What follows belongs to an exercise in optimizing a design on an open flow for small area, a short achievable clock period and few clock cycles; a production flow would make more cautious choices.
Where RTL was checked, it was by simulation tests only, not by an equivalence proof against the original.
Some runs may be left out. An edit can pass the tests and still lose a function that they never use.
For runs 2, 4, 6 and 7, only the layout was checked, not whether the RTL still works.

==> flow/design.v <==
module RiscvSingleCycle_regfile (
    input var logic clk,
    input var logic rst,
    input  var logic [4-1:0]  rs1_addr,
    input  var logic [4-1:0]  rs2_addr,
    output var logic [32-1:0] rs1_data,
    output var logic [32-1:0] rs2_data,
    input var logic [4-1:0]  rd_addr,
    input var logic [32-1:0] rd_data,
    input var logic          we 
);
    logic [32-1:0] regs [0:16-1];
    always_comb rs1_data = ((rs1_addr == 0) ? ( 32'h0 ) : ( regs[rs1_addr] ));
    always_comb rs2_data = ((rs2_addr == 0) ? ( 32'h0 ) : ( regs[rs2_addr] ));
    always_ff @ (posedge clk, negedge rst) begin
        if (!rst) begin
            for (int unsigned i = 0; i < 16; i++) begin
                regs[i] <= 0;
            end
        end else begin
            if (we && rd_addr != 0) begin
                regs[rd_addr] <= rd_data;
            end
            regs[0] <= 0;
        end
    end
endmodule
module RiscvSingleCycle_mdu #(
    parameter bit ENABLE_MUL = 1,  
    parameter bit ENABLE_DIV = 1  
) (
    input  var logic [3-1:0]  op    ,  
    input  var logic [32-1:0] a     ,  
    input  var logic [32-1:0] b     ,  
    output var logic [32-1:0]  
     result
);
    localparam logic [3-1:0] OP_MUL    = 3'b000;  
    localparam logic [3-1:0] OP_MULH   = 3'b001;  
    localparam logic [3-1:0] OP_MULHSU = 3'b010;  
    localparam logic [3-1:0] OP_MULHU  = 3'b011;  
    localparam logic [3-1:0] OP_DIV    = 3'b100;  
    localparam logic [3-1:0] OP_DIVU   = 3'b101;  
    localparam logic [3-1:0] OP_REM    = 3'b110;  
    localparam logic [3-1:0] OP_REMU   = 3'b111;  
    localparam logic [8-1:0] MASK_MUL    = 1;  
    localparam logic [8-1:0] MASK_MULH   = 2;  
    localparam logic [8-1:0] MASK_MULHSU = 4;  
    localparam logic [8-1:0] MASK_MULHU  = 8;  
    localparam logic [8-1:0] MASK_DIV    = 16;  
    localparam logic [8-1:0] MASK_DIVU   = 32;  
    localparam logic [8-1:0] MASK_REM    = 64;  
    localparam logic [8-1:0] MASK_REMU   = 128;  
    logic [8-1:0] mul_one_hot;
    always_comb begin
        mul_one_hot = '0;
        case (op)
            OP_MUL: begin
                mul_one_hot = MASK_MUL;
            end
            OP_MULH: begin
                mul_one_hot = MASK_MULH;
            end
            OP_MULHSU: begin
                mul_one_hot = MASK_MULHSU;
            end
            OP_MULHU: begin
                mul_one_hot = MASK_MULHU;
            end
            OP_DIV: begin
                mul_one_hot = MASK_DIV;
            end
            OP_DIVU: begin
                mul_one_hot = MASK_DIVU;
            end
            OP_REM: begin
                mul_one_hot = MASK_REM;
            end
            OP_REMU: begin
                mul_one_hot = MASK_REMU;
            end
        endcase
    end
    logic [32-1:0] mdu_result;
    logic [32-1:0] mul_result;
    logic [32-1:0] div_result;
    if (ENABLE_MUL) begin :mul_gen
        logic [64-1:0] mul_full;
        logic [64-1:0] mula    ;
        logic [64-1:0] mulb    ;
        always_comb begin
            case (op)
                OP_MUL, OP_MULHU: begin
                    mula = {32'h0, a};
                    mulb = {32'h0, b};
                end
                OP_MULHSU: begin
                    mula = {{32{a[31]}}, a};
                    mulb = {32'h0, b};
                end
                OP_MULH: begin
                    mula = {{32{a[31]}}, a};
                    mulb = {{32{b[31]}}, b};
                end
                default: begin
                    mula = {32'h0, a};
                    mulb = {32'h0, b};
                end
            endcase
            mul_full = mula * mulb;
            case (op)
                OP_MUL: begin
                    mul_result = mul_full[31:0];
                end
                default: begin
                    mul_result = mul_full[63:32];
                end
            endcase
        end
    end else begin :mul_gen
        always_comb mul_result = 32'h0;
    end
    if (ENABLE_DIV) begin :div_gen
        logic [32-1:0] quotient ;
        logic [32-1:0] remainder;
        logic          a_neg    ;
        logic          b_neg    ;
        logic [32-1:0] a_mag    ;
        logic [32-1:0] b_mag    ;
        always_comb a_neg = ((op == OP_DIV) || (op == OP_REM)) && a[31];
        always_comb b_neg = ((op == OP_DIV) || (op == OP_REM)) && b[31];
        always_comb a_mag = ((a_neg) ? ( -a ) : ( a ));
        always_comb b_mag = ((b_neg) ? ( -b ) : ( b ));
        always_comb begin
            div_result = 32'h0;
            quotient   = 32'h0;
            remainder  = 32'h0;
            case (op)
                OP_DIV, OP_DIVU: begin
                    if (b == 0) begin
                        div_result = 32'hFFFFFFFF;
                    end else begin
                        quotient   = a_mag / b_mag;
                        div_result = (((a_neg ^ b_neg)) ? ( -quotient ) : ( quotient ));
                    end
                end
                OP_REM, OP_REMU: begin
                    if (b == 0) begin
                        div_result = a;
                    end else begin
                        remainder  = a_mag % b_mag;
                        div_result = ((a_neg) ? ( -remainder ) : ( remainder ));
                    end
                end
                default: begin
                    div_result = 32'h0;
                end
            endcase
        end
    end else begin :div_gen
        always_comb div_result = 32'h0;
    end
    always_comb begin
        case (op)
            OP_MUL, OP_MULH, OP_MULHSU, OP_MULHU: begin
                mdu_result = mul_result;
            end
            OP_DIV, OP_DIVU, OP_REM, OP_REMU: begin
                mdu_result = div_result;
            end
            default: begin
                mdu_result = 32'h0;
            end
        endcase
    end
    always_comb result = mdu_result;
endmodule
module RiscvSingleCycle_immgen (
    input  var logic [32-1:0] instruction,
    input  var logic [3-1:0]  imm_sel    ,
    output var logic [32-1:0] imm    
);
    localparam logic [3-1:0] IMM_I = 3'b000;  
    localparam logic [3-1:0] IMM_S = 3'b001;  
    localparam logic [3-1:0] IMM_B = 3'b010;  
    localparam logic [3-1:0] IMM_U = 3'b011;  
    localparam logic [3-1:0] IMM_J = 3'b100;  
    logic [32-1:0] imm_i;
    logic [32-1:0] imm_s;
    logic [32-1:0] imm_b;
    logic [32-1:0] imm_u;
    logic [32-1:0] imm_j;
    always_comb imm_i = {{20{instruction[31]}}, instruction[31:20]};
    always_comb imm_s = {{20{instruction[31]}}, instruction[31:25], instruction[11:7]};
    always_comb imm_b = {{19{instruction[31]}}, instruction[31], instruction[7], instruction[30:25], instruction[11:8], 1'b0};
    always_comb imm_u = {instruction[31:12], 12'h0};
    always_comb imm_j = {{11{instruction[31]}}, instruction[31], instruction[19:12], instruction[20], instruction[30:21], 1'b0};
    always_comb imm = ((imm_sel == IMM_I) ? (
        imm_i
    ) : (imm_sel == IMM_S) ? (
        imm_s
    ) : (imm_sel == IMM_B) ? (
        imm_b
    ) : (imm_sel == IMM_U) ? (
        imm_u
    ) : (imm_sel == IMM_J) ? (
        imm_j
    ) : (
        32'h0
    ));
endmodule
module RiscvSingleCycle_control #(
    parameter bit ENABLE_MUL      = 1,  
    parameter bit ENABLE_DIV      = 1,  
    parameter bit ENABLE_ADDER    = 1,  
    parameter bit ENABLE_SHIFTER  = 1,  
    parameter bit ENABLE_BRANCHES = 1  
) (
    input var logic          rst        ,  
    input var logic [32-1:0] instruction,
    output var logic         branch    ,
    output var logic         jump      ,
    output var logic         mem_read  ,
    output var logic         mem_write ,
    output var logic         mem_to_reg,
    output var logic         alu_src   ,
    output var logic [2-1:0] alu_a_src ,
    output var logic         reg_write ,
    output var logic [4-1:0] alu_op    ,
    output var logic [3-1:0] imm_sel   ,
    output var logic         mdu_en    ,  
    output var logic [3-1:0] funct3,
    output var logic [2-1:0] pc_src
);
    logic [7-1:0] opcode      ;
    logic [3-1:0] funct3_field;
    logic [7-1:0] funct7      ;
    always_comb opcode       = instruction[6:0];
    always_comb funct3_field = instruction[14:12];
    always_comb funct7       = instruction[31:25];
    localparam logic [7-1:0] OP_LUI    = 7'b0110111;
    localparam logic [7-1:0] OP_AUIPC  = 7'b0010111;
    localparam logic [7-1:0] OP_JAL    = 7'b1101111;
    localparam logic [7-1:0] OP_JALR   = 7'b1100111;
    localparam logic [7-1:0] OP_BRANCH = 7'b1100011;
    localparam logic [7-1:0] OP_LOAD   = 7'b0000011;
    localparam logic [7-1:0] OP_STORE  = 7'b0100011;
    localparam logic [7-1:0] OP_IMM    = 7'b0010011;
    localparam logic [7-1:0] OP_REG    = 7'b0110011;  
    localparam logic [4-1:0] ALU_ADD  = 4'b0000;
    localparam logic [4-1:0] ALU_SUB  = 4'b0001;
    localparam logic [4-1:0] ALU_SLL  = 4'b0010;
    localparam logic [4-1:0] ALU_SLT  = 4'b0011;
    localparam logic [4-1:0] ALU_SLTU = 4'b0100;
    localparam logic [4-1:0] ALU_XOR  = 4'b0101;
    localparam logic [4-1:0] ALU_SRL  = 4'b0110;
    localparam logic [4-1:0] ALU_SRA  = 4'b0111;
    localparam logic [4-1:0] ALU_OR   = 4'b1000;
    localparam logic [4-1:0] ALU_AND  = 4'b1001;
    localparam logic [3-1:0] IMM_I = 3'b000;
    localparam logic [3-1:0] IMM_S = 3'b001;
    localparam logic [3-1:0] IMM_B = 3'b010;
    localparam logic [3-1:0] IMM_U = 3'b011;
    localparam logic [3-1:0] IMM_J = 3'b100;
    localparam logic [2-1:0] PC_PLUS4  = 2'b00;
    localparam logic [2-1:0] PC_BRANCH = 2'b01;
    localparam logic [2-1:0] PC_JALR   = 2'b10;
    localparam logic [2-1:0] ALU_A_RS1  = 2'b00;
    localparam logic [2-1:0] ALU_A_PC   = 2'b01;
    localparam logic [2-1:0] ALU_A_ZERO = 2'b10;
    logic         ctrl_branch    ;
    logic         ctrl_jump      ;
    logic         ctrl_mem_read  ;
    logic         ctrl_mem_write ;
    logic         ctrl_mem_to_reg;
    logic         ctrl_alu_src   ;
    logic [2-1:0] ctrl_alu_a_src ;
    logic         ctrl_reg_write ;
    logic [4-1:0] ctrl_alu_op    ;
    logic [3-1:0] ctrl_imm_sel   ;
    logic [2-1:0] ctrl_pc_src    ;
    logic         ctrl_mdu_en    ;
    always_comb begin
        ctrl_branch     = 0;
        ctrl_jump       = 0;
        ctrl_mem_read   = 0;
        ctrl_mem_write  = 0;
        ctrl_mem_to_reg = 0;
        ctrl_alu_src    = 0;
        ctrl_alu_a_src  = ALU_A_RS1;
        ctrl_reg_write  = 0;
        ctrl_alu_op     = ALU_ADD;
        ctrl_imm_sel    = IMM_I;
        ctrl_pc_src     = PC_PLUS4;
        ctrl_mdu_en     = 0;
        case (opcode)
            OP_LUI: begin
                ctrl_reg_write = 1;
                ctrl_imm_sel   = IMM_U;
                ctrl_alu_src   = 1;
                ctrl_alu_a_src = ALU_A_ZERO;  
                ctrl_alu_op    = ALU_ADD;
            end
            OP_AUIPC: begin
                ctrl_reg_write = 1;
                ctrl_imm_sel   = IMM_U;
                ctrl_alu_src   = 1;
                ctrl_alu_a_src = ALU_A_PC;  
                ctrl_alu_op    = ALU_ADD;
            end
            OP_JAL: begin
                ctrl_jump      = 1;
                ctrl_reg_write = 1;
                ctrl_imm_sel   = IMM_J;
                ctrl_pc_src    = PC_BRANCH;
            end
            OP_JALR: begin
                ctrl_jump      = 1;
                ctrl_reg_write = 1;
                ctrl_imm_sel   = IMM_I;
                ctrl_alu_src   = 1;
                ctrl_pc_src    = PC_JALR;
            end
            OP_BRANCH: begin
                ctrl_branch  = 1;
                ctrl_imm_sel = IMM_B;
                ctrl_alu_op  = ALU_SUB;
            end
            OP_LOAD: begin
                ctrl_mem_read   = 1;
                ctrl_mem_to_reg = 1;
                ctrl_reg_write  = 1;
                ctrl_alu_src    = 1;
                ctrl_imm_sel    = IMM_I;
                ctrl_alu_op     = ALU_ADD;
            end
            OP_STORE: begin
                ctrl_mem_write = 1;
                ctrl_alu_src   = 1;
                ctrl_imm_sel   = IMM_S;
                ctrl_alu_op    = ALU_ADD;
            end
            OP_IMM: begin
                ctrl_reg_write = 1;
                ctrl_alu_src   = 1;
                ctrl_imm_sel   = IMM_I;
                case (funct3_field)
                    3'b000: ctrl_alu_op = ALU_ADD;  
                    3'b010: ctrl_alu_op = ALU_SLT;  
                    3'b011: ctrl_alu_op = ALU_SLTU;  
                    3'b100: ctrl_alu_op = ALU_XOR;  
                    3'b110: ctrl_alu_op = ALU_OR;  
                    3'b111: ctrl_alu_op = ALU_AND;  
                    3'b001: ctrl_alu_op = ALU_SLL;  
                    3'b101: begin
                        if (funct7[5]) begin
                            ctrl_alu_op = ALU_SRA;
                        end else begin
                            ctrl_alu_op = ALU_SRL;
                        end
                    end
                    default: ctrl_alu_op = ALU_ADD;
                endcase
            end
            OP_REG: begin
                ctrl_reg_write = 1;
                if (funct7 == 7'b0000001) begin
                    if ((ENABLE_MUL || ENABLE_DIV)) begin
                        ctrl_mdu_en = 1;
                    end else begin
                        ctrl_mdu_en = 0;  
                    end
                end else begin
                    ctrl_mdu_en = 0;
                    case (funct3_field)
                        3'b000: begin
                            if (funct7[5]) begin
                                ctrl_alu_op = ALU_SUB;
                            end else begin
                                ctrl_alu_op = ALU_ADD;
                            end
                        end
                        3'b001: ctrl_alu_op = ALU_SLL;  
                        3'b010: ctrl_alu_op = ALU_SLT;  
                        3'b011: ctrl_alu_op = ALU_SLTU;  
                        3'b100: ctrl_alu_op = ALU_XOR;  
                        3'b101: begin
                            if (funct7[5]) begin
                                ctrl_alu_op = ALU_SRA;
                            end else begin
                                ctrl_alu_op = ALU_SRL;
                            end
                        end
                        3'b110 : ctrl_alu_op = ALU_OR;  
                        3'b111 : ctrl_alu_op = ALU_AND;  
                        default: ctrl_alu_op = ALU_ADD;
                    endcase
                end
            end
            default: begin
            end
        endcase
    end
    always_comb branch     = ctrl_branch;
    always_comb jump       = ctrl_jump;
    always_comb mem_read   = ctrl_mem_read;
    always_comb mem_write  = ctrl_mem_write;
    always_comb mem_to_reg = ctrl_mem_to_reg;
    always_comb alu_src    = ctrl_alu_src;
    always_comb alu_a_src  = ctrl_alu_a_src;
    always_comb reg_write  = ctrl_reg_write;
    always_comb alu_op     = ctrl_alu_op;
    always_comb imm_sel    = ctrl_imm_sel;
    always_comb funct3     = funct3_field;
    always_comb pc_src     = ctrl_pc_src;
    always_comb mdu_en     = ctrl_mdu_en;
endmodule
module RiscvSingleCycle_branch_comp (
    input  var logic [32-1:0] a           ,
    input  var logic [32-1:0] b           ,
    input  var logic [3-1:0]  funct3      ,
    output var logic          branch_taken
);
    localparam logic [3-1:0] BEQ  = 3'b000;  
    localparam logic [3-1:0] BNE  = 3'b001;  
    localparam logic [3-1:0] BLT  = 3'b100;  
    localparam logic [3-1:0] BGE  = 3'b101;  
    localparam logic [3-1:0] BLTU = 3'b110;  
    localparam logic [3-1:0] BGEU = 3'b111;  
    logic                 taken   ;
    logic signed [32-1:0] a_signed;
    logic signed [32-1:0] b_signed;
    always_comb a_signed = a;
    always_comb b_signed = b;
    always_comb begin
        case (funct3)
            BEQ: begin
                taken = a == b;
            end
            BNE: begin
                taken = a != b;
            end
            BLT: begin
                taken = a_signed < b_signed;
            end
            BGE: begin
                taken = a_signed >= b_signed;
            end
            BLTU: begin
                taken = a < b;
            end
            BGEU: begin
                taken = a >= b;
            end
            default: begin
                taken = 0;
            end
        endcase
    end
    always_comb branch_taken = taken;
endmodule
module RiscvSingleCycle_alu #(
    parameter bit ENABLE_ADDER   = 1,  
    parameter bit ENABLE_SHIFTER = 1  
) (
    input  var logic [4-1:0]  op    ,
    input  var logic [32-1:0] a     ,
    input  var logic [32-1:0] b     ,
    output var logic [32-1:0] result,
    output var logic          zero  
);
    localparam logic [4-1:0] OP_ADD  = 4'b0000;
    localparam logic [4-1:0] OP_SUB  = 4'b0001;
    localparam logic [4-1:0] OP_SLL  = 4'b0010;
    localparam logic [4-1:0] OP_SLT  = 4'b0011;
    localparam logic [4-1:0] OP_SLTU = 4'b0100;
    localparam logic [4-1:0] OP_XOR  = 4'b0101;
    localparam logic [4-1:0] OP_SRL  = 4'b0110;
    localparam logic [4-1:0] OP_SRA  = 4'b0111;
    localparam logic [4-1:0] OP_OR   = 4'b1000;
    localparam logic [4-1:0] OP_AND  = 4'b1001;
    logic        [32-1:0] alu_result    ;
    logic        [32-1:0] adder_result  ;
    logic        [32-1:0] shifter_result;
    logic signed [32-1:0] a_signed      ;
    logic signed [32-1:0] b_signed      ;
    always_comb a_signed = a;
    always_comb b_signed = b;
    if (ENABLE_ADDER) begin :adder_gen
        logic signed [33-1:0] sub_result;  
        always_comb begin
            adder_result = 32'h0;
            sub_result   = 33'h0;
            case (op)
                OP_ADD: begin
                    adder_result = a + b;
                end
                OP_SUB: begin
                    adder_result = a - b;
                end
                OP_SLT: begin
                    sub_result   = {a_signed[31], a_signed} - {b_signed[31], b_signed};
                    adder_result = ((sub_result[32]) ? ( 32'h1 ) : ( 32'h0 ));
                end
                OP_SLTU: begin
                    adder_result = (((a < b)) ? ( 32'h1 ) : ( 32'h0 ));
                end
                default: begin
                    adder_result = 32'h0;
                end
            endcase
        end
    end else begin :adder_gen
        always_comb adder_result = 32'h0;
    end
    if (ENABLE_SHIFTER) begin :shifter_gen
        always_comb begin
            shifter_result = 32'h0;
            case (op)
                OP_SLL: begin
                    shifter_result = a << b[4:0];
                end
                OP_SRL: begin
                    shifter_result = a >> b[4:0];
                end
                OP_SRA: begin
                    shifter_result = a_signed >>> b[4:0];
                end
                default: begin
                    shifter_result = 32'h0;
                end
            endcase
        end
    end else begin :shifter_gen
        always_comb shifter_result = 32'h0;
    end
    always_comb begin
        case (op)
            OP_ADD, OP_SUB, OP_SLT, OP_SLTU: begin
                alu_result = adder_result;
            end
            OP_SLL, OP_SRL, OP_SRA: begin
                alu_result = shifter_result;
            end
            OP_XOR: begin
                alu_result = a ^ b;
            end
            OP_OR: begin
                alu_result = a | b;
            end
            OP_AND: begin
                alu_result = a & b;
            end
            default: begin
                alu_result = 32'h0;
            end
        endcase
    end
    always_comb result = alu_result;
    always_comb zero   = alu_result == 0;
endmodule
module RiscvSingleCycle_datapath #(
    parameter bit ENABLE_MUL      = 1,  
    parameter bit ENABLE_DIV      = 1,  
    parameter bit ENABLE_ADDER    = 1,  
    parameter bit ENABLE_SHIFTER  = 1,  
    parameter bit ENABLE_BRANCHES = 1  
) (
    input var logic clk,
    input var logic rst,
    output var logic [32-1:0] imem_addr ,
    input  var logic [32-1:0] imem_rdata,
    output var logic [32-1:0] dmem_addr ,
    output var logic [32-1:0] dmem_wdata,
    input  var logic [32-1:0] dmem_rdata,
    input var logic         branch    ,
    input var logic         jump      ,
    input var logic         mem_to_reg,
    input var logic         alu_src   ,
    input var logic [2-1:0] alu_a_src ,
    input var logic         reg_write ,
    input var logic [4-1:0] alu_op    ,
    input var logic [3-1:0] imm_sel   ,
    input var logic [3-1:0] funct3    ,
    input var logic [2-1:0] pc_src    ,
    input var logic          
     mdu_en
);
    localparam logic [2-1:0] PC_PLUS4  = 2'b00;
    localparam logic [2-1:0] PC_BRANCH = 2'b01;
    localparam logic [2-1:0] PC_JALR   = 2'b10;
    localparam logic [2-1:0] ALU_A_RS1  = 2'b00;
    localparam logic [2-1:0] ALU_A_PC   = 2'b01;
    localparam logic [2-1:0] ALU_A_ZERO = 2'b10;
    logic [32-1:0] pc       ;
    logic [32-1:0] pc_next  ;
    logic [32-1:0] pc_plus4 ;
    logic [32-1:0] pc_target;
    logic [32-1:0] instruction;
    logic [4-1:0]  rs1_addr   ;
    logic [4-1:0]  rs2_addr   ;
    logic [4-1:0]  rd_addr    ;
    logic [32-1:0] rs1_data;
    logic [32-1:0] rs2_data;
    logic [32-1:0] rd_data ;
    logic [32-1:0] imm;
    logic [32-1:0] alu_a     ;
    logic [32-1:0] alu_b     ;
    logic [32-1:0] alu_result;
    logic          alu_zero  ;
    logic [32-1:0] mdu_result;
    logic branch_taken;
    logic take_branch ;
    always_comb instruction = imem_rdata;
    always_comb imem_addr   = pc;
    always_comb rs1_addr = instruction[18:15];
    always_comb rs2_addr = instruction[23:20];
    always_comb rd_addr  = instruction[10:7];
    RiscvSingleCycle_regfile regfile_inst (
        .clk      (clk      ),
        .rst      (rst      ),
        .rs1_addr (rs1_addr ),
        .rs2_addr (rs2_addr ),
        .rs1_data (rs1_data ),
        .rs2_data (rs2_data ),
        .rd_addr  (rd_addr  ),
        .rd_data  (rd_data  ),
        .we       (reg_write)
    );
    RiscvSingleCycle_immgen immgen_inst (
        .instruction (instruction),
        .imm_sel     (imm_sel    ),
        .imm         (imm        )
    );
    always_comb begin
        case (alu_a_src)
            ALU_A_RS1: begin
                alu_a = rs1_data;
            end
            ALU_A_PC: begin
                alu_a = pc;
            end
            ALU_A_ZERO: begin
                alu_a = 32'h0;
            end
            default: begin
                alu_a = rs1_data;
            end
        endcase
    end
    always_comb alu_b = ((alu_src) ? ( imm ) : ( rs2_data ));
    RiscvSingleCycle_alu #(
        .ENABLE_ADDER   (ENABLE_ADDER  ),
        .ENABLE_SHIFTER (ENABLE_SHIFTER)
    ) alu_inst (
        .op     (alu_op    ),
        .a      (alu_a     ),
        .b      (alu_b     ),
        .result (alu_result),
        .zero   (alu_zero  )
    );
    RiscvSingleCycle_mdu #(
        .ENABLE_MUL (ENABLE_MUL),
        .ENABLE_DIV (ENABLE_DIV)
    ) mdu_inst (
        .op     (funct3    ),  
        .a      (rs1_data  ),  
        .b      (rs2_data  ),  
        .result (mdu_result)
    );
    RiscvSingleCycle_branch_comp branch_comp_inst (
        .a            (rs1_data    ),
        .b            (rs2_data    ),
        .funct3       (funct3      ),
        .branch_taken (branch_taken)
    );
    always_comb dmem_addr  = alu_result;
    always_comb dmem_wdata = rs2_data;
    logic [32-1:0] exec_result;
    always_comb exec_result = ((mdu_en) ? ( mdu_result ) : ( alu_result ));
    always_comb rd_data = ((jump) ? ( pc_plus4 ) : (mem_to_reg) ? ( dmem_rdata ) : ( exec_result ));
    always_comb pc_plus4  = pc + 4;
    always_comb pc_target = pc + imm;
    always_comb take_branch = branch & branch_taken;
    always_comb begin
        case (pc_src)
            PC_PLUS4: begin
                pc_next = ((take_branch) ? ( pc_target ) : ( pc_plus4 ));
            end
            PC_BRANCH: begin
                pc_next = pc_target;
            end
            PC_JALR: begin
                pc_next = alu_result & 32'hFFFFFFFE;
            end
            default: begin
                pc_next = pc_plus4;
            end
        endcase
    end
    always_ff @ (posedge clk, negedge rst) begin
        if (!rst) begin
            pc <= 0;
        end else begin
            pc <= pc_next;
        end
    end
endmodule
module RiscvSingleCycle_riscv_core #(
    parameter bit ENABLE_MUL      = 1,  
    parameter bit ENABLE_DIV      = 1,  
    parameter bit ENABLE_ADDER    = 1,  
    parameter bit ENABLE_SHIFTER  = 1,  
    parameter bit ENABLE_BRANCHES = 1  
) (
    input var logic clk,
    input var logic rst,  
    output var logic [32-1:0] imem_addr ,
    input  var logic [32-1:0] imem_rdata,
    output var logic [32-1:0] dmem_addr ,
    output var logic [32-1:0] dmem_wdata,
    input  var logic [32-1:0] dmem_rdata,
    output var logic          dmem_we   ,
    output var logic          dmem_re   
);
    logic         branch    ;
    logic         jump      ;
    logic         mem_read  ;
    logic         mem_write ;
    logic         mem_to_reg;
    logic         alu_src   ;
    logic [2-1:0] alu_a_src ;
    logic         reg_write ;
    logic [4-1:0] alu_op    ;
    logic [3-1:0] imm_sel   ;
    logic [3-1:0] funct3    ;
    logic [2-1:0] pc_src    ;
    logic         mdu_en    ;  
    logic [32-1:0] instruction;
    always_comb instruction = imem_rdata;
    RiscvSingleCycle_control #(
        .ENABLE_MUL      (ENABLE_MUL     ),
        .ENABLE_DIV      (ENABLE_DIV     ),
        .ENABLE_ADDER    (ENABLE_ADDER   ),
        .ENABLE_SHIFTER  (ENABLE_SHIFTER ),
        .ENABLE_BRANCHES (ENABLE_BRANCHES)
    ) control_inst (
        .rst         (rst        ),
        .instruction (instruction),
        .branch      (branch     ),
        .jump        (jump       ),
        .mem_read    (mem_read   ),
        .mem_write   (mem_write  ),
        .mem_to_reg  (mem_to_reg ),
        .alu_src     (alu_src    ),
        .alu_a_src   (alu_a_src  ),
        .reg_write   (reg_write  ),
        .alu_op      (alu_op     ),
        .imm_sel     (imm_sel    ),
        .mdu_en      (mdu_en     ),  
        .funct3      (funct3     ),
        .pc_src      (pc_src     )
    );
    RiscvSingleCycle_datapath #(
        .ENABLE_MUL      (ENABLE_MUL     ),
        .ENABLE_DIV      (ENABLE_DIV     ),
        .ENABLE_ADDER    (ENABLE_ADDER   ),
        .ENABLE_SHIFTER  (ENABLE_SHIFTER ),
        .ENABLE_BRANCHES (ENABLE_BRANCHES)
    ) datapath_inst (
        .clk        (clk       ),
        .rst        (rst       ),
        .imem_addr  (imem_addr ),
        .imem_rdata (imem_rdata),
        .dmem_addr  (dmem_addr ),
        .dmem_wdata (dmem_wdata),
        .dmem_rdata (dmem_rdata),
        .branch     (branch    ),
        .jump       (jump      ),
        .mem_to_reg (mem_to_reg),
        .alu_src    (alu_src   ),
        .alu_a_src  (alu_a_src ),
        .reg_write  (reg_write ),
        .alu_op     (alu_op    ),
        .imm_sel    (imm_sel   ),
        .funct3     (funct3    ),
        .pc_src     (pc_src    ),
        .mdu_en     (mdu_en      
        )    );
    always_comb dmem_we = mem_write;
    always_comb dmem_re = mem_read;
endmodule
==> flow/run.sh <==
#!/bin/bash
# synth_recipe.tcl (not shown) runs the flow's synth.tcl, then flattens the netlist and writes it again
# the make line also repeats each setting of config.mk as NAME=value (left out here)
make -C /OpenROAD-flow-scripts/flow DESIGN_CONFIG=/design/flow/config.mk WORK_HOME=/design/flow/orfs CLKGATE_MAP_FILE= SYNTH_SCRIPT=/design/flow/synth_recipe.tcl finish
==> flow/config.mk <==
export PLATFORM = sky130hd
export DESIGN_NAME = RiscvSingleCycle_riscv_core
export DESIGN_NICKNAME = RiscvSingleCycle_riscv_core
export VERILOG_FILES = /design/flow/design.v
export SDC_FILE = /design/flow/constraint.sdc
export NUM_CORES = 4
export LEC_CHECK = 0
export CAP_MARGIN = 20
export CORE_MARGIN = 2
export CORE_UTILIZATION = 30
export PLACE_DENSITY = 0.4
export SLEW_MARGIN = 20
==> flow/constraint.sdc <==
create_clock -name core_clock -period 150.0 [get_ports {clk}]
set_input_delay 30.0000 -clock core_clock [delete_from_list [all_inputs] [get_ports {clk}]]
set_output_delay 30.0000 -clock core_clock [all_outputs]
set_load 0.01 [all_outputs]
Figure 1. Register map, names as in the netlist (run 1).
Drawn at 1 px/micron. Other cells in grey.
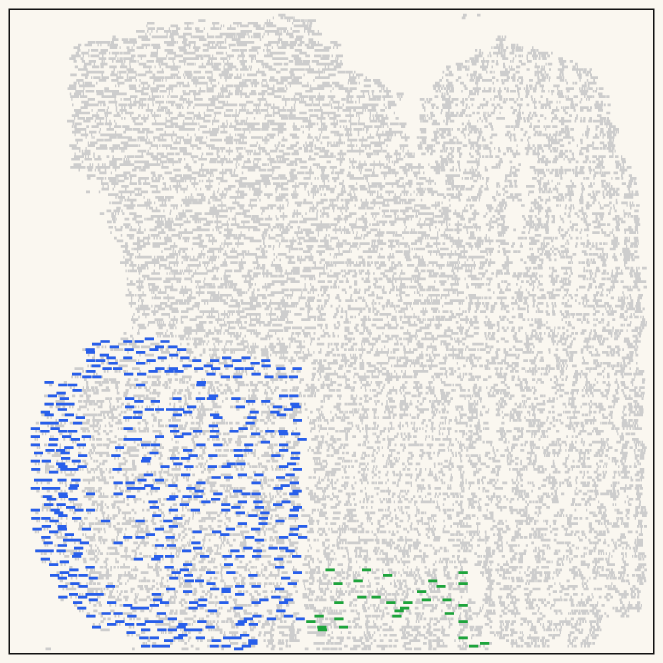
[green] datapath_inst.pc | placed flops: 32 | where: south
[blue] datapath_inst.regfile_inst.regs | placed flops: 480

Figure 2. Zoomed window (run 1).
Window x 146 to 176, y 467 to 497 microns. Cells in grey, sequential cells in the stronger grey; small squares are vias.
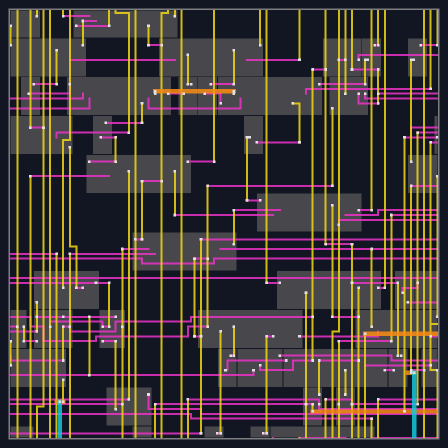
[magenta] met1
[orange] met3
[cyan] met4
[yellow] met2
cells with their middle in the window: 35
most frequent: fa_1 (13), inv_1 (10)
sequential cells in the window: 0

==> results.txt, run 1 <==
status - complete, no violations
Remaining DRCs - 0
CTS sink count - 512
Die W - 643 microns
Synth top area share - 23.6%
CTS tree - yes
Overflow after GRT - 0
CTS max path bufs - 3
die area - 413,000 sq um
Yosys cell types - 133
global-route wire length before repair - 995,000 microns
Placeable Area - 406,000 sq um
commonest non-fill, non-tap cells in the layout - 2,262 x nand2_1, 1,678 x inv_1, 1,443 x fa_1
vias - 122,000
# placed instances - 20,800
Layout Nets - 18,000
fraction of registers with async set/reset - 100%
crit path DAT - 143.88 ns
GRT Total Usage - 34.1%
Synth area leaders - fa_1 24%, ha_1 11%, dfrtp_1 10%, nand2_1 7.0%, inv_1 5.2%
Post-Syn Nets - 18,100
WHS - 0.491 ns
post-synthesis cell type with the largest combined area - fa_1
commonest cells in the netlist - 2,279 x nand2_1, 1,686 x inv_1, 1,444 x fa_1, 1,393 x nor2_1, 1,055 x ha_1
Total Routed Length - 723,000 microns
root buffer cell - clkbuf_16
Gate Count Post-Synth - 15,500
Buffers on Ports - 163
Placer Congestion - 1.04
Tcrit/Tclk final - 95.6%
FP Rows - 234
startpoint types - input pin
Final Hold Vio Count - 0
worst hold path type - register to register
WL per Instance - 34.6 microns
Worst EP required - 150.52 ns
antenna-violating nets left - 0
I/O pin cnt - 164
Worst-Skew Late Latency - 0.72 ns
Seq/Total Area, Yosys - 10.5%
vias per cell - 5.85
commonest non-fill, non-tap cell in the layout - nand2_1
Critical Path End Type - register
layout cells sized above 1 - 7.98%
vias in the first global route - 120,000
Clk pin slew, worst setup/hold paths - 0.07 ns
Synth warnings - 9
pre-CTS setup slack - 6.02 ns
count leader, synth - nand2_1
Slowest Stage Delay on Critical Path - 0.89 ns
height of the die - 643 microns
Post-Syn Area - 122,000 sq um
Testbench counts for the RTL of run 1, summed over its fixed seeds: cycles 72,971.
Figure 3. Path with the least slack (run 1).
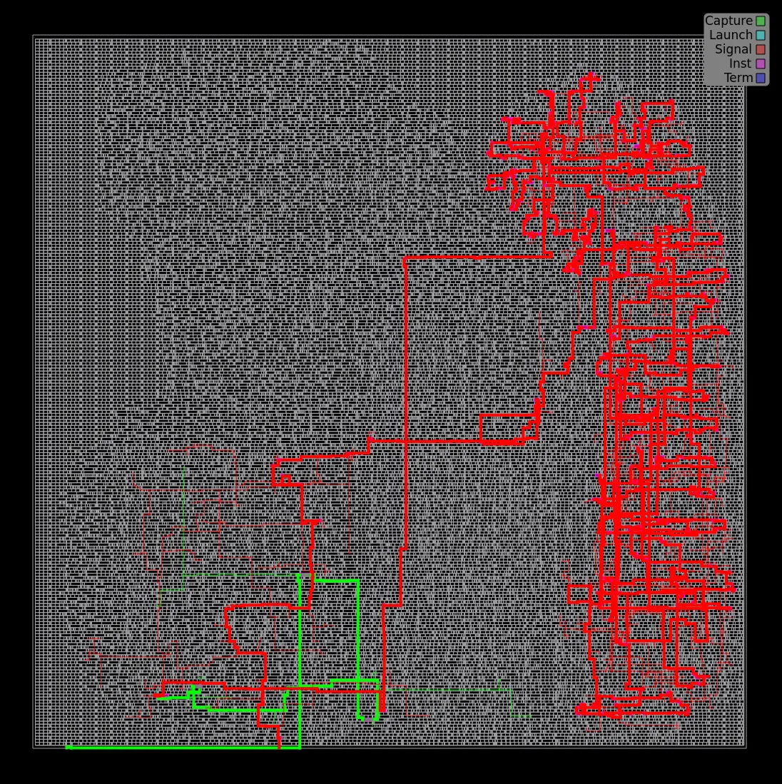
final design utilization: 33.1%
final std cells w/o fill: 20,900
Tmin final: 143.37 ns
setup ws final: 6.63 ns
TNS Setup: 0 ns

[run 1: cell type report]
class	count	area, sq um
timing repair buffer	669	5440
sequential	512	12800
inverter	1726	6480
antenna	22	55.1
clock inverter	29	280
multi-input combinational	12400	101000
tap	5428	6790
fill	43800	272000
clock buffer	83	1750
[run 1: final timing paths]
path / startpoint / endpoint / slack (ns) / depth (start not counted)
hold reg to reg: datapath_inst.regfile_inst.regs[9][23] / datapath_inst.regfile_inst.regs[9][23] / 0.49 / 2
max in group asynchronous: rst / datapath_inst.regfile_inst.regs[13][9] / 118.47 / 3
min in group asynchronous: rst / datapath_inst.regfile_inst.regs[15][22] / 29.28 / 1
setup reg to reg: datapath_inst.regfile_inst.regs[2][2] / datapath_inst.regfile_inst.regs[7][22] / 37.21 / 406
setup / recovery: imem_rdata[22] / datapath_inst.regfile_inst.regs[7][22] / 6.63 / 414
hold / removal: datapath_inst.regfile_inst.regs[9][23] / datapath_inst.regfile_inst.regs[9][23] / 0.49 / 2
[run 1: layer usage]
metal	global-route usage [%]	routed length (microns)
met5	0	414
met4	20.8	54700
met3	6.58	58500
met2	53.6	320000
met1	43.2	290000
[run 1: state kept, by name (all words and copies together) (netlist names)]
register and cells:
datapath_inst.regfile_inst.regs 480, datapath_inst.pc 32
[run 1: worst max-delay path, delay by kind of cell]
family | cells | cell delay, ns
mux | 4 | 1.68
fa+ha+maj | 33 | 9.99
simple gates | 130 | 32.74
buf+inv | 34 | 8.82
xor+xnor | 1 | 0.15
compound gates | 212 | 59.96
[run 1: repair_timing]
| action | in CTS | in global routing |
|---|---|---|
| setup buffers | 0 | 0 |
| endpoints found under the setup margin | 0 | 465 |
| hold buffers | 0 | 0 |
| gates resized for setup | 0 | 13 |
[run 1: cell families after synthesis]
logic type | synth area share (%)
fa+ha+maj | 34.4
simple gates | 19.0
compound gates | 20.1
xor+xnor | 4.76
buf+inv | 8.24
flops | 10.5
mux | 3.00
## Run 2: files that changed since run 1, shown whole
==> flow/design.v <==
module RiscvSingleCycle_riscv_core (
    input var logic clk,
    input var logic rst,  
    output var logic [32-1:0] imem_addr ,
    input  var logic [32-1:0] imem_rdata,
    output var logic [32-1:0] dmem_addr ,
    output var logic [32-1:0] dmem_wdata,
    input  var logic [32-1:0] dmem_rdata,
    output var logic          dmem_we   ,
    output var logic          dmem_re
);
    logic [31:1]       pc;     
    logic [31:0]       ir;     
    logic [15:1]       valid;  
    logic [15:1][31:0] regs;
    logic [2:0]        cnt;    
    logic [32:0]       hi;
    logic [31:0]       lo;
    logic [31:0]       rs1v;   
    logic [31:0]       rs2v;
    logic [6:0] opc;
    logic [2:0] f3;
    logic [3:0] rd;
    always_comb opc = ir[6:0];
    always_comb f3  = ir[14:12];
    always_comb rd  = ir[10:7];
    logic is_lui, is_auipc, is_jal, is_jalr, is_br, is_ld, is_st, is_opimm, is_op, is_m, is_alur;
    always_comb begin
        is_lui   = opc == 7'b0110111;
        is_auipc = opc == 7'b0010111;
        is_jal   = opc == 7'b1101111;
        is_jalr  = opc == 7'b1100111;
        is_br    = opc == 7'b1100011;
        is_ld    = opc == 7'b0000011;
        is_st    = opc == 7'b0100011;
        is_opimm = opc == 7'b0010011;
        is_op    = opc == 7'b0110011;
        is_m     = is_op && ir[31:25] == 7'b0000001;
        is_alur  = is_op && !is_m;
    end
    logic [31:0] imm_i, imm_s, imm_b, imm_u, imm_j;
    always_comb begin
        imm_i = {{20{ir[31]}}, ir[31:20]};
        imm_s = {{20{ir[31]}}, ir[31:25], ir[11:7]};
        imm_b = {{19{ir[31]}}, ir[31], ir[7], ir[30:25], ir[11:8], 1'b0};
        imm_u = {ir[31:12], 12'h0};
        imm_j = {{11{ir[31]}}, ir[31], ir[19:12], ir[20], ir[30:21], 1'b0};
    end
    logic [31:0] alu_b, bx, sum, alu_res, shr, shl, sh_in;
    logic        sub, cout, ltu, lts, eq, taken;
    logic signed [32:0] sh_sin, sh_full;
    always_comb begin
        alu_b = (is_op || is_br) ? rs2v : (is_st ? imm_s : imm_i);
        sub   = is_br || ((is_op || is_opimm) && f3[2:1] == 2'b01) || (is_alur && f3 == 3'b000 && ir[30]);
        bx    = alu_b ^ {32{sub}};
        {cout, sum} = {1'b0, rs1v} + {1'b0, bx} + {32'h0, sub};
        ltu   = !cout;
        lts   = (rs1v[31] ^ alu_b[31]) ? rs1v[31] : sum[31];
        eq    = rs1v == alu_b;
        case (f3)
            3'b000:  taken = eq;
            3'b001:  taken = !eq;
            3'b100:  taken = lts;
            3'b101:  taken = !lts;
            3'b110:  taken = ltu;
            3'b111:  taken = !ltu;
            default: taken = 1'b0;
        endcase
        for (int i = 0; i < 32; i++) sh_in[i] = f3[2] ? rs1v[i] : rs1v[31-i];
        sh_sin  = {f3[2] && ir[30] && rs1v[31], sh_in};
        sh_full = sh_sin >>> alu_b[4:0];
        shr     = sh_full[31:0];
        for (int i = 0; i < 32; i++) shl[i] = shr[31-i];
        case (f3)
            3'b000:  alu_res = sum;
            3'b001:  alu_res = shl;
            3'b010:  alu_res = {31'h0, lts};
            3'b011:  alu_res = {31'h0, ltu};
            3'b100:  alu_res = rs1v ^ alu_b;
            3'b101:  alu_res = shr;
            3'b110:  alu_res = rs1v | alu_b;
            default: alu_res = rs1v & alu_b;
        endcase
    end
    logic        first, mul_last, div_last, m_last, is_div;
    logic        sa, sb, dsigned, a_neg, b_neg;
    logic [32:0] hi_in, a33, mul_hi;
    logic [31:0] lo_in, mul_lo, a_mag, dv, r, q, res_pre, div_res, mdu_res;
    logic [8:0]  mchunk;
    logic signed [41:0] mstep;
    logic signed [32:0] hi_s, a33_s;
    logic signed [8:0]  mchunk_s;
    logic [32:0] x;
    logic [33:0] t;
    logic        neg;
    always_comb begin
        is_div   = f3[2];
        first    = cnt == 3'd0;
        mul_last = cnt == 3'd3;
        div_last = cnt == 3'd7;
        m_last   = is_div ? div_last : mul_last;
        sa       = f3[1] ^ f3[0];             
        sb       = f3[1:0] == 2'b01;          
        dsigned  = !f3[0];                    
        a_neg    = dsigned && rs1v[31];
        b_neg    = dsigned && rs2v[31];
        a_mag    = a_neg ? 32'h0 - rs1v : rs1v;
        hi_in    = first ? 33'h0 : hi;
        lo_in    = first ? (is_div ? a_mag : rs2v) : lo;
        a33      = {sa && rs1v[31], rs1v};
        mchunk   = {sb && mul_last && lo_in[7], lo_in[7:0]};
        hi_s     = hi_in;
        a33_s    = a33;
        mchunk_s = mchunk;
        mstep    = hi_s + a33_s * mchunk_s;
        mul_hi   = mstep[40:8];
        mul_lo   = {mstep[7:0], lo_in[31:8]};
        dv = rs2v ^ {32{!b_neg}};
        r  = hi_in[31:0];
        q  = lo_in;
        for (int s = 0; s < 4; s++) begin
            x = {r, q[31]};
            t = {1'b0, x} + {1'b0, 1'b1, dv} + {33'h0, !b_neg};
            q = {q[30:0], t[33]};
            r = t[33] ? t[31:0] : x[31:0];
        end
        res_pre = f3[1] ? r : q;
        neg     = f3[1] ? a_neg : (a_neg ^ b_neg) && rs2v != 32'h0;
        div_res = neg ? 32'h0 - res_pre : res_pre;
        mdu_res = is_div ? div_res : (f3[1:0] == 2'b00 ? mul_lo : mul_hi[31:0]);
    end
    logic [31:0] pcf, pc4, pcadd, fa, wd;
    logic        stall, we;
    always_comb begin
        pcf   = {pc, 1'b0};
        pc4   = pcf + 32'd4;
        pcadd = pcf + (is_br ? imm_b : (is_jal ? imm_j : imm_u));
        stall = is_m && !m_last;
        if (stall)                        fa = pcf;
        else if (is_jal || (is_br && taken)) fa = pcadd;
        else if (is_jalr)                 fa = {sum[31:1], 1'b0};
        else                              fa = pc4;
        we = is_lui || is_auipc || is_jal || is_jalr || is_ld || is_opimm || is_alur || (is_m && m_last);
        if (is_ld)                    wd = dmem_rdata;
        else if (is_lui)              wd = imm_u;
        else if (is_auipc)            wd = pcadd;
        else if (is_jal || is_jalr)   wd = pc4;
        else if (is_m)                wd = mdu_res;
        else                          wd = alu_res;
    end
    logic [3:0]  nrs1, nrs2;
    logic [31:0] nrs1v, nrs2v;
    always_comb begin
        nrs1  = imem_rdata[18:15];
        nrs2  = imem_rdata[23:20];
        nrs1v = '0;
        nrs2v = '0;
        for (int i = 1; i < 16; i++) begin
            nrs1v = nrs1v | (regs[i] & {32{valid[i] && nrs1 == 4'(i)}});
            nrs2v = nrs2v | (regs[i] & {32{valid[i] && nrs2 == 4'(i)}});
        end
        if (we && rd == nrs1 && nrs1 != 4'd0) nrs1v = wd;
        if (we && rd == nrs2 && nrs2 != 4'd0) nrs2v = wd;
    end
    always_comb imem_addr  = fa;
    always_comb dmem_addr  = sum;
    always_comb dmem_wdata = rs2v;
    always_comb dmem_we    = is_st;
    always_comb dmem_re    = is_ld;
    always_ff @ (posedge clk, negedge rst) begin
        if (!rst) begin
            pc    <= 31'h7FFFFFFE;  
            ir[0] <= 1'b0;          
            cnt   <= 3'd0;
            valid <= '0;
        end else begin
            pc    <= fa[31:1];
            ir[0] <= imem_rdata[0];
            cnt   <= (is_m && !m_last) ? cnt + 3'd1 : 3'd0;
            for (int i = 1; i < 16; i++) begin
                if (we && rd == 4'(i)) valid[i] <= 1'b1;
            end
        end
    end
    always_ff @ (posedge clk) begin
        ir[31:1] <= imem_rdata[31:1];
        rs1v     <= nrs1v;
        rs2v     <= nrs2v;
        hi       <= is_div ? {1'b0, r} : mul_hi;
        lo       <= is_div ? q : mul_lo;
        for (int i = 1; i < 16; i++) begin
            if (we && rd == 4'(i)) regs[i] <= wd;
        end
    end
endmodule
Figure 4. Met2 routing (run 2).
Drawn at 1.5 px/micron.
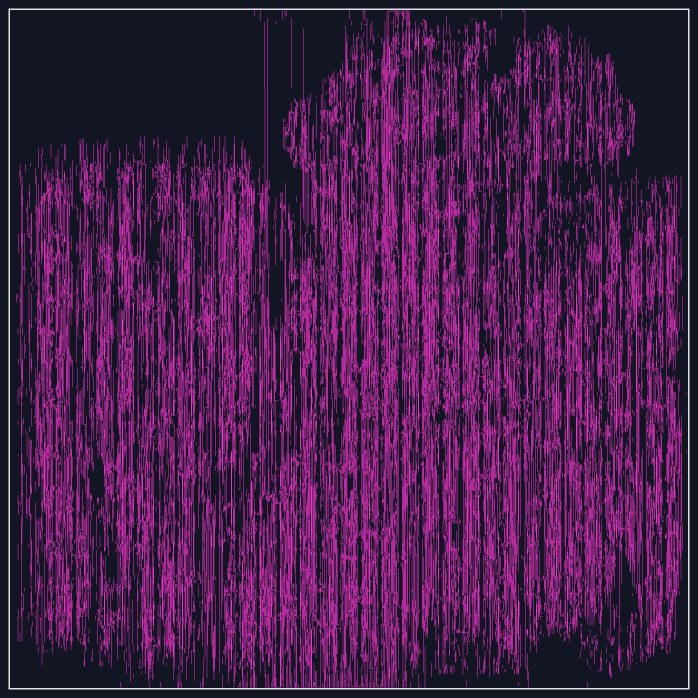
longest straight run: 167 microns
wire length on this layer: 157 mm
Total Routed Length: 347,000 microns
vias: 57,800
met2 Track Usage GR: 52.5%

Figure 5. Register map, names as in the netlist (run 2).
Drawn at 1 px/micron. Other sequential cells in the stronger grey, the rest of the logic in the fainter grey.
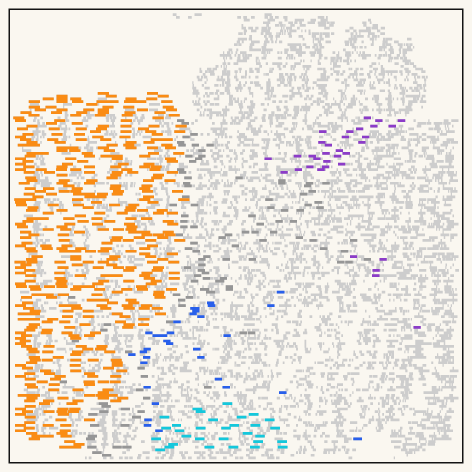
[cyan] pc | placed flops: 31 | where: south
[orange] regs | placed flops: 480
[purple] hi | placed flops: 33
[blue] ir | placed flops: 32
Seq area share: 27.6%
final design utilization: 34.3%

==> results.txt, run 2 <==
worst hold start - cnt[0] (was datapath_inst.regfile_inst.regs[9][23])
Critical Path End Type - primary output (was register)
adder-cell area share of the yosys netlist - 16.5% (was 34.4%)
global-route wire length before repair - 472,000 microns (was 995,000 microns)
layout cells sized above 1 - 10.2% (was 7.98%)
CTS sink count - 690 (was 512)
R2R cell count - 52 (was 406)
WP buf/inv - 4 (was 34)
commonest non-fill, non-tap cells in the layout - 580 x nand2_1, 497 x nor2_1, 480 x edfxtp_1 (was 2,262 x nand2_1, 1,678 x inv_1, 1,443 x fa_1)
worst hold path type - register to register (unchanged)
GRT Total Usage - 33.0% (was 34.1%)
mux contribution to synthesized area - 4.32% (was 3.00%)
hold_buf cts - 0 (unchanged)
Post-Synth Simple-Gate Area - 15.2% (was 19.0%)
Overflow after GRT - 0 (unchanged)
Slowest Stage Delay on Critical Path - 0.91 ns (was 0.89 ns)
Yosys cell types - 120 (was 133)
CTS tree - yes (unchanged)
r2r setup slk - 129.92 ns (was 37.21 ns)
Buffers on Ports - 162 (was 163)
R2R Path End - regs[381] (was datapath_inst.regfile_inst.regs[7][22])
Post-Syn Area - 60,200 sq um (was 122,000 sq um)
antenna-violating nets left - 0 (unchanged)
Worst EP required - 120.00 ns (was 150.52 ns)
die area - 204,000 sq um (was 413,000 sq um)
met3 wire length - 26,400 microns (was 58,500 microns)
post-synthesis cell type with the largest combined area - edfxtp_1 (was fa_1)
Layout Nets - 7,325 (was 18,000)
Largest register FFs - 480 (unchanged)
crit path DAT - 9.46 ns (was 143.88 ns)
compound-gate portion of the synthesized area - 22.4% (was 20.1%)
root buffer cell - clkbuf_16 (unchanged)
Clk pin slew, worst setup/hold paths - 0.06 ns (was 0.07 ns)
commonest non-fill, non-tap cell in the layout - nand2_1 (unchanged)
Remaining DRCs - 0 (unchanged)
Worst-Skew Late Latency - 0.74 ns (was 0.72 ns)
WHS Path Cells - 1 (was 2)
Biggest register - regs (was datapath_inst.regfile_inst.regs)
vias in the first global route - 56,500 (was 120,000)
Synth warnings - 1 (was 9)
worst r2r src - ir[12] (was datapath_inst.regfile_inst.regs[2][2])
met2 wire len - 157,000 microns (was 320,000 microns)
status - complete, no violations (unchanged)
Synth area leaders - edfxtp_1 24%, fa_1 9.2%, ha_1 7.3%, dfxtp_1 5.3%, nand2_1 3.6% (was fa_1 24%, ha_1 11%, dfrtp_1 10%, nand2_1 7.0%, inv_1 5.2%)
height of the die - 452 microns (was 643 microns)
Synth top area share - 23.9% (was 23.6%)
TNS Setup - 0 ns (unchanged)
hold endpoint - cnt[0] (was datapath_inst.regfile_inst.regs[9][23])
commonest cells in the netlist - 581 x nand2_1, 517 x nor2_1, 480 x edfxtp_1, 412 x a21oi_1, 396 x inv_1 (was 2,279 x nand2_1, 1,686 x inv_1, 1,444 x fa_1, 1,393 x nor2_1, 1,055 x ha_1)
Post-Syn Nets - 7,251 (was 18,100)
CTS max path bufs - 3 (unchanged)
Placer Congestion - 1.01 (was 1.04)
Seq/Total Area, Yosys - 31.4% (was 10.5%)
Post-Synth XOR/XNOR Area - 4.78% (was 4.76%)
vias per cell - 6.16 (was 5.85)
buffer count from post-CTS setup fixing - 0 (unchanged)
Die W - 452 microns (was 643 microns)
Figure 6. Path with the least slack (run 2).
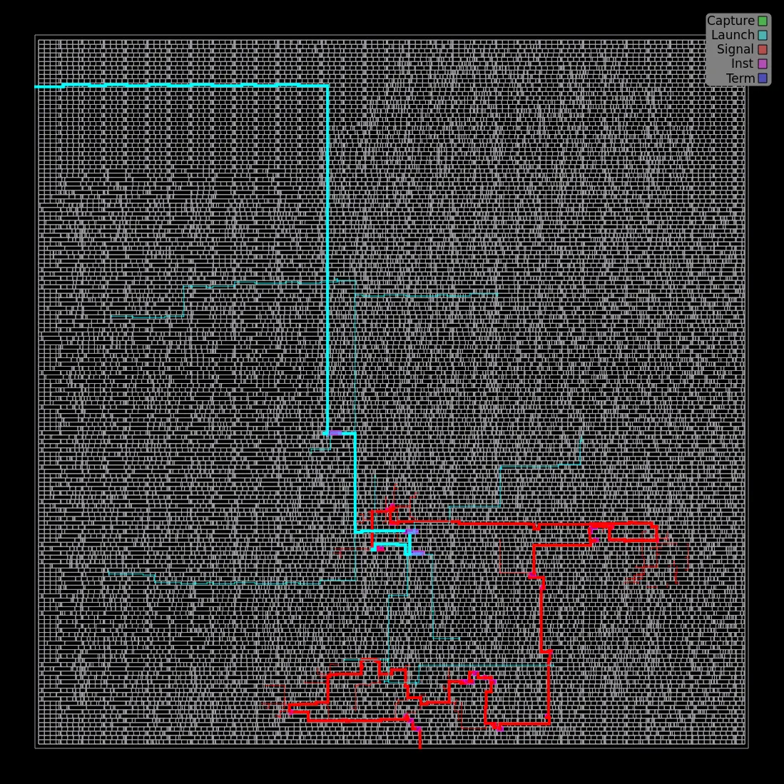
final std cells w/o fill: 9,381
setup ws final: 110.54 ns
Tmin final: 39.46 ns

Figure 7. Met1 routing (run 2).
Drawn at 1 px/micron.
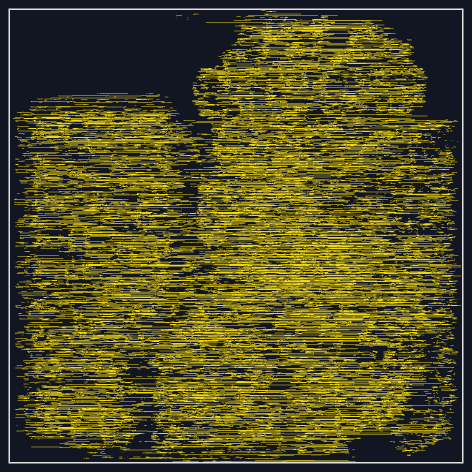
main direction: horizontal
share of all routed wire: 40%
nets with wire on the layer: 6,881
GRT met1 Usage: 41.7%

run 2: cells by family (layout without fill, tap and decap cells):
| logic type | count (synthesis) | count (layout) |
|---|---|---|
| buf+inv | 843 | 985 |
| fa+ha+maj | 630 | 630 |
| other cells | 1 | 29 |
| compound gates | 1918 | 1918 |
| simple gates | 1928 | 1928 |
| xor+xnor | 329 | 329 |
| flops | 690 | 690 |
| mux | 216 | 216 |
run 2: layout make-up:
class	count	area, sq um
tap	2656	3320
timing repair buffer	419	3540
fill	20600	131000
clock inverter	41	377
sequential	690	18900
clock buffer	114	2370
inverter	411	1550
antenna	28	70.1
multi-input combinational	5022	38400
run 2: worst max path at each step:
stage / from / to / slack (ns) / cells after the start
after floorplan: ir[0] / imem_addr[30] / 113.48 / 30
after global placement: ir[5] / imem_addr[31] / 111.57 / 27
final: ir[5] / imem_addr[15] / 110.54 / 23
after global routing: ir[5] / imem_addr[31] / 109.84 / 27
after CTS: ir[5] / imem_addr[31] / 110.70 / 23
after detailed placement: ir[5] / imem_addr[31] / 111.51 / 23
run 2: routing by layer:
metal	global-route usage (%)	vias up
li1	-	24500
met1	41.7	29400
met2	52.5	3062
met3	6.17	786
met4	19.4	16
met5	0	-
run 2: stage by stage:
stage	worst slack (ns)	cell area [sq um]	std cells	hold slack, ns
2_1_floorplan	113.48	60200	6555	0.432
3_3_place_gp	111.57	65700	9196	0.451
3_5_place_dp	111.51	65700	9197	0.458
4_1_cts	110.70	68500	9352	0.466
5_1_grt	109.84	68500	9370	0.498
6_report	110.54	68500	9381	0.467
==> run 2 -> run 3 <==
--- a/flow/design.v
+++ b/flow/design.v
@@ -18,9 +18,9 @@
     logic [31:0]       lo;
-    logic [31:0]       rs1v;   
-    logic [31:0]       rs2v;
     logic [6:0] opc;
     logic [2:0] f3;
-    logic [3:0] rd;
+    logic [3:0] rs1, rs2, rd;
     always_comb opc = ir[6:0];
     always_comb f3  = ir[14:12];
+    always_comb rs1 = ir[18:15];
+    always_comb rs2 = ir[23:20];
     always_comb rd  = ir[10:7];
@@ -47,2 +47,11 @@
         imm_j = {{11{ir[31]}}, ir[31], ir[19:12], ir[20], ir[30:21], 1'b0};
+    end
+    logic [31:0] rs1v, rs2v;
+    always_comb begin
+        rs1v = '0;
+        rs2v = '0;
+        for (int i = 1; i < 16; i++) begin
+            rs1v = rs1v | (regs[i] & {32{valid[i] && rs1 == 4'(i)}});
+            rs2v = rs2v | (regs[i] & {32{valid[i] && rs2 == 4'(i)}});
+        end
     end
@@ -150,16 +159,2 @@
     end
-    logic [3:0]  nrs1, nrs2;
-    logic [31:0] nrs1v, nrs2v;
-    always_comb begin
-        nrs1  = imem_rdata[18:15];
-        nrs2  = imem_rdata[23:20];
-        nrs1v = '0;
-        nrs2v = '0;
-        for (int i = 1; i < 16; i++) begin
-            nrs1v = nrs1v | (regs[i] & {32{valid[i] && nrs1 == 4'(i)}});
-            nrs2v = nrs2v | (regs[i] & {32{valid[i] && nrs2 == 4'(i)}});
-        end
-        if (we && rd == nrs1 && nrs1 != 4'd0) nrs1v = wd;
-        if (we && rd == nrs2 && nrs2 != 4'd0) nrs2v = wd;
-    end
     always_comb imem_addr  = fa;
@@ -186,4 +181,2 @@
         ir[31:1] <= imem_rdata[31:1];
-        rs1v     <= nrs1v;
-        rs2v     <= nrs2v;
         hi       <= is_div ? {1'b0, r} : mul_hi;
Figure 8. Met2 routing (run 3).
Drawn at 1.5 px/micron.
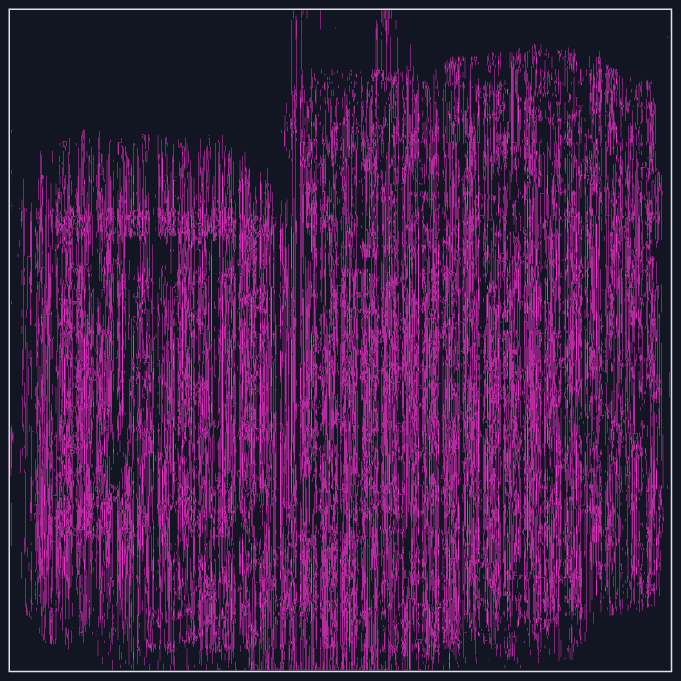
share of all routed wire: 46%
main direction: vertical
nets with wire on the layer: 5,871
longest straight run: 214 microns
wire length on this layer: 147 mm

Figure 9. Met1 routing (run 3).
Drawn at 1 px/micron.
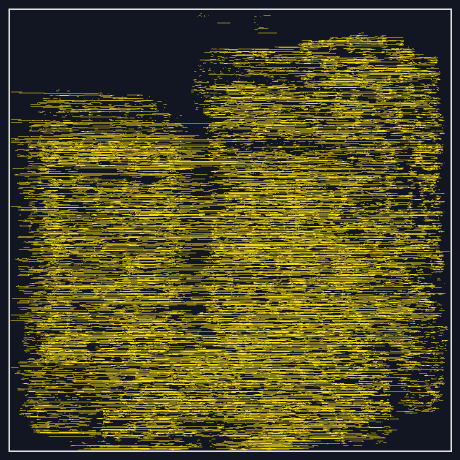
wire length on this layer: 131 mm
nets with wire on the layer: 6,616
Total Routed Length: 323,000 microns
GRT met1 Usage: 41.9%
vias: 54,400

==> results.txt, run 3 <==
status - complete, no violations (unchanged)
crit path DAT - 11.55 ns (was 9.46 ns)
Synth warnings - 1 (unchanged)
worst hold start - cnt[0] (unchanged)
FP Rows - 160 (was 164)
buffer count from post-CTS setup fixing - 0 (unchanged)
WL per Instance - 36.2 microns (was 37.0 microns)
Placer Congestion - 1.00 (was 1.01)
CTS max path bufs - 3 (unchanged)
Layout Nets - 7,033 (was 7,325)
R2R Path End - regs[120] (was regs[381])
vias per cell - 6.10 (was 6.16)
Post-Syn Nets - 6,900 (was 7,251)
Placeable Area - 190,000 sq um (was 200,000 sq um)
worst r2r src - ir[20] (was ir[12])
antenna-violating nets left - 0 (unchanged)
TNS Setup - 0 ns (unchanged)
Yosys cell types - 126 (was 120)
height of the die - 440 microns (was 452 microns)
number of gates resized after cts - 0 (unchanged)
Worst-Skew Late Latency - 0.75 ns (was 0.74 ns)
post-synthesis cell type with the largest combined area - edfxtp_1 (unchanged)
Synth top area share - 25.2% (was 23.9%)
startpoint types - register (unchanged)
commonest non-fill, non-tap cell in the layout - nand2_1 (unchanged)
worst hold path type - register to register (unchanged)
Seq/Total Area, Yosys - 30.8% (was 31.4%)
hold_buf cts - 0 (unchanged)
Critical Path End Type - primary output (unchanged)
CTS tree - yes (unchanged)
Post-Syn Area - 57,100 sq um (was 60,200 sq um)
hold endpoint - cnt[0] (unchanged)
Largest register FFs - 480 (unchanged)
Die W - 440 microns (was 452 microns)
Tcrit/Tclk final - 27.7% (was 26.3%)
Testbench counts for the RTL of run 3, summed over its fixed seeds: cycles 89,953.
Figure 10. Register map, names as in the netlist (run 3).
Drawn at 1 px/micron. Other sequential cells in the stronger grey, the rest of the logic in the fainter grey.
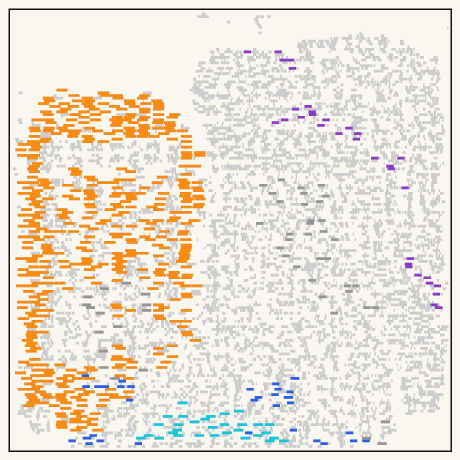
[cyan] pc | placed flops: 31 | where: south
[orange] regs | placed flops: 480
[blue] ir | placed flops: 32
[purple] hi | placed flops: 33
not coloured: 50
Seq area share: 27.0%
Seq. cell area: 17,600 sq um
final design utilization: 34.4%

Figure 11. Path with the least slack (run 3).
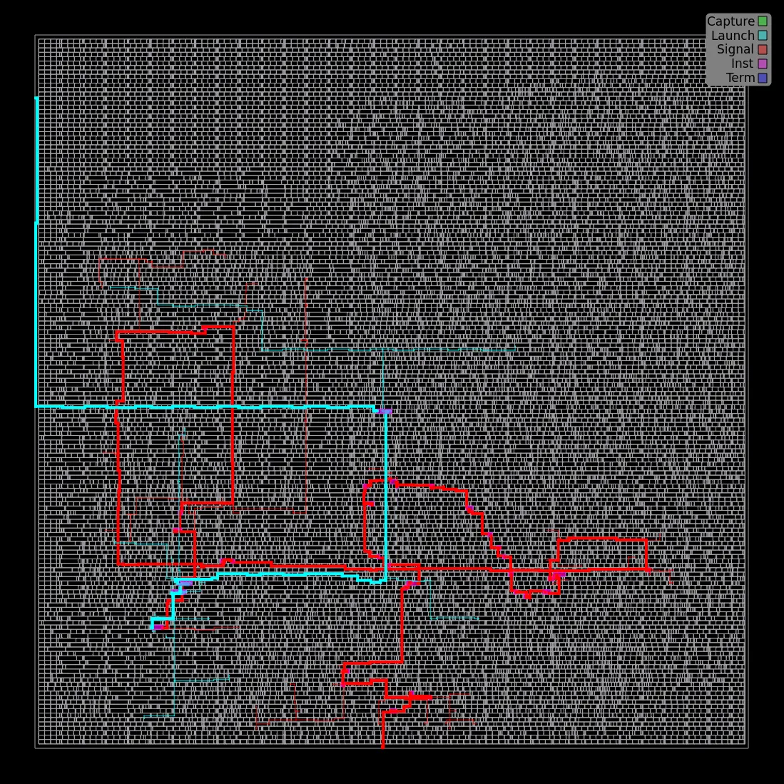
final std cells w/o fill: 8,922
Tmin final: 41.55 ns

## run 3: worst max-delay path by stage
stage,endpoint,slack (ns),cells after the start,from
CTS,imem_addr[9],108.70,36,ir[20]
global route,imem_addr[9],107.94,36,ir[20]
finish,imem_addr[9],108.45,32,ir[17]
floorplan,imem_addr[15],111.58,37,ir[22]
global placement,imem_addr[9],109.61,36,ir[20]
detailed placement,imem_addr[9],109.50,36,ir[20]
## run 3: area by class of cell
cell class / instances / area share [%]
clock inverter: 53 / 0.974
tap: 2511 / 4.81
inverter: 399 / 2.31
antenna: 12 / 0.0459
clock buffer: 90 / 3.17
sequential: 626 / 27.0
multi-input combinational: 4815 / 56.3
timing repair buffer: 416 / 5.41
## run 3: critical path, delay by kind of cell, from the launching register on
kind / cells / cell delay [ns]
adder cells (fa/ha/maj): 1 / 0.53
flip-flops: 1 / 0.73
AO/OA/AOI/OAI: 17 / 3.99
multiplexers: 2 / 0.67
buffers and inverters: 3 / 1.79
AND/OR/NAND/NOR: 9 / 3.04
## run 3: kinds of logic (layout without fill, tap and decap cells)
group                      count (synthesis)  after routing  share of synthesized area, %
and+or+nand+nor                         1887           1887                          16.2
AOI/OAI and AO/OA                       1753           1753                          21.0
buffers and inverters                    763            958                          5.53
adders and majority gates                630            630                          17.4
DFF                                      626            626                          30.8
xor gates and xnor gates                 332            332                          5.09
muxes                                    212            212                          3.94
other                                      1             13                       0.00656
## run 3: per-stage QoR
| stage | std cells | worst slack [ns] | cell area, sq um |
|---|---|---|---|
| floorplan | 6204 | 111.58 | 57100 |
| detailed placement | 8766 | 109.50 | 62600 |
| global route | 8912 | 107.94 | 65300 |
| finish | 8922 | 108.45 | 65400 |
| CTS | 8909 | 108.70 | 65300 |
| global placement | 8765 | 109.61 | 62600 |
## run 3: layer usage
metal	GRT usage [%]	vias up	part of all wire (%)
met5	0	-	0.043
met4	15.4	20	5.7
met3	5.74	733	8.2
met2	52.4	3050	46
met1	41.9	27600	40
li1	-	23100	-
==> run 3 -> run 4 <==
--- a/flow/design.v
+++ b/flow/design.v
@@ -18,24 +18,12 @@
     logic [31:0]       lo;
+    logic [31:0]       rs1v;   
+    logic [31:0]       rs2v;
     logic [6:0] opc;
     logic [2:0] f3;
-    logic [3:0] rs1, rs2, rd;
+    logic [3:0] rd;
     always_comb opc = ir[6:0];
     always_comb f3  = ir[14:12];
-    always_comb rs1 = ir[18:15];
-    always_comb rs2 = ir[23:20];
     always_comb rd  = ir[10:7];
     logic is_lui, is_auipc, is_jal, is_jalr, is_br, is_ld, is_st, is_opimm, is_op, is_m, is_alur;
-    always_comb begin
-        is_lui   = opc == 7'b0110111;
-        is_auipc = opc == 7'b0010111;
-        is_jal   = opc == 7'b1101111;
-        is_jalr  = opc == 7'b1100111;
-        is_br    = opc == 7'b1100011;
-        is_ld    = opc == 7'b0000011;
-        is_st    = opc == 7'b0100011;
-        is_opimm = opc == 7'b0010011;
-        is_op    = opc == 7'b0110011;
-        is_m     = is_op && ir[31:25] == 7'b0000001;
-        is_alur  = is_op && !is_m;
-    end
+    logic use_b, sub;
     logic [31:0] imm_i, imm_s, imm_b, imm_u, imm_j;
@@ -48,17 +36,7 @@
     end
-    logic [31:0] rs1v, rs2v;
-    always_comb begin
-        rs1v = '0;
-        rs2v = '0;
-        for (int i = 1; i < 16; i++) begin
-            rs1v = rs1v | (regs[i] & {32{valid[i] && rs1 == 4'(i)}});
-            rs2v = rs2v | (regs[i] & {32{valid[i] && rs2 == 4'(i)}});
-        end
-    end
     logic [31:0] alu_b, bx, sum, alu_res, shr, shl, sh_in;
-    logic        sub, cout, ltu, lts, eq, taken;
+    logic        cout, ltu, lts, eq, taken;
     logic signed [32:0] sh_sin, sh_full;
     always_comb begin
-        alu_b = (is_op || is_br) ? rs2v : (is_st ? imm_s : imm_i);
-        sub   = is_br || ((is_op || is_opimm) && f3[2:1] == 2'b01) || (is_alur && f3 == 3'b000 && ir[30]);
+        alu_b = use_b ? rs2v : (is_st ? imm_s : imm_i);
         bx    = alu_b ^ {32{sub}};
@@ -159,2 +137,36 @@
     end
+    logic [3:0]  nrs1, nrs2;
+    logic [31:0] nrs1v, nrs2v;
+    always_comb begin
+        nrs1  = imem_rdata[18:15];
+        nrs2  = imem_rdata[23:20];
+        nrs1v = '0;
+        nrs2v = '0;
+        for (int i = 1; i < 16; i++) begin
+            nrs1v = nrs1v | (regs[i] & {32{valid[i] && nrs1 == 4'(i)}});
+            nrs2v = nrs2v | (regs[i] & {32{valid[i] && nrs2 == 4'(i)}});
+        end
+        if (we && rd == nrs1 && nrs1 != 4'd0) nrs1v = wd;
+        if (we && rd == nrs2 && nrs2 != 4'd0) nrs2v = wd;
+    end
+    logic [6:0] nopc;
+    logic [2:0] nf3;
+    logic n_lui, n_auipc, n_jal, n_jalr, n_br, n_ld, n_st, n_opimm, n_op, n_m, n_alur, n_use_b, n_sub;
+    always_comb begin
+        nopc     = imem_rdata[6:0];
+        nf3      = imem_rdata[14:12];
+        n_lui    = nopc == 7'b0110111;
+        n_auipc  = nopc == 7'b0010111;
+        n_jal    = nopc == 7'b1101111;
+        n_jalr   = nopc == 7'b1100111;
+        n_br     = nopc == 7'b1100011;
+        n_ld     = nopc == 7'b0000011;
+        n_st     = nopc == 7'b0100011;
+        n_opimm  = nopc == 7'b0010011;
+        n_op     = nopc == 7'b0110011;
+        n_m      = n_op && imem_rdata[31:25] == 7'b0000001;
+        n_alur   = n_op && !n_m;
+        n_use_b  = n_op || n_br;
+        n_sub    = n_br || ((n_op || n_opimm) && nf3[2:1] == 2'b01) || (n_alur && nf3 == 3'b000 && imem_rdata[30]);
+    end
     always_comb imem_addr  = fa;
@@ -167,3 +179,3 @@
             pc    <= 31'h7FFFFFFE;  
-            ir[0] <= 1'b0;          
+            {is_lui, is_auipc, is_jal, is_jalr, is_br, is_ld, is_st, is_opimm, is_op, is_m, is_alur, use_b, sub} <= '0;
             cnt   <= 3'd0;
@@ -172,3 +184,4 @@
             pc    <= fa[31:1];
-            ir[0] <= imem_rdata[0];
+            {is_lui, is_auipc, is_jal, is_jalr, is_br, is_ld, is_st, is_opimm, is_op, is_m, is_alur, use_b, sub} <=
+                {n_lui, n_auipc, n_jal, n_jalr, n_br, n_ld, n_st, n_opimm, n_op, n_m, n_alur, n_use_b, n_sub};
             cnt   <= (is_m && !m_last) ? cnt + 3'd1 : 3'd0;
@@ -180,3 +193,5 @@
     always_ff @ (posedge clk) begin
-        ir[31:1] <= imem_rdata[31:1];
+        ir       <= imem_rdata;
+        rs1v     <= nrs1v;
+        rs2v     <= nrs2v;
         hi       <= is_div ? {1'b0, r} : mul_hi;
Figure 12. Met2 routing (run 4).
Drawn at 1.5 px/micron.
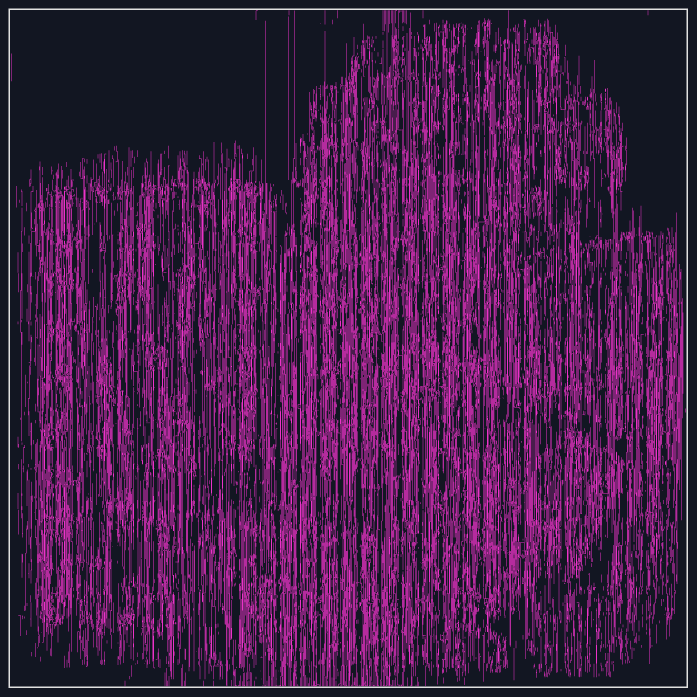
main direction: vertical
longest straight run: 152 microns
share of all routed wire: 45%
nets with wire on the layer: 6,155

Figure 13. Zoomed window (run 4).
Window x 98 to 128, y 323 to 353 microns. Cells in grey, sequential cells in the stronger grey; small squares are vias.
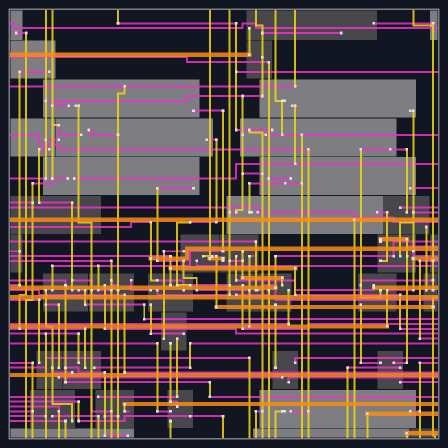
[orange] met3
[magenta] met1
[yellow] met2
netlist names of flops here include: regs (8)
sequential cells in the window: 8
most frequent: edfxtp_1 (8), a22oi_1 (7), nand3_1 (4)
cells with their middle in the window: 29

==> results.txt, run 4 <==
TNS Setup - 0 ns (unchanged)
final std cells w/o fill - 9,331 (was 8,922)
post-synthesis cell type with the largest combined area - edfxtp_1 (unchanged)
# placed instances - 9,170 (was 8,766)
commonest non-fill, non-tap cell in the layout - nand2_1 (unchanged)
vias in the first global route - 54,500 (was 51,600)
startpoint types - register (unchanged)
Largest register FFs - 480 (unchanged)
worst slew pin tran - 1.24 ns (about the same)
commonest cells in the netlist - 577 x nand2_1, 517 x nor2_1, 480 x edfxtp_1, 421 x inv_1, 413 x a21oi_1 (was 626 x nand2_1, 480 x edfxtp_1, 472 x nor2_1, 375 x inv_1, 357 x o21ai_0)
Clk pin slew, worst setup/hold paths - 0.06 ns (about the same)
Remaining DRCs - 0 (unchanged)
die area - 203,000 sq um (was 194,000 sq um)
Seq/Total Area, Yosys - 31.8% (was 30.8%)
WL per Instance - 35.8 microns (was 36.2 microns)
Tcrit/Tclk final - 26.5% (was 27.7%)
commonest non-fill, non-tap cells in the layout - 576 x nand2_1, 500 x nor2_1, 480 x edfxtp_1 (was 625 x nand2_1, 480 x edfxtp_1, 455 x nor2_1)
Critical Path End Type - primary output (unchanged)
root buffer cell - clkbuf_16 (unchanged)
Final Hold Vio Count - 0 (unchanged)
setup ws final - 110.22 ns (was 108.45 ns)
crit path DAT - 9.79 ns (was 11.55 ns)
worst hold path type - register to register (unchanged)
Worst EP required - 120.00 ns (about the same)
Placed Area - 65,400 sq um (was 62,600 sq um)
vias per cell - 6.08 (was 6.10)
FP Rows - 164 (was 160)
Synth area leaders - edfxtp_1 24%, fa_1 9.2%, ha_1 7.4%, dfxtp_1 5.1%, nand2_1 3.6% (was edfxtp_1 25%, fa_1 9.7%, ha_1 7.7%, nand2_1 4.1%, a22oi_1 3.7%)
Die W - 451 microns (was 440 microns)
Total Routed Length - 334,000 microns (was 323,000 microns)
I/O pin cnt - 164 (unchanged)
Synth warnings - 1 (unchanged)
Biggest register - regs (unchanged)
Placer Congestion - 1.01 (was 1.00)
Buffers on Ports - 162 (unchanged)
Overflow after GRT - 0 (unchanged)
Final Instance Area - 68,400 sq um (was 65,400 sq um)
CTS tree - yes (unchanged)
fraction of registers with async set/reset - 8.78% (was 7.99%)
Synth-to-Final Area Change - 14.0% (was 14.4%)
number of gates resized after cts - 0 (unchanged)
Synth top area share - 24.0% (was 25.2%)
Tmin final - 39.79 ns (was 41.55 ns)
Placeable Area - 199,000 sq um (was 190,000 sq um)
CTS sink count - 695 (was 626)
global-route wire length before repair - 454,000 microns (was 437,000 microns)
Post-Syn Nets - 7,226 (was 6,900)
antenna-violating nets left - 0 (unchanged)
WHS - 0.463 ns (about the same)
post-synthesis register bit count - 695 (was 626)
height of the die - 451 microns (was 440 microns)
Post-Syn Area - 60,000 sq um (was 57,100 sq um)
status - complete, no violations (unchanged)
CTS max path bufs - 3 (unchanged)
Layout Nets - 7,296 (was 7,033)
Figure 14. Met1 routing (run 4).
Drawn at 1 px/micron.
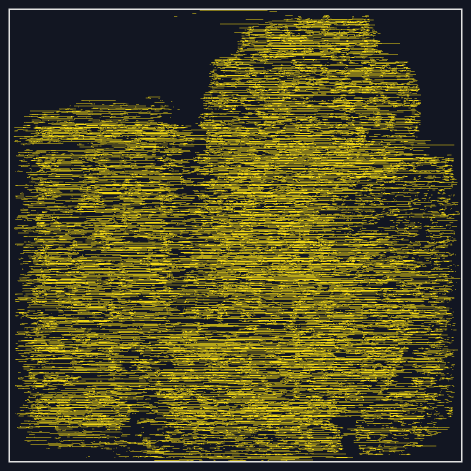
nets with wire on the layer: 6,868
longest straight run: 128 microns
share of all routed wire: 40%
wire length on this layer: 134 mm
main direction: horizontal
GRT met1 Usage: 40.4%
vias: 56,700

Figure 15. Register map, names as in the netlist (run 4).
Drawn at 1 px/micron. Other sequential cells in the stronger grey, the rest of the logic in the fainter grey.
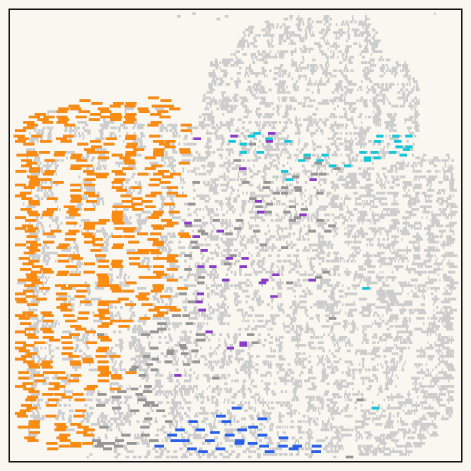
[cyan] hi | placed flops: 33
[blue] pc | placed flops: 31 | where: south
[purple] rs2v | placed flops: 32
[orange] regs | placed flops: 480
not coloured: 119
Seq. cell area: 19,100 sq um
final design utilization: 34.3%

## run 4: logic make-up (layout without fill, tap and decap cells)
family / count (synthesis) / count (layout) / share of synthesized area, %
adder cells (fa/ha/maj): 630 / 630 / 16.6
AO/OA/AOI/OAI: 1886 / 1886 / 21.8
other: 1 / 9 / 0.00625
AND/OR/NAND/NOR: 1924 / 1924 / 15.2
XOR/XNOR: 330 / 330 / 4.82
flip-flops: 695 / 695 / 31.8
multiplexers: 215 / 215 / 4.36
buffers and inverters: 849 / 986 / 5.39
## run 4: layer usage
layer | share of wire, % | vias up | global-route usage [%]
li1 | - | 24300 | -
met1 | 40 | 28700 | 40.4
met2 | 45 | 3011 | 51.0
met3 | 7.8 | 704 | 5.68
met4 | 6.7 | 18 | 17.9
met5 | 0.037 | - | 0
## run 4: cell type report
| class | count | area, sq um |
|---|---|---|
| diodes | 8 | 20.0 |
| clock buffers | 98 | 2160 |
| clock inverters | 54 | 762 |
| fillers | 20600 | 131000 |
| inverters | 431 | 1620 |
| multi-input cells | 4986 | 38000 |
| flip-flops and latches | 695 | 19100 |
| well taps | 2656 | 3320 |
| repair buffers | 403 | 3440 |
## run 4: critical path, stage by stage (launching register included)
cell and delay [ns]:
dfrtp_1 0.52, mux2i_1 0.56, o21a_2 0.20, buf_4 0.50
xnor2_1 0.22, inv_1 0.08, fa_1 0.40, nor2b_1 0.12
o21ai_0 0.11, a21boi_0 0.55, o21a_1 0.21, o21ai_0 0.18
a2111oi_0 0.78, nor3_1 0.18, or3_1 0.45, a31oi_1 0.41
a221oi_1 0.26, a211oi_1 0.26, o22ai_1 0.14, mux2_2 0.28
a221o_1 0.34, o311ai_1 0.30, nand2_2 0.64, buf_16 0.36
mux2i_1 0.12, a21oi_1 0.24, clkdlybuf4s50_1 0.58
## run 4: worst paths after layout
path | from | slack (ns) | end | depth (start not counted)
max in group asynchronous | rst | 119.83 | sub | 2
min | cnt[0] | 0.46 | cnt[0] | 1
max reg2reg | rs1v[3] | 129.39 | regs[126] | 60
max | is_st | 110.22 | imem_addr[17] | 26
min in group asynchronous | rst | 29.48 | valid[9] | 2
min reg2reg | cnt[0] | 0.46 | cnt[0] | 1
==> run 4 -> run 5 <==
--- a/flow/design.v
+++ b/flow/design.v
@@ -15,3 +15,3 @@
     logic [15:1][31:0] regs;
-    logic [2:0]        cnt;    
+    logic [3:0]        cnt;    
     logic [32:0]       hi;
@@ -71,19 +71,14 @@
     end
-    logic        first, mul_last, div_last, m_last, is_div;
+    logic        first, m_short, mul_last, d_zero, d_big, div_last, m_last, is_div;
     logic        sa, sb, dsigned, a_neg, b_neg;
     logic [32:0] hi_in, a33, mul_hi;
-    logic [31:0] lo_in, mul_lo, a_mag, dv, r, q, res_pre, div_res, mdu_res;
-    logic [8:0]  mchunk;
-    logic signed [41:0] mstep;
-    logic signed [32:0] hi_s, a33_s;
-    logic signed [8:0]  mchunk_s;
+    logic [31:0] lo_in, mul_lo, mul_res, a_mag, dv, r, q, res_pre, div_res, mdu_res;
+    logic [37:0] mstep, op0, op1, op2, op3, op4, s1, c1, s2, c2, s3, c3;
+    logic        neg3, cc;
     logic [32:0] x;
     logic [33:0] t;
-    logic        neg;
+    logic        neg, orx;
     always_comb begin
         is_div   = f3[2];
-        first    = cnt == 3'd0;
-        mul_last = cnt == 3'd3;
-        div_last = cnt == 3'd7;
-        m_last   = is_div ? div_last : mul_last;
+        first    = cnt == 4'd0;
         sa       = f3[1] ^ f3[0];             
@@ -93,13 +88,48 @@
         b_neg    = dsigned && rs2v[31];
-        a_mag    = a_neg ? 32'h0 - rs1v : rs1v;
-        hi_in    = first ? 33'h0 : hi;
-        lo_in    = first ? (is_div ? a_mag : rs2v) : lo;
-        a33      = {sa && rs1v[31], rs1v};
-        mchunk   = {sb && mul_last && lo_in[7], lo_in[7:0]};
-        hi_s     = hi_in;
-        a33_s    = a33;
-        mchunk_s = mchunk;
-        mstep    = hi_s + a33_s * mchunk_s;
-        mul_hi   = mstep[40:8];
-        mul_lo   = {mstep[7:0], lo_in[31:8]};
+        m_short  = rs1v == 32'h0 || (sb ? (rs2v[31:3] == 29'h0 || rs2v[31:3] == 29'h1FFFFFFF) : rs2v[31:4] == 28'h0);
+        mul_last = m_short || cnt == 4'd7;
+        d_zero   = rs2v == 32'h0;
+        d_big    = b_neg ? rs2v[31:28] != 4'hF : rs2v[31:28] != 4'h0;
+        div_last = d_zero || (d_big ? cnt == 4'd1 : cnt == 4'd15);
+        m_last   = is_div ? div_last : mul_last;
+        orx = 1'b0;
+        for (int i = 0; i < 32; i++) begin
+            a_mag[i] = rs1v[i] ^ (a_neg & orx);
+            orx      = orx | rs1v[i];
+        end
+        if (!first) begin
+            hi_in = hi;
+            lo_in = lo;
+        end else if (!is_div) begin
+            hi_in = 33'h0;
+            lo_in = rs2v;
+        end else if (d_big) begin
+            hi_in = {5'h0, a_mag[31:4]};
+            lo_in = {a_mag[3:0], 28'h0};
+        end else begin
+            hi_in = 33'h0;
+            lo_in = a_mag;
+        end
+        a33  = {sa && rs1v[31], rs1v};
+        neg3 = sb && mul_last && lo_in[3];
+        op0  = {{5{hi_in[32]}}, hi_in};
+        op1  = {{5{a33[32]}}, a33} & {38{lo_in[0]}};
+        op2  = {{4{a33[32]}}, a33, 1'b0} & {38{lo_in[1]}};
+        op3  = {{3{a33[32]}}, a33, 2'b0} & {38{lo_in[2]}};
+        op4  = (({{2{a33[32]}}, a33, 3'b0} ^ {38{neg3}}) | {35'h0, {3{neg3}}}) & {38{lo_in[3]}};
+        s1   = op0 ^ op1 ^ op2;
+        c1   = {(op0[36:0] & op1[36:0]) | (op0[36:0] & op2[36:0]) | (op1[36:0] & op2[36:0]), 1'b0};
+        s2   = s1 ^ c1 ^ op3;
+        c2   = {(s1[36:0] & c1[36:0]) | (s1[36:0] & op3[36:0]) | (c1[36:0] & op3[36:0]), 1'b0};
+        s3   = s2 ^ c2 ^ op4;
+        c3   = {(s2[36:0] & c2[36:0]) | (s2[36:0] & op4[36:0]) | (c2[36:0] & op4[36:0]), neg3};
+        cc   = 1'b0;
+        for (int i = 0; i < 38; i++) begin
+            mstep[i] = s3[i] ^ c3[i] ^ cc;
+            cc       = (s3[i] & c3[i]) | (s3[i] & cc) | (c3[i] & cc);
+        end
+        mul_hi   = mstep[36:4];
+        mul_lo   = {mstep[3:0], lo_in[31:4]};
+        if (f3[1:0] == 2'b00) mul_res = m_short ? mstep[31:0] : mul_lo;
+        else                  mul_res = m_short ? {{26{mstep[37]}}, mstep[37:32]} : mul_hi[31:0];
         dv = rs2v ^ {32{!b_neg}};
@@ -107,3 +137,3 @@
         q  = lo_in;
-        for (int s = 0; s < 4; s++) begin
+        for (int s = 0; s < 2; s++) begin
             x = {r, q[31]};
@@ -114,5 +144,12 @@
         res_pre = f3[1] ? r : q;
-        neg     = f3[1] ? a_neg : (a_neg ^ b_neg) && rs2v != 32'h0;
-        div_res = neg ? 32'h0 - res_pre : res_pre;
-        mdu_res = is_div ? div_res : (f3[1:0] == 2'b00 ? mul_lo : mul_hi[31:0]);
+        neg     = f3[1] ? a_neg : a_neg ^ b_neg;
+        if (d_zero) div_res = f3[1] ? rs1v : 32'hFFFFFFFF;
+        else begin
+            orx = 1'b0;
+            for (int i = 0; i < 32; i++) begin
+                div_res[i] = res_pre[i] ^ (neg & orx);
+                orx        = orx | res_pre[i];
+            end
+        end
+        mdu_res = is_div ? div_res : mul_res;
     end
@@ -180,3 +217,3 @@
             {is_lui, is_auipc, is_jal, is_jalr, is_br, is_ld, is_st, is_opimm, is_op, is_m, is_alur, use_b, sub} <= '0;
-            cnt   <= 3'd0;
+            cnt   <= 4'd0;
             valid <= '0;
@@ -186,3 +223,3 @@
                 {n_lui, n_auipc, n_jal, n_jalr, n_br, n_ld, n_st, n_opimm, n_op, n_m, n_alur, n_use_b, n_sub};
-            cnt   <= (is_m && !m_last) ? cnt + 3'd1 : 3'd0;
+            cnt   <= (is_m && !m_last) ? cnt + 4'd1 : 4'd0;
             for (int i = 1; i < 16; i++) begin
Figure 16. Zoomed window (run 5).
Window x 89 to 119, y 298 to 328 microns. Cells in grey, sequential cells in the stronger grey; small squares are vias.
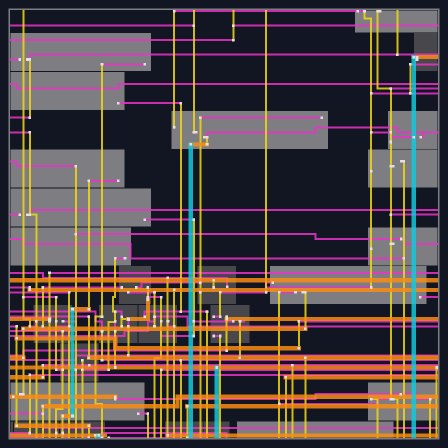
[magenta] met1
[orange] met3
[yellow] met2
[cyan] met4
sequential cells in the window: 9
cells with their middle in the window: 16
most frequent: edfxtp_1 (9), a22oi_1 (6), nand4_1 (1)
netlist names of flops here include: regs (9)

Figure 17. Register map, names as in the netlist (run 5).
Drawn at 1.5 px/micron. Other sequential cells in the stronger grey, the rest of the logic in the fainter grey.
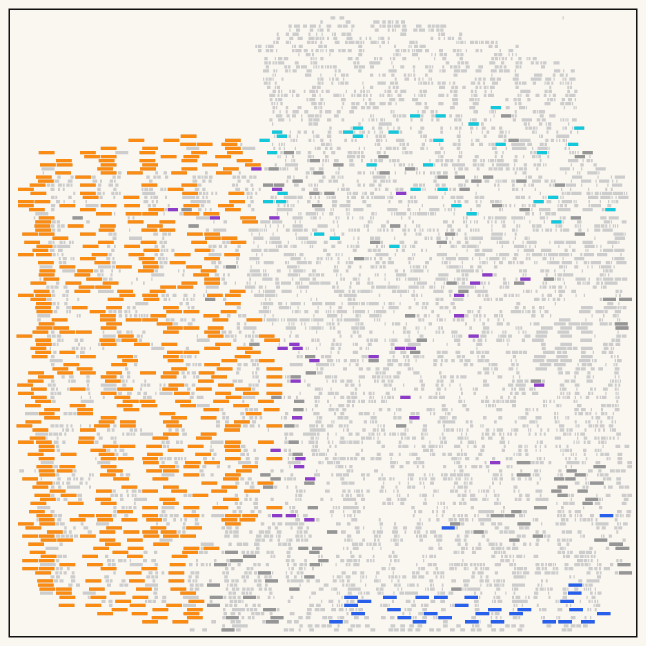
[blue] pc | placed flops: 31
[orange] regs | placed flops: 480
[cyan] hi | placed flops: 33
[purple] rs2v | placed flops: 32
not coloured: 120
Seq area share: 32.5%
Seq. cell area: 19,100 sq um
final design utilization: 34.7%

==> results.txt, run 5 <==
GRT met1 Usage - 43.5% (was 40.4%)
commonest non-fill, non-tap cells in the layout - 480 x edfxtp_1, 456 x nor2_1, 385 x nand2_1 (was 576 x nand2_1, 500 x nor2_1, 480 x edfxtp_1)
R2R Path End - regs[186] (was regs[126])
count leader, synth - edfxtp_1 (was nand2_1)
CTS sink count - 696 (was 695)
hold endpoint - valid[14] (was cnt[0])
hold_buf cts - 0 (unchanged)
buffer count from post-CTS setup fixing - 0 (unchanged)
Slowest-stage cell, CP - o21a_2 (was a2111oi_0)
Worst-Skew Late Latency - 0.75 ns (was 0.73 ns)
Synth area leaders - edfxtp_1 28%, dfxtp_1 6.0%, fa_1 5.4%, ha_1 4.9%, a22oi_1 4.1% (was edfxtp_1 24%, fa_1 9.2%, ha_1 7.4%, dfxtp_1 5.1%, nand2_1 3.6%)
Final Hold Vio Count - 0 (unchanged)
busiest grt layer - met2 (unchanged)
status - complete, no violations (unchanged)
TNS Setup - 0 ns (unchanged)
setup ws final - 112.06 ns (was 110.22 ns)
Fill cells - 17,400 (was 20,600)
global-route wire length before repair - 399,000 microns (was 454,000 microns)
CTS max path bufs - 3 (unchanged)
Synth top area share - 28.1% (was 24.0%)
Placeable Area - 169,000 sq um (was 199,000 sq um)
final std cells w/o fill - 7,827 (was 9,331)
Post-Syn Nets - 5,883 (was 7,226)
Largest regs - regs (480), hi (33) (unchanged)
R2R cell count - 67 (was 60)
chain of cells forming the critical path - mux2i_1 > o21a_2 > xnor2_1 > inv_1 > fa_1 > nor2b_1 > o21ai_0 > a21oi_1 > o21a_1 > o2111ai_1 > a41oi_1 > o41ai_1 > o311a_1 > o41a_1 > o21a_1 > o211a_1 > o22ai_1 > nor2_4 > buf_4 > o311ai_0 > clkdlybuf4s50_1
Tmin final - 37.94 ns (was 39.79 ns)
Die W - 417 microns (was 451 microns)
Placer Congestion - 1.02 (was 1.01)
worst slew pin tran - 1.29 ns (was 1.24 ns)
post-synthesis cell type with the largest combined area - edfxtp_1 (unchanged)
Critical Path End Type - primary output (unchanged)
Synth warnings - 1 (unchanged)
Testbench counts for the RTL of run 5, summed over its fixed seeds: cycles 88,995.
Figure 18. Met1 routing (run 5).
Drawn at 1 px/micron.
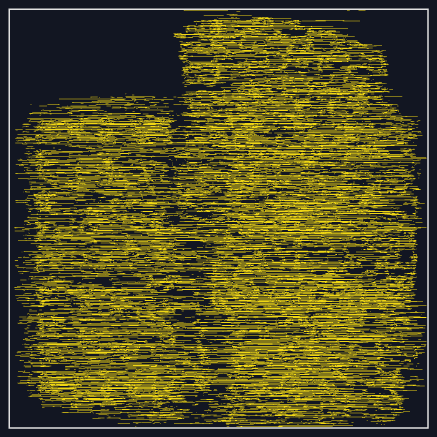
main direction: horizontal
nets with wire on the layer: 5,594
wire length on this layer: 120 mm

Figure 19. Met2 routing (run 5).
Drawn at 1.5 px/micron.
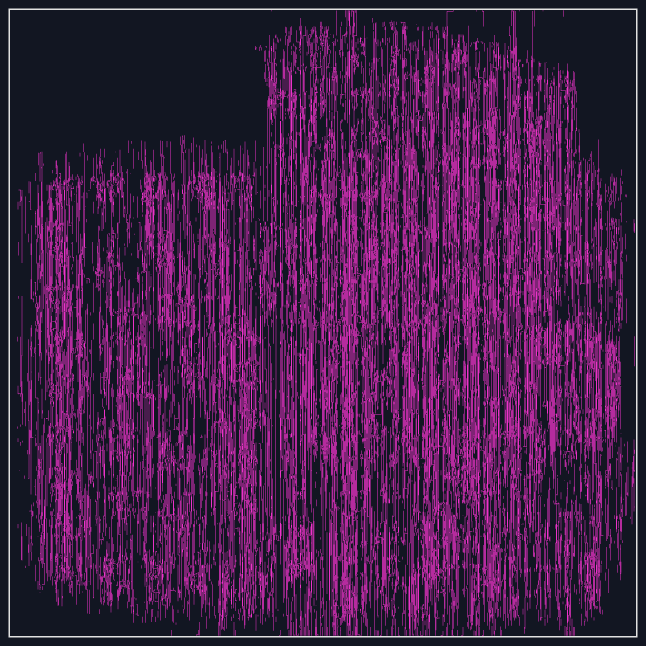
main direction: vertical
share of all routed wire: 43%
wire length on this layer: 127 mm
longest straight run: 145 microns
met2 Track Usage GR: 49.8%
Total Routed Length: 295,000 microns
vias: 49,100

==> run 5: cell types whose count changed after synthesis, sizes merged, moves of 47 or more <==
cell and change:
xor2 -60, o21ai -48, fa -138, inv -106
nand2 -194, a21o -47, ha -154
==> run 5: final cells by class <==
cell class | count | area [sq um] | area share (%)
inverter | 324 | 1220 | 2.07
timing repair buffer | 367 | 3160 | 5.37
sequential | 696 | 19100 | 32.5
antenna | 2 | 5.00 | 0.00851
tap | 2218 | 2780 | 4.72
multi-input combinational | 4064 | 29700 | 50.5
clock inverter | 55 | 618 | 1.05
clock buffer | 101 | 2230 | 3.79
==> run 5: through the flow <==
step	hold slack [ns]	area, sq um
final	0.485	58800
after global routing	0.507	58800
after CTS	0.485	58800
after detailed placement	0.470	55900
after global placement	0.464	55900
after floorplan	0.446	51300
==> run 5: worst max path at each step <==
| stage | start | end | slack, ns | cells past startpoint |
|---|---|---|---|---|
| final | ir[8] | imem_addr[14] | 112.06 | 21 |
| after global routing | ir[8] | imem_addr[30] | 111.68 | 21 |
| after CTS | ir[8] | imem_addr[14] | 112.06 | 21 |
| after detailed placement | ir[8] | imem_addr[14] | 112.84 | 21 |
| after global placement | ir[8] | imem_addr[30] | 112.88 | 21 |
| after floorplan | is_st | imem_addr[12] | 113.62 | 26 |
==> run 5: kinds of logic (layout without fill, tap and decap cells) <==
family	count (synthesis)	count (layout)	share of synthesized area, %
compound gates	1750	1750	23.8
simple gates	1502	1502	13.9
buf+inv	719	847	5.34
flops	696	696	37.2
fa+ha+maj	338	338	10.3
xor+xnor	287	287	4.90
mux	186	186	4.58
other cells	1	3	0.00732
==> run 5: critical path, delay by kind of cell (launching register included) <==
kind,cells,cell delay (ns)
fa+ha+maj,1,0.40
compound gates,13,4.31
buf+inv,3,1.05
simple gates,2,0.15
flops,1,0.52
mux,1,0.51
xor+xnor,1,0.23
==> run 5: metal layers <==
layer / routed length (microns) / vias to the layer above
met5: 116 / -
met3: 29000 / 666
met4: 18000 / 16
li1: - / 20700
met2: 127000 / 3068
met1: 120000 / 24600
--- run 6 (changed files replaced; the others as in run 5) ---
==> flow/design.v <==
module RiscvSingleCycle_riscv_core (
    input var logic clk,
    input var logic rst,  
    output var logic [32-1:0] imem_addr ,
    input  var logic [32-1:0] imem_rdata,
    output var logic [32-1:0] dmem_addr ,
    output var logic [32-1:0] dmem_wdata,
    input  var logic [32-1:0] dmem_rdata,
    output var logic          dmem_we   ,
    output var logic          dmem_re
);
    logic [31:1]       fpc;     
    logic [31:1]       pc;      
    logic [31:0]       ir;      
    logic [15:1]       valid;   
    logic [15:1][31:0] regs;
    logic [3:0]        cnt;     
    logic [32:0]       hi;
    logic [31:0]       lo;
    logic              wb_we, wb_ld;    
    logic [3:0]        wb_rd;
    logic [31:0]       wb_val;          
    logic [31:0]       dm_addr;
    logic              dm_we, dm_re;
    logic is_lui, is_auipc, is_jal, is_jalr, is_br, is_ld, is_st, is_opimm, is_op, is_m, is_alur;
    logic use_b, sub, use1, use2;
    logic [2:0] f3;
    logic [3:0] rs1, rs2, rd;
    always_comb f3  = ir[14:12];
    always_comb rs1 = ir[18:15];
    always_comb rs2 = ir[23:20];
    always_comb rd  = ir[10:7];
    logic [31:0] imm_i, imm_s, imm_b, imm_u, imm_j;
    always_comb begin
        imm_i = {{20{ir[31]}}, ir[31:20]};
        imm_s = {{20{ir[31]}}, ir[31:25], ir[11:7]};
        imm_b = {{19{ir[31]}}, ir[31], ir[7], ir[30:25], ir[11:8], 1'b0};
        imm_u = {ir[31:12], 12'h0};
        imm_j = {{11{ir[31]}}, ir[31], ir[19:12], ir[20], ir[30:21], 1'b0};
    end
    logic [31:0] rs1v, rs2v;
    logic        ld_stall;
    always_comb begin
        rs1v = '0;
        rs2v = '0;
        for (int i = 1; i < 16; i++) begin
            rs1v = rs1v | (regs[i] & {32{valid[i] && rs1 == 4'(i)}});
            rs2v = rs2v | (regs[i] & {32{valid[i] && rs2 == 4'(i)}});
        end
        if (wb_we && wb_rd == rs1) rs1v = wb_val;
        if (wb_we && wb_rd == rs2) rs2v = wb_val;
        ld_stall = wb_we && wb_ld && ((use1 && wb_rd == rs1) || (use2 && wb_rd == rs2));
    end
    logic [31:0] alu_b, bx, sum, alu_res, shr, shl, sh_in;
    logic        cout, ltu, lts, eq, taken, ca;
    logic signed [32:0] sh_sin, sh_full;
    always_comb begin
        alu_b = use_b ? rs2v : (is_st ? imm_s : imm_i);
        bx    = alu_b ^ {32{sub}};
        ca    = sub;
        for (int i = 0; i < 32; i++) begin
            sum[i] = rs1v[i] ^ bx[i] ^ ca;
            ca     = (rs1v[i] & bx[i]) | (rs1v[i] & ca) | (bx[i] & ca);
        end
        cout  = ca;
        ltu   = !cout;
        lts   = (rs1v[31] ^ alu_b[31]) ? rs1v[31] : sum[31];
        eq    = rs1v == alu_b;
        case (f3)
            3'b000:  taken = eq;
            3'b001:  taken = !eq;
            3'b100:  taken = lts;
            3'b101:  taken = !lts;
            3'b110:  taken = ltu;
            3'b111:  taken = !ltu;
            default: taken = 1'b0;
        endcase
        for (int i = 0; i < 32; i++) sh_in[i] = f3[2] ? rs1v[i] : rs1v[31-i];
        sh_sin  = {f3[2] && ir[30] && rs1v[31], sh_in};
        sh_full = sh_sin >>> alu_b[4:0];
        shr     = sh_full[31:0];
        for (int i = 0; i < 32; i++) shl[i] = shr[31-i];
        case (f3)
            3'b000:  alu_res = sum;
            3'b001:  alu_res = shl;
            3'b010:  alu_res = {31'h0, lts};
            3'b011:  alu_res = {31'h0, ltu};
            3'b100:  alu_res = rs1v ^ alu_b;
            3'b101:  alu_res = shr;
            3'b110:  alu_res = rs1v | alu_b;
            default: alu_res = rs1v & alu_b;
        endcase
    end
    logic        first, m_short, mul_last, d_zero, d_big, div_last, m_last, is_div;
    logic        sa, sb, dsigned, a_neg, b_neg;
    logic [32:0] hi_in, a33, mul_hi;
    logic [31:0] lo_in, mul_lo, mul_res, a_mag, dv, r, q, res_pre, div_res, mdu_res;
    logic [37:0] mstep, op0, op1, op2, op3, op4, s1, c1, s2, c2, s3, c3;
    logic        neg3, cc;
    logic [32:0] x;
    logic [33:0] t;
    logic        neg, orx;
    always_comb begin
        is_div   = f3[2];
        first    = cnt == 4'd0;
        sa       = f3[1] ^ f3[0];             
        sb       = f3[1:0] == 2'b01;          
        dsigned  = !f3[0];                    
        a_neg    = dsigned && rs1v[31];
        b_neg    = dsigned && rs2v[31];
        m_short  = rs1v == 32'h0 || (sb ? (rs2v[31:3] == 29'h0 || rs2v[31:3] == 29'h1FFFFFFF) : rs2v[31:4] == 28'h0);
        mul_last = m_short || cnt == 4'd7;
        d_zero   = rs2v == 32'h0;
        d_big    = b_neg ? rs2v[31:28] != 4'hF : rs2v[31:28] != 4'h0;
        div_last = d_zero || (d_big ? cnt == 4'd1 : cnt == 4'd15);
        m_last   = is_div ? div_last : mul_last;
        orx = 1'b0;
        for (int i = 0; i < 32; i++) begin
            a_mag[i] = rs1v[i] ^ (a_neg & orx);
            orx      = orx | rs1v[i];
        end
        if (!first) begin
            hi_in = hi;
            lo_in = lo;
        end else if (!is_div) begin
            hi_in = 33'h0;
            lo_in = rs2v;
        end else if (d_big) begin
            hi_in = {5'h0, a_mag[31:4]};
            lo_in = {a_mag[3:0], 28'h0};
        end else begin
            hi_in = 33'h0;
            lo_in = a_mag;
        end
        a33  = {sa && rs1v[31], rs1v};
        neg3 = sb && mul_last && lo_in[3];
        op0  = {{5{hi_in[32]}}, hi_in};
        op1  = {{5{a33[32]}}, a33} & {38{lo_in[0]}};
        op2  = {{4{a33[32]}}, a33, 1'b0} & {38{lo_in[1]}};
        op3  = {{3{a33[32]}}, a33, 2'b0} & {38{lo_in[2]}};
        op4  = (({{2{a33[32]}}, a33, 3'b0} ^ {38{neg3}}) | {35'h0, {3{neg3}}}) & {38{lo_in[3]}};
        s1   = op0 ^ op1 ^ op2;
        c1   = {(op0[36:0] & op1[36:0]) | (op0[36:0] & op2[36:0]) | (op1[36:0] & op2[36:0]), 1'b0};
        s2   = s1 ^ c1 ^ op3;
        c2   = {(s1[36:0] & c1[36:0]) | (s1[36:0] & op3[36:0]) | (c1[36:0] & op3[36:0]), 1'b0};
        s3   = s2 ^ c2 ^ op4;
        c3   = {(s2[36:0] & c2[36:0]) | (s2[36:0] & op4[36:0]) | (c2[36:0] & op4[36:0]), neg3};
        cc   = 1'b0;
        for (int i = 0; i < 38; i++) begin
            mstep[i] = s3[i] ^ c3[i] ^ cc;
            cc       = (s3[i] & c3[i]) | (s3[i] & cc) | (c3[i] & cc);
        end
        mul_hi   = mstep[36:4];
        mul_lo   = {mstep[3:0], lo_in[31:4]};
        if (f3[1:0] == 2'b00) mul_res = m_short ? mstep[31:0] : mul_lo;
        else                  mul_res = m_short ? {{26{mstep[37]}}, mstep[37:32]} : mul_hi[31:0];
        dv = rs2v ^ {32{!b_neg}};
        r  = hi_in[31:0];
        q  = lo_in;
        for (int s = 0; s < 2; s++) begin
            x = {r, q[31]};
            t = {1'b0, x} + {1'b0, 1'b1, dv} + {33'h0, !b_neg};
            q = {q[30:0], t[33]};
            r = t[33] ? t[31:0] : x[31:0];
        end
        res_pre = f3[1] ? r : q;
        neg     = f3[1] ? a_neg : a_neg ^ b_neg;
        if (d_zero) div_res = f3[1] ? rs1v : 32'hFFFFFFFF;
        else begin
            orx = 1'b0;
            for (int i = 0; i < 32; i++) begin
                div_res[i] = res_pre[i] ^ (neg & orx);
                orx        = orx | res_pre[i];
            end
        end
        mdu_res = is_div ? div_res : mul_res;
    end
    logic [31:0] pcf, pcadd, pimm, target, fnext, wd;
    logic        stall, redirect, we, cp;
    always_comb begin
        pcf   = {pc, 1'b0};
        pimm  = is_br ? imm_b : (is_jal ? imm_j : imm_u);
        cp    = 1'b0;
        for (int i = 0; i < 32; i++) begin
            pcadd[i] = pcf[i] ^ pimm[i] ^ cp;
            cp       = (pcf[i] & pimm[i]) | (pcf[i] & cp) | (pimm[i] & cp);
        end
        stall    = ld_stall || (is_m && !m_last);
        redirect = is_jal || is_jalr || (is_br && taken);
        target   = is_jalr ? {sum[31:1], 1'b0} : pcadd;
        cp = 1'b1;
        for (int i = 2; i < 32; i++) begin
            fnext[i] = fpc[i] ^ cp;
            cp       = fpc[i] & cp;
        end
        fnext[1:0] = {fpc[1], 1'b0};
        we = is_lui || is_auipc || is_jal || is_jalr || is_opimm || is_alur || (is_m && m_last);
        if (is_lui)                   wd = imm_u;
        else if (is_auipc)            wd = pcadd;
        else if (is_jal || is_jalr)   wd = {fpc, 1'b0};
        else if (is_m)                wd = mdu_res;
        else                          wd = alu_res;
    end
    logic [6:0] nopc;
    logic [2:0] nf3;
    logic n_lui, n_auipc, n_jal, n_jalr, n_br, n_ld, n_st, n_opimm, n_op, n_m, n_alur, n_use_b, n_sub, n_use1, n_use2;
    always_comb begin
        nopc     = imem_rdata[6:0];
        nf3      = imem_rdata[14:12];
        n_lui    = nopc == 7'b0110111;
        n_auipc  = nopc == 7'b0010111;
        n_jal    = nopc == 7'b1101111;
        n_jalr   = nopc == 7'b1100111;
        n_br     = nopc == 7'b1100011;
        n_ld     = nopc == 7'b0000011;
        n_st     = nopc == 7'b0100011;
        n_opimm  = nopc == 7'b0010011;
        n_op     = nopc == 7'b0110011;
        n_m      = n_op && imem_rdata[31:25] == 7'b0000001;
        n_alur   = n_op && !n_m;
        n_use_b  = n_op || n_br;
        n_sub    = n_br || ((n_op || n_opimm) && nf3[2:1] == 2'b01) || (n_alur && nf3 == 3'b000 && imem_rdata[30]);
        n_use1   = n_jalr || n_br || n_ld || n_st || n_opimm || n_op;
        n_use2   = n_br || n_st || n_op;
    end
    always_comb imem_addr  = {fpc, 1'b0};
    always_comb dmem_addr  = dm_addr;
    always_comb dmem_wdata = wb_val;
    always_comb dmem_we    = dm_we;
    always_comb dmem_re    = dm_re;
    always_ff @ (posedge clk, negedge rst) begin
        if (!rst) begin
            fpc   <= '0;
            {is_lui, is_auipc, is_jal, is_jalr, is_br, is_ld, is_st, is_opimm, is_op, is_m, is_alur, use_b, sub, use1, use2} <= '0;
            cnt   <= 4'd0;
            wb_we <= 1'b0;
            wb_ld <= 1'b0;
            dm_we <= 1'b0;
            dm_re <= 1'b0;
            valid <= '0;
        end else begin
            if (!stall) begin
                fpc <= redirect ? target[31:1] : fnext[31:1];
                {is_lui, is_auipc, is_jal, is_jalr, is_br, is_ld, is_st, is_opimm, is_op, is_m, is_alur, use_b, sub, use1, use2} <=
                    redirect ? '0 :
                    {n_lui, n_auipc, n_jal, n_jalr, n_br, n_ld, n_st, n_opimm, n_op, n_m, n_alur, n_use_b, n_sub, n_use1, n_use2};
            end
            cnt   <= (is_m && !ld_stall && !m_last) ? cnt + 4'd1 : 4'd0;
            wb_we <= !stall && rd != 4'd0 && (we || is_ld);
            wb_ld <= !stall && is_ld;
            dm_we <= !stall && is_st;
            dm_re <= !stall && is_ld;
            if (wb_we) valid[wb_rd] <= 1'b1;
        end
    end
    always_ff @ (posedge clk) begin
        if (!stall) begin
            ir <= imem_rdata;
            pc <= fpc;
        end
        wb_rd   <= rd;
        wb_val  <= is_st ? rs2v : wd;
        dm_addr <= sum;
        hi      <= is_div ? {1'b0, r} : mul_hi;
        lo      <= is_div ? q : mul_lo;
        if (wb_we) regs[wb_rd] <= wb_ld ? dmem_rdata : wb_val;
    end
endmodule
Figure 20. Register map, names as in the netlist (run 6).
Drawn at 1 px/micron. Other sequential cells in the stronger grey, the rest of the logic in the fainter grey.
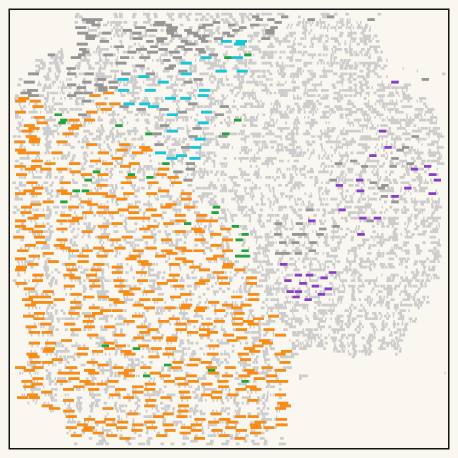
[green] wb_val | placed flops: 32
[cyan] pc | placed flops: 31 | where: north
[orange] regs | placed flops: 480
[purple] hi | placed flops: 33 | where: east

Figure 21. Met1 routing (run 6).
Drawn at 1 px/micron.
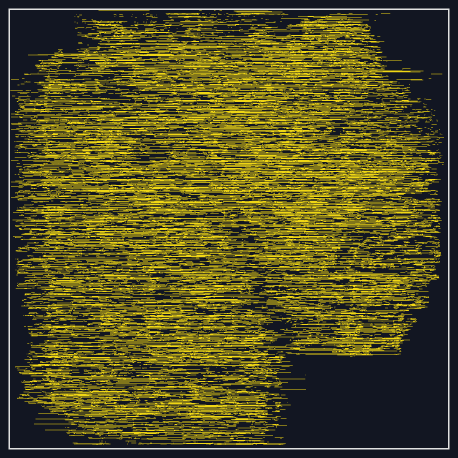
nets with wire on the layer: 6,425
longest straight run: 124 microns
wire length on this layer: 135 mm
main direction: horizontal
share of all routed wire: 41%

==> results.txt, run 6 <==
status - complete, no violations (unchanged)
compound-gate portion of the synthesized area - 23.0% (was 23.8%)
family with the most delay on the worst path - flip-flops (was compound AO/OA/AOI/OAI gates)
Seq/Total Area, Yosys - 36.2% (was 37.2%)
largest family of logic cells by synthesized area - compound AO/OA/AOI/OAI gates (unchanged)
number of cells on the critical path - 1 (was 21)
Gate Count Post-Synth - 6,337 (was 5,479)
commonest non-fill, non-tap cell in the layout - nand2_1 (was edfxtp_1)
root buffer cell - clkbuf_16 (unchanged)
Synth area leaders - edfxtp_1 28%, fa_1 7.0%, o21ai_0 6.4%, nand2_1 5.8%, dfxtp_1 4.7% (was edfxtp_1 28%, dfxtp_1 6.0%, fa_1 5.4%, ha_1 4.9%, a22oi_1 4.1%)
adder-cell area share of the yosys netlist - 10.8% (was 10.3%)
Worst EP required - 120.00 ns (about the same)
fraction of registers with async set/reset - 9.10% (was 8.91%)
height of the die - 438 microns (was 417 microns)
mux contribution to synthesized area - 5.48% (was 4.58%)
Synth warnings - 1 (unchanged)
Die W - 438 microns (was 417 microns)
I/O pin cnt - 164 (unchanged)
FP Rows - 159 (was 151)
Layout Nets - 6,765 (was 5,941)
GRT Total Usage - 33.6% (was 32.8%)
Remaining DRCs - 0 (unchanged)
Tcrit/Tclk final - 21.5% (was 25.3%)
commonest cells in the netlist - 878 x nand2_1, 728 x o21ai_0, 536 x edfxtp_1, 422 x nor2_1, 365 x clkbuf_1 (was 480 x edfxtp_1, 472 x nor2_1, 385 x nand2_1, 374 x a21oi_1, 323 x clkbuf_1)
antenna-violating nets left - 0 (unchanged)
Post-Synth Simple-Gate Area - 15.6% (was 13.9%)
number of gates resized after cts - 0 (unchanged)
Post-Synth XOR/XNOR Area - 3.30% (was 4.90%)
Overflow after GRT - 0 (unchanged)
Figure 22. Zoomed window (run 6).
Window x 94 to 124, y 313 to 343 microns. Cells in grey, sequential cells in the stronger grey; small squares are vias.
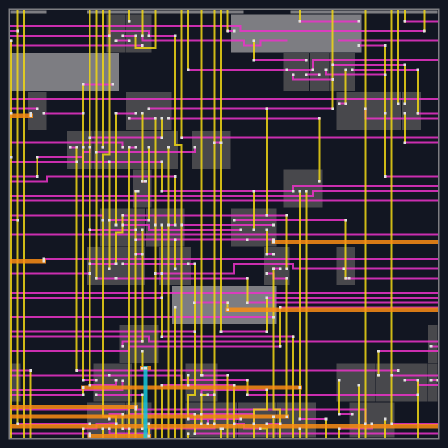
[magenta] met1
[orange] met3
[yellow] met2
[cyan] met4
most frequent: buf_4 (4), nand3_1 (3), a2111oi_0 (3)
cells with their middle in the window: 35
sequential cells in the window: 3

Figure 23. Met2 routing (run 6).
Drawn at 1.5 px/micron.
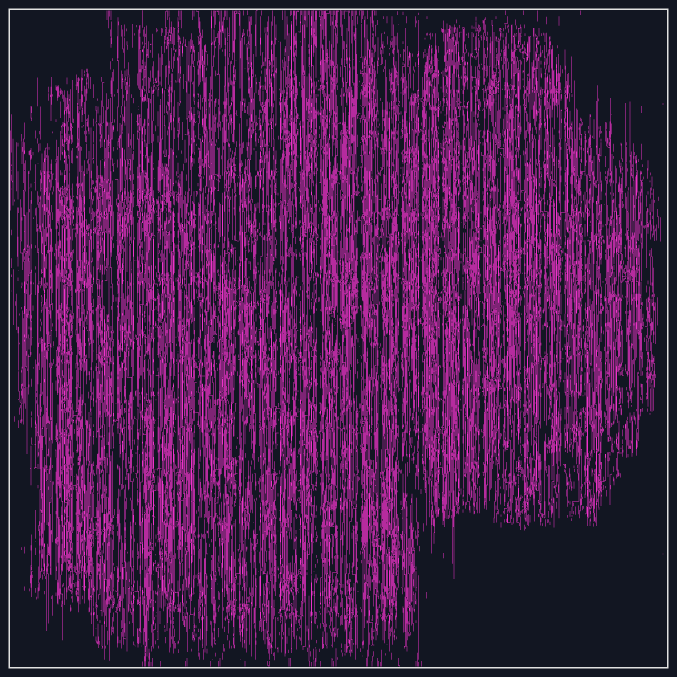
main direction: vertical
wire length on this layer: 148 mm
share of all routed wire: 45%
met2 Track Usage GR: 52.4%
Total Routed Length: 332,000 microns
vias: 55,100

## run 6: final cells by class
class                      count  area [sq um]
tap                         2495          3120
fill                       19700        123000
multi-input combinational   4789         33500
timing repair buffer         393          3390
inverter                     314          1180
clock inverter                40           430
clock buffer                 131          2610
sequential                   736         20400
antenna                       16          40.0
## run 6: per-stage QoR
step	setup WS [ns]	cells	hold WS [ns]	cell area, sq um
4_1_cts	117.82	8897	0.461	64600
3_3_place_gp	117.92	8725	0.435	61500
5_1_grt	117.86	8898	0.494	64600
2_1_floorplan	118.83	6337	0.392	56500
3_5_place_dp	117.90	8726	0.437	61500
6_report	117.79	8914	0.451	64700
## run 6: path summary, 6_finish.rpt
kind / endpoint / slack (ns)
max: dmem_wdata[22] / 117.79
min: wb_rd[1] / 0.45
max reg2reg: wb_val[15] / 124.33
min reg2reg: wb_rd[1] / 0.45
max in group asynchronous: wb_we / 119.69
min in group asynchronous: fpc[2] / 29.18
## run 6: cell families (layout without fill, tap and decap cells)
group | after synthesis | after routing
fa+ha+maj | 371 | 371
mux | 291 | 291
flops | 736 | 736
simple gates | 1922 | 1922
buf+inv | 812 | 878
other cells | 1 | 17
compound gates | 1992 | 1992
xor+xnor | 212 | 212
## run 6: routing by layer
layer	GRT usage, %	vias up	wire (microns)
met5	0	-	129
met4	16.6	20	18400
met3	7.08	771	30600
met2	52.4	3216	148000
met1	44.0	27900	135000
li1	-	23200	-
==> run 6 -> run 7 <==
--- a/flow/design.v
+++ b/flow/design.v
@@ -12,3 +12,2 @@
     logic [31:1]       fpc;     
-    logic [31:1]       pc;      
     logic [31:0]       ir;      
@@ -17,4 +16,3 @@
     logic [3:0]        cnt;     
-    logic [32:0]       hi;
-    logic [31:0]       lo;
+    logic              hi32;    
     logic              wb_we, wb_ld;    
@@ -122,4 +120,4 @@
         if (!first) begin
-            hi_in = hi;
-            lo_in = lo;
+            hi_in = {hi32, dm_addr};
+            lo_in = wb_val;
         end else if (!is_div) begin
@@ -177,11 +175,17 @@
     end
-    logic [31:0] pcf, pcadd, pimm, target, fnext, wd;
+    logic [31:0] pcf, pcadd, pimm, pimm4, target, fnext, wd;
     logic        stall, redirect, we, cp;
     always_comb begin
-        pcf   = {pc, 1'b0};
+        pcf   = {fpc, 1'b0};
         pimm  = is_br ? imm_b : (is_jal ? imm_j : imm_u);
+        pimm4[1:0] = pimm[1:0];
+        cp    = 1'b1;
+        for (int i = 2; i < 32; i++) begin
+            pimm4[i] = pimm[i] ^ cp;
+            cp       = cp & !pimm[i];
+        end
         cp    = 1'b0;
         for (int i = 0; i < 32; i++) begin
-            pcadd[i] = pcf[i] ^ pimm[i] ^ cp;
-            cp       = (pcf[i] & pimm[i]) | (pcf[i] & cp) | (pimm[i] & cp);
+            pcadd[i] = pcf[i] ^ pimm4[i] ^ cp;
+            cp       = (pcf[i] & pimm4[i]) | (pcf[i] & cp) | (pimm4[i] & cp);
         end
@@ -256,11 +260,11 @@
     always_ff @ (posedge clk) begin
-        if (!stall) begin
-            ir <= imem_rdata;
-            pc <= fpc;
-        end
+        if (!stall) ir <= imem_rdata;
         wb_rd   <= rd;
-        wb_val  <= is_st ? rs2v : wd;
-        dm_addr <= sum;
-        hi      <= is_div ? {1'b0, r} : mul_hi;
-        lo      <= is_div ? q : mul_lo;
+        if (is_m && !m_last) begin
+            wb_val  <= is_div ? q : mul_lo;
+            {hi32, dm_addr} <= is_div ? {1'b0, r} : mul_hi;
+        end else begin
+            wb_val  <= is_st ? rs2v : wd;
+            dm_addr <= sum;
+        end
         if (wb_we) regs[wb_rd] <= wb_ld ? dmem_rdata : wb_val;
Figure 24. Met2 routing (run 7).
Drawn at 1.5 px/micron.
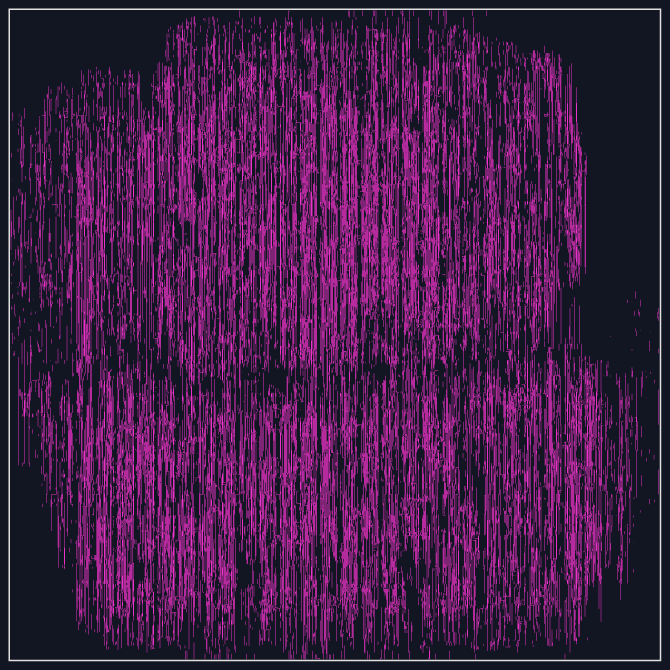
longest straight run: 166 microns
nets with wire on the layer: 5,364
wire length on this layer: 132 mm
share of all routed wire: 40%
main direction: vertical

Figure 25. Path with the least slack (run 7).
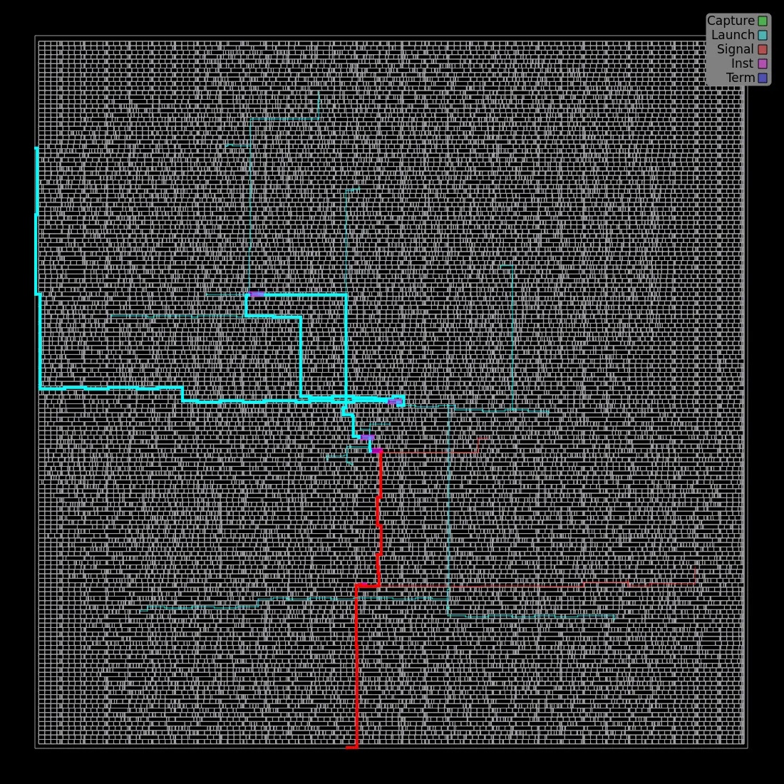
final std cells w/o fill: 8,936
Tmin final: 32.36 ns
final design utilization: 34.4%
setup ws final: 117.64 ns

==> results.txt, run 7 <==
FP Rows - 157 (was 159)
TNS Setup - 0 ns (unchanged)
Tcrit/Tclk final - 21.6% (was 21.5%)
worst r2r src - ir[15] (was ir[21])
post-synthesis cell type with the largest combined area - edfxtp_1 (unchanged)
fraction of registers with async set/reset - 10.5% (was 9.10%)
R2R cell count - 70 (was 66)
Post-Syn Area - 55,300 sq um (was 56,500 sq um)
Post-Synth Simple-Gate Area - 16.1% (was 15.6%)
status - complete, no violations (unchanged)
I/O pin cnt - 164 (unchanged)
commonest non-fill, non-tap cell in the layout - nand2_1 (unchanged)
Final Hold Vio Count - 0 (unchanged)
largest family of logic cells by synthesized area - compound AO/OA/AOI/OAI gates (unchanged)
Placer Congestion - 1.00 (was 0.996)
layout cells sized above 1 - 9.28% (was 9.60%)
Post-Syn Nets - 6,887 (was 6,774)
WP buf/inv - 1 (unchanged)
GRT Total Usage - 33.8% (was 33.6%)
worst hold path type - register to register (unchanged)
Remaining DRCs - 0 (unchanged)
worst slew pin tran - 1.23 ns (was 1.22 ns)
Critical Path End Type - primary output (unchanged)
chain of cells forming the critical path - clkdlybuf4s50_1 (unchanged)
Final Instance Area - 63,000 sq um (was 64,700 sq um)
CTS max path bufs - 3 (unchanged)
Slowest-stage cell, CP - dfxtp_1 (unchanged)
post-synthesis register bit count - 641 (was 736)
Gate Count Post-Synth - 6,423 (was 6,337)
hold_buf cts - 0 (unchanged)
compound-gate portion of the synthesized area - 24.8% (was 23.0%)
antenna-violating nets left - 0 (unchanged)
Biggest register - regs (unchanged)
Yosys cell types - 120 (was 106)
Placeable Area - 183,000 sq um (was 187,000 sq um)
family with the most delay on the worst path - flip-flops (unchanged)
worst hold start - is_opimm (was ir[8])
Synth-to-Final Area Change - 14.0% (was 14.5%)
Largest register FFs - 480 (unchanged)
startpoint types - register (unchanged)
commonest cells in the netlist - 931 x nand2_1, 783 x o21ai_0, 506 x edfxtp_1, 445 x nor2_1, 387 x clkbuf_1 (was 878 x nand2_1, 728 x o21ai_0, 536 x edfxtp_1, 422 x nor2_1, 365 x clkbuf_1)
Figure 26. Met1 routing (run 7).
Drawn at 1 px/micron.
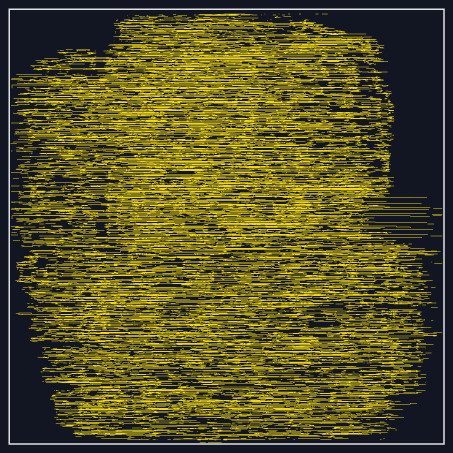
share of all routed wire: 43%
longest straight run: 120 microns
vias: 55,900
GRT met1 Usage: 48.7%
Total Routed Length: 326,000 microns

Figure 27. Zoomed window (run 7).
Window x 93 to 123, y 310 to 340 microns. Cells in grey, sequential cells in the stronger grey; small squares are vias.
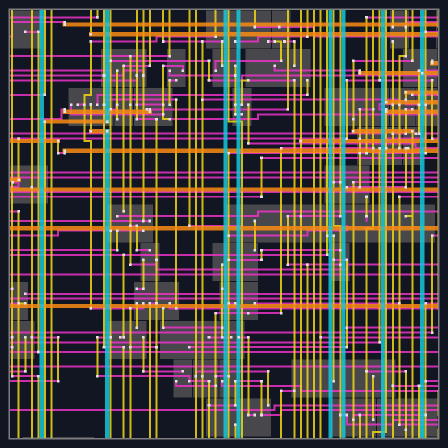
[magenta] met1
[cyan] met4
[orange] met3
[yellow] met2
sequential cells in the window: 0
cells with their middle in the window: 40
most frequent: ha_1 (7), nand2_1 (5)

run 7: changes by cell type in the layout (fill, tap and decap cells not counted), moves of 27 or more:
cell      before  now
and3_1       133   61
ha_1         172  200
nor2b_1       26   56
inv_1        308  281
nand2_1      861  910
a211oi_1      38   76
edfxtp_1     536  506
o21ai_0      728  780
dfxtp_1      133   68
run 7: path summary, 6_finish.rpt:
kind / endpoint / slack [ns]
min: is_opimm / 0.49
max reg2reg: wb_val[21] / 123.62
min reg2reg: is_opimm / 0.49
max in group asynchronous: dm_re / 119.76
min in group asynchronous: fpc[17] / 29.08
max: dmem_wdata[7] / 117.64
run 7: logic make-up (layout without fill, tap and decap cells):
group,after synthesis,in the layout
multiplexers,257,257
adder cells (fa/ha/maj),399,399
AND/OR/NAND/NOR,1974,1974
AO/OA/AOI/OAI,2113,2113
flip-flops,641,641
other,1,7
buffers and inverters,813,856
XOR/XNOR,225,225
run 7: metal layers:
metal  up-vias  GRT usage, %  share of wire, %
met5         -             0             0.031
met4        16          15.4               5.5
met3       669          7.68                11
met2      3563          47.6                40
met1     28100          48.7                43
li1      23500             -                 -
run 7: area by class of cell:
cell class | count | area [sq um] | share of cell area (%)
multi-input combinational | 4969 | 34400 | 54.6
sequential | 641 | 18200 | 29.0
timing repair buffer | 402 | 3480 | 5.52
tap | 2464 | 3080 | 4.90
clock buffer | 112 | 2300 | 3.65
inverter | 299 | 1120 | 1.79
clock inverter | 43 | 318 | 0.505
antenna | 6 | 15.0 | 0.0238
run 7: through the flow:
step	setup WS [ns]	hold slack (ns)	utilization, %	std cells
finish	117.64	0.485	34.4	8936
global route	117.69	0.529	34.4	8930
CTS	117.68	0.490	34.3	8929
detailed placement	117.81	0.474	32.9	8774
global placement	117.88	0.484	32.9	8771
floorplan	117.33	0.392	-	6423

==> separate check: timing with driven ports <==
Ports are ideal in the flow. The routed layouts listed here were re-timed in OpenROAD.
Step 1 (the two cells are an assumption about what drives the block):
set clk [get_ports {clk}]
set_driving_cell -lib_cell sky130_fd_sc_hd__clkbuf_16 $clk
set_driving_cell -lib_cell sky130_fd_sc_hd__buf_2 [delete_from_list [all_inputs] $clk]
Step 2 also shifts input and output timing later by t, the mid clock arrival at the registers, as if the neighbouring blocks saw the same clock.
Three values: no drivers, after step 1, after step 2; two values: the first two.
run | t (ns) | setup slack, ns | clock arrival spread, ns | worst slew at a driven data input, ns
run 1 | 0.762 | 6.633 / 6.663 / 5.902 | 0.053 / 0.053 | 0.13
run 2 | 0.778 | 110.540 / 110.457 / 111.235 | 0.085 / 0.086 | 0.09
run 3 | 0.797 | 108.452 / 108.369 / 109.167 | 0.070 / 0.071 | 0.12
run 4 | 0.788 | 110.215 / 110.131 / 110.919 | 0.047 / 0.047 | 0.13
run 5 | 0.801 | 112.057 / 111.977 / 112.779 | 0.049 / 0.049 | 0.07
run 6 | 0.837 | 117.791 / 117.701 / 118.086 | 0.049 / 0.049 | 0.08
run 7 | 0.826 | 117.644 / 117.562 / 118.055 | 0.051 / 0.051 | 0.05
After both steps setup and hold are still met in every run listed. For run 1, which loses most, drivers alone change the setup slack by +0.030 ns; drivers and shift together by -0.731 ns.
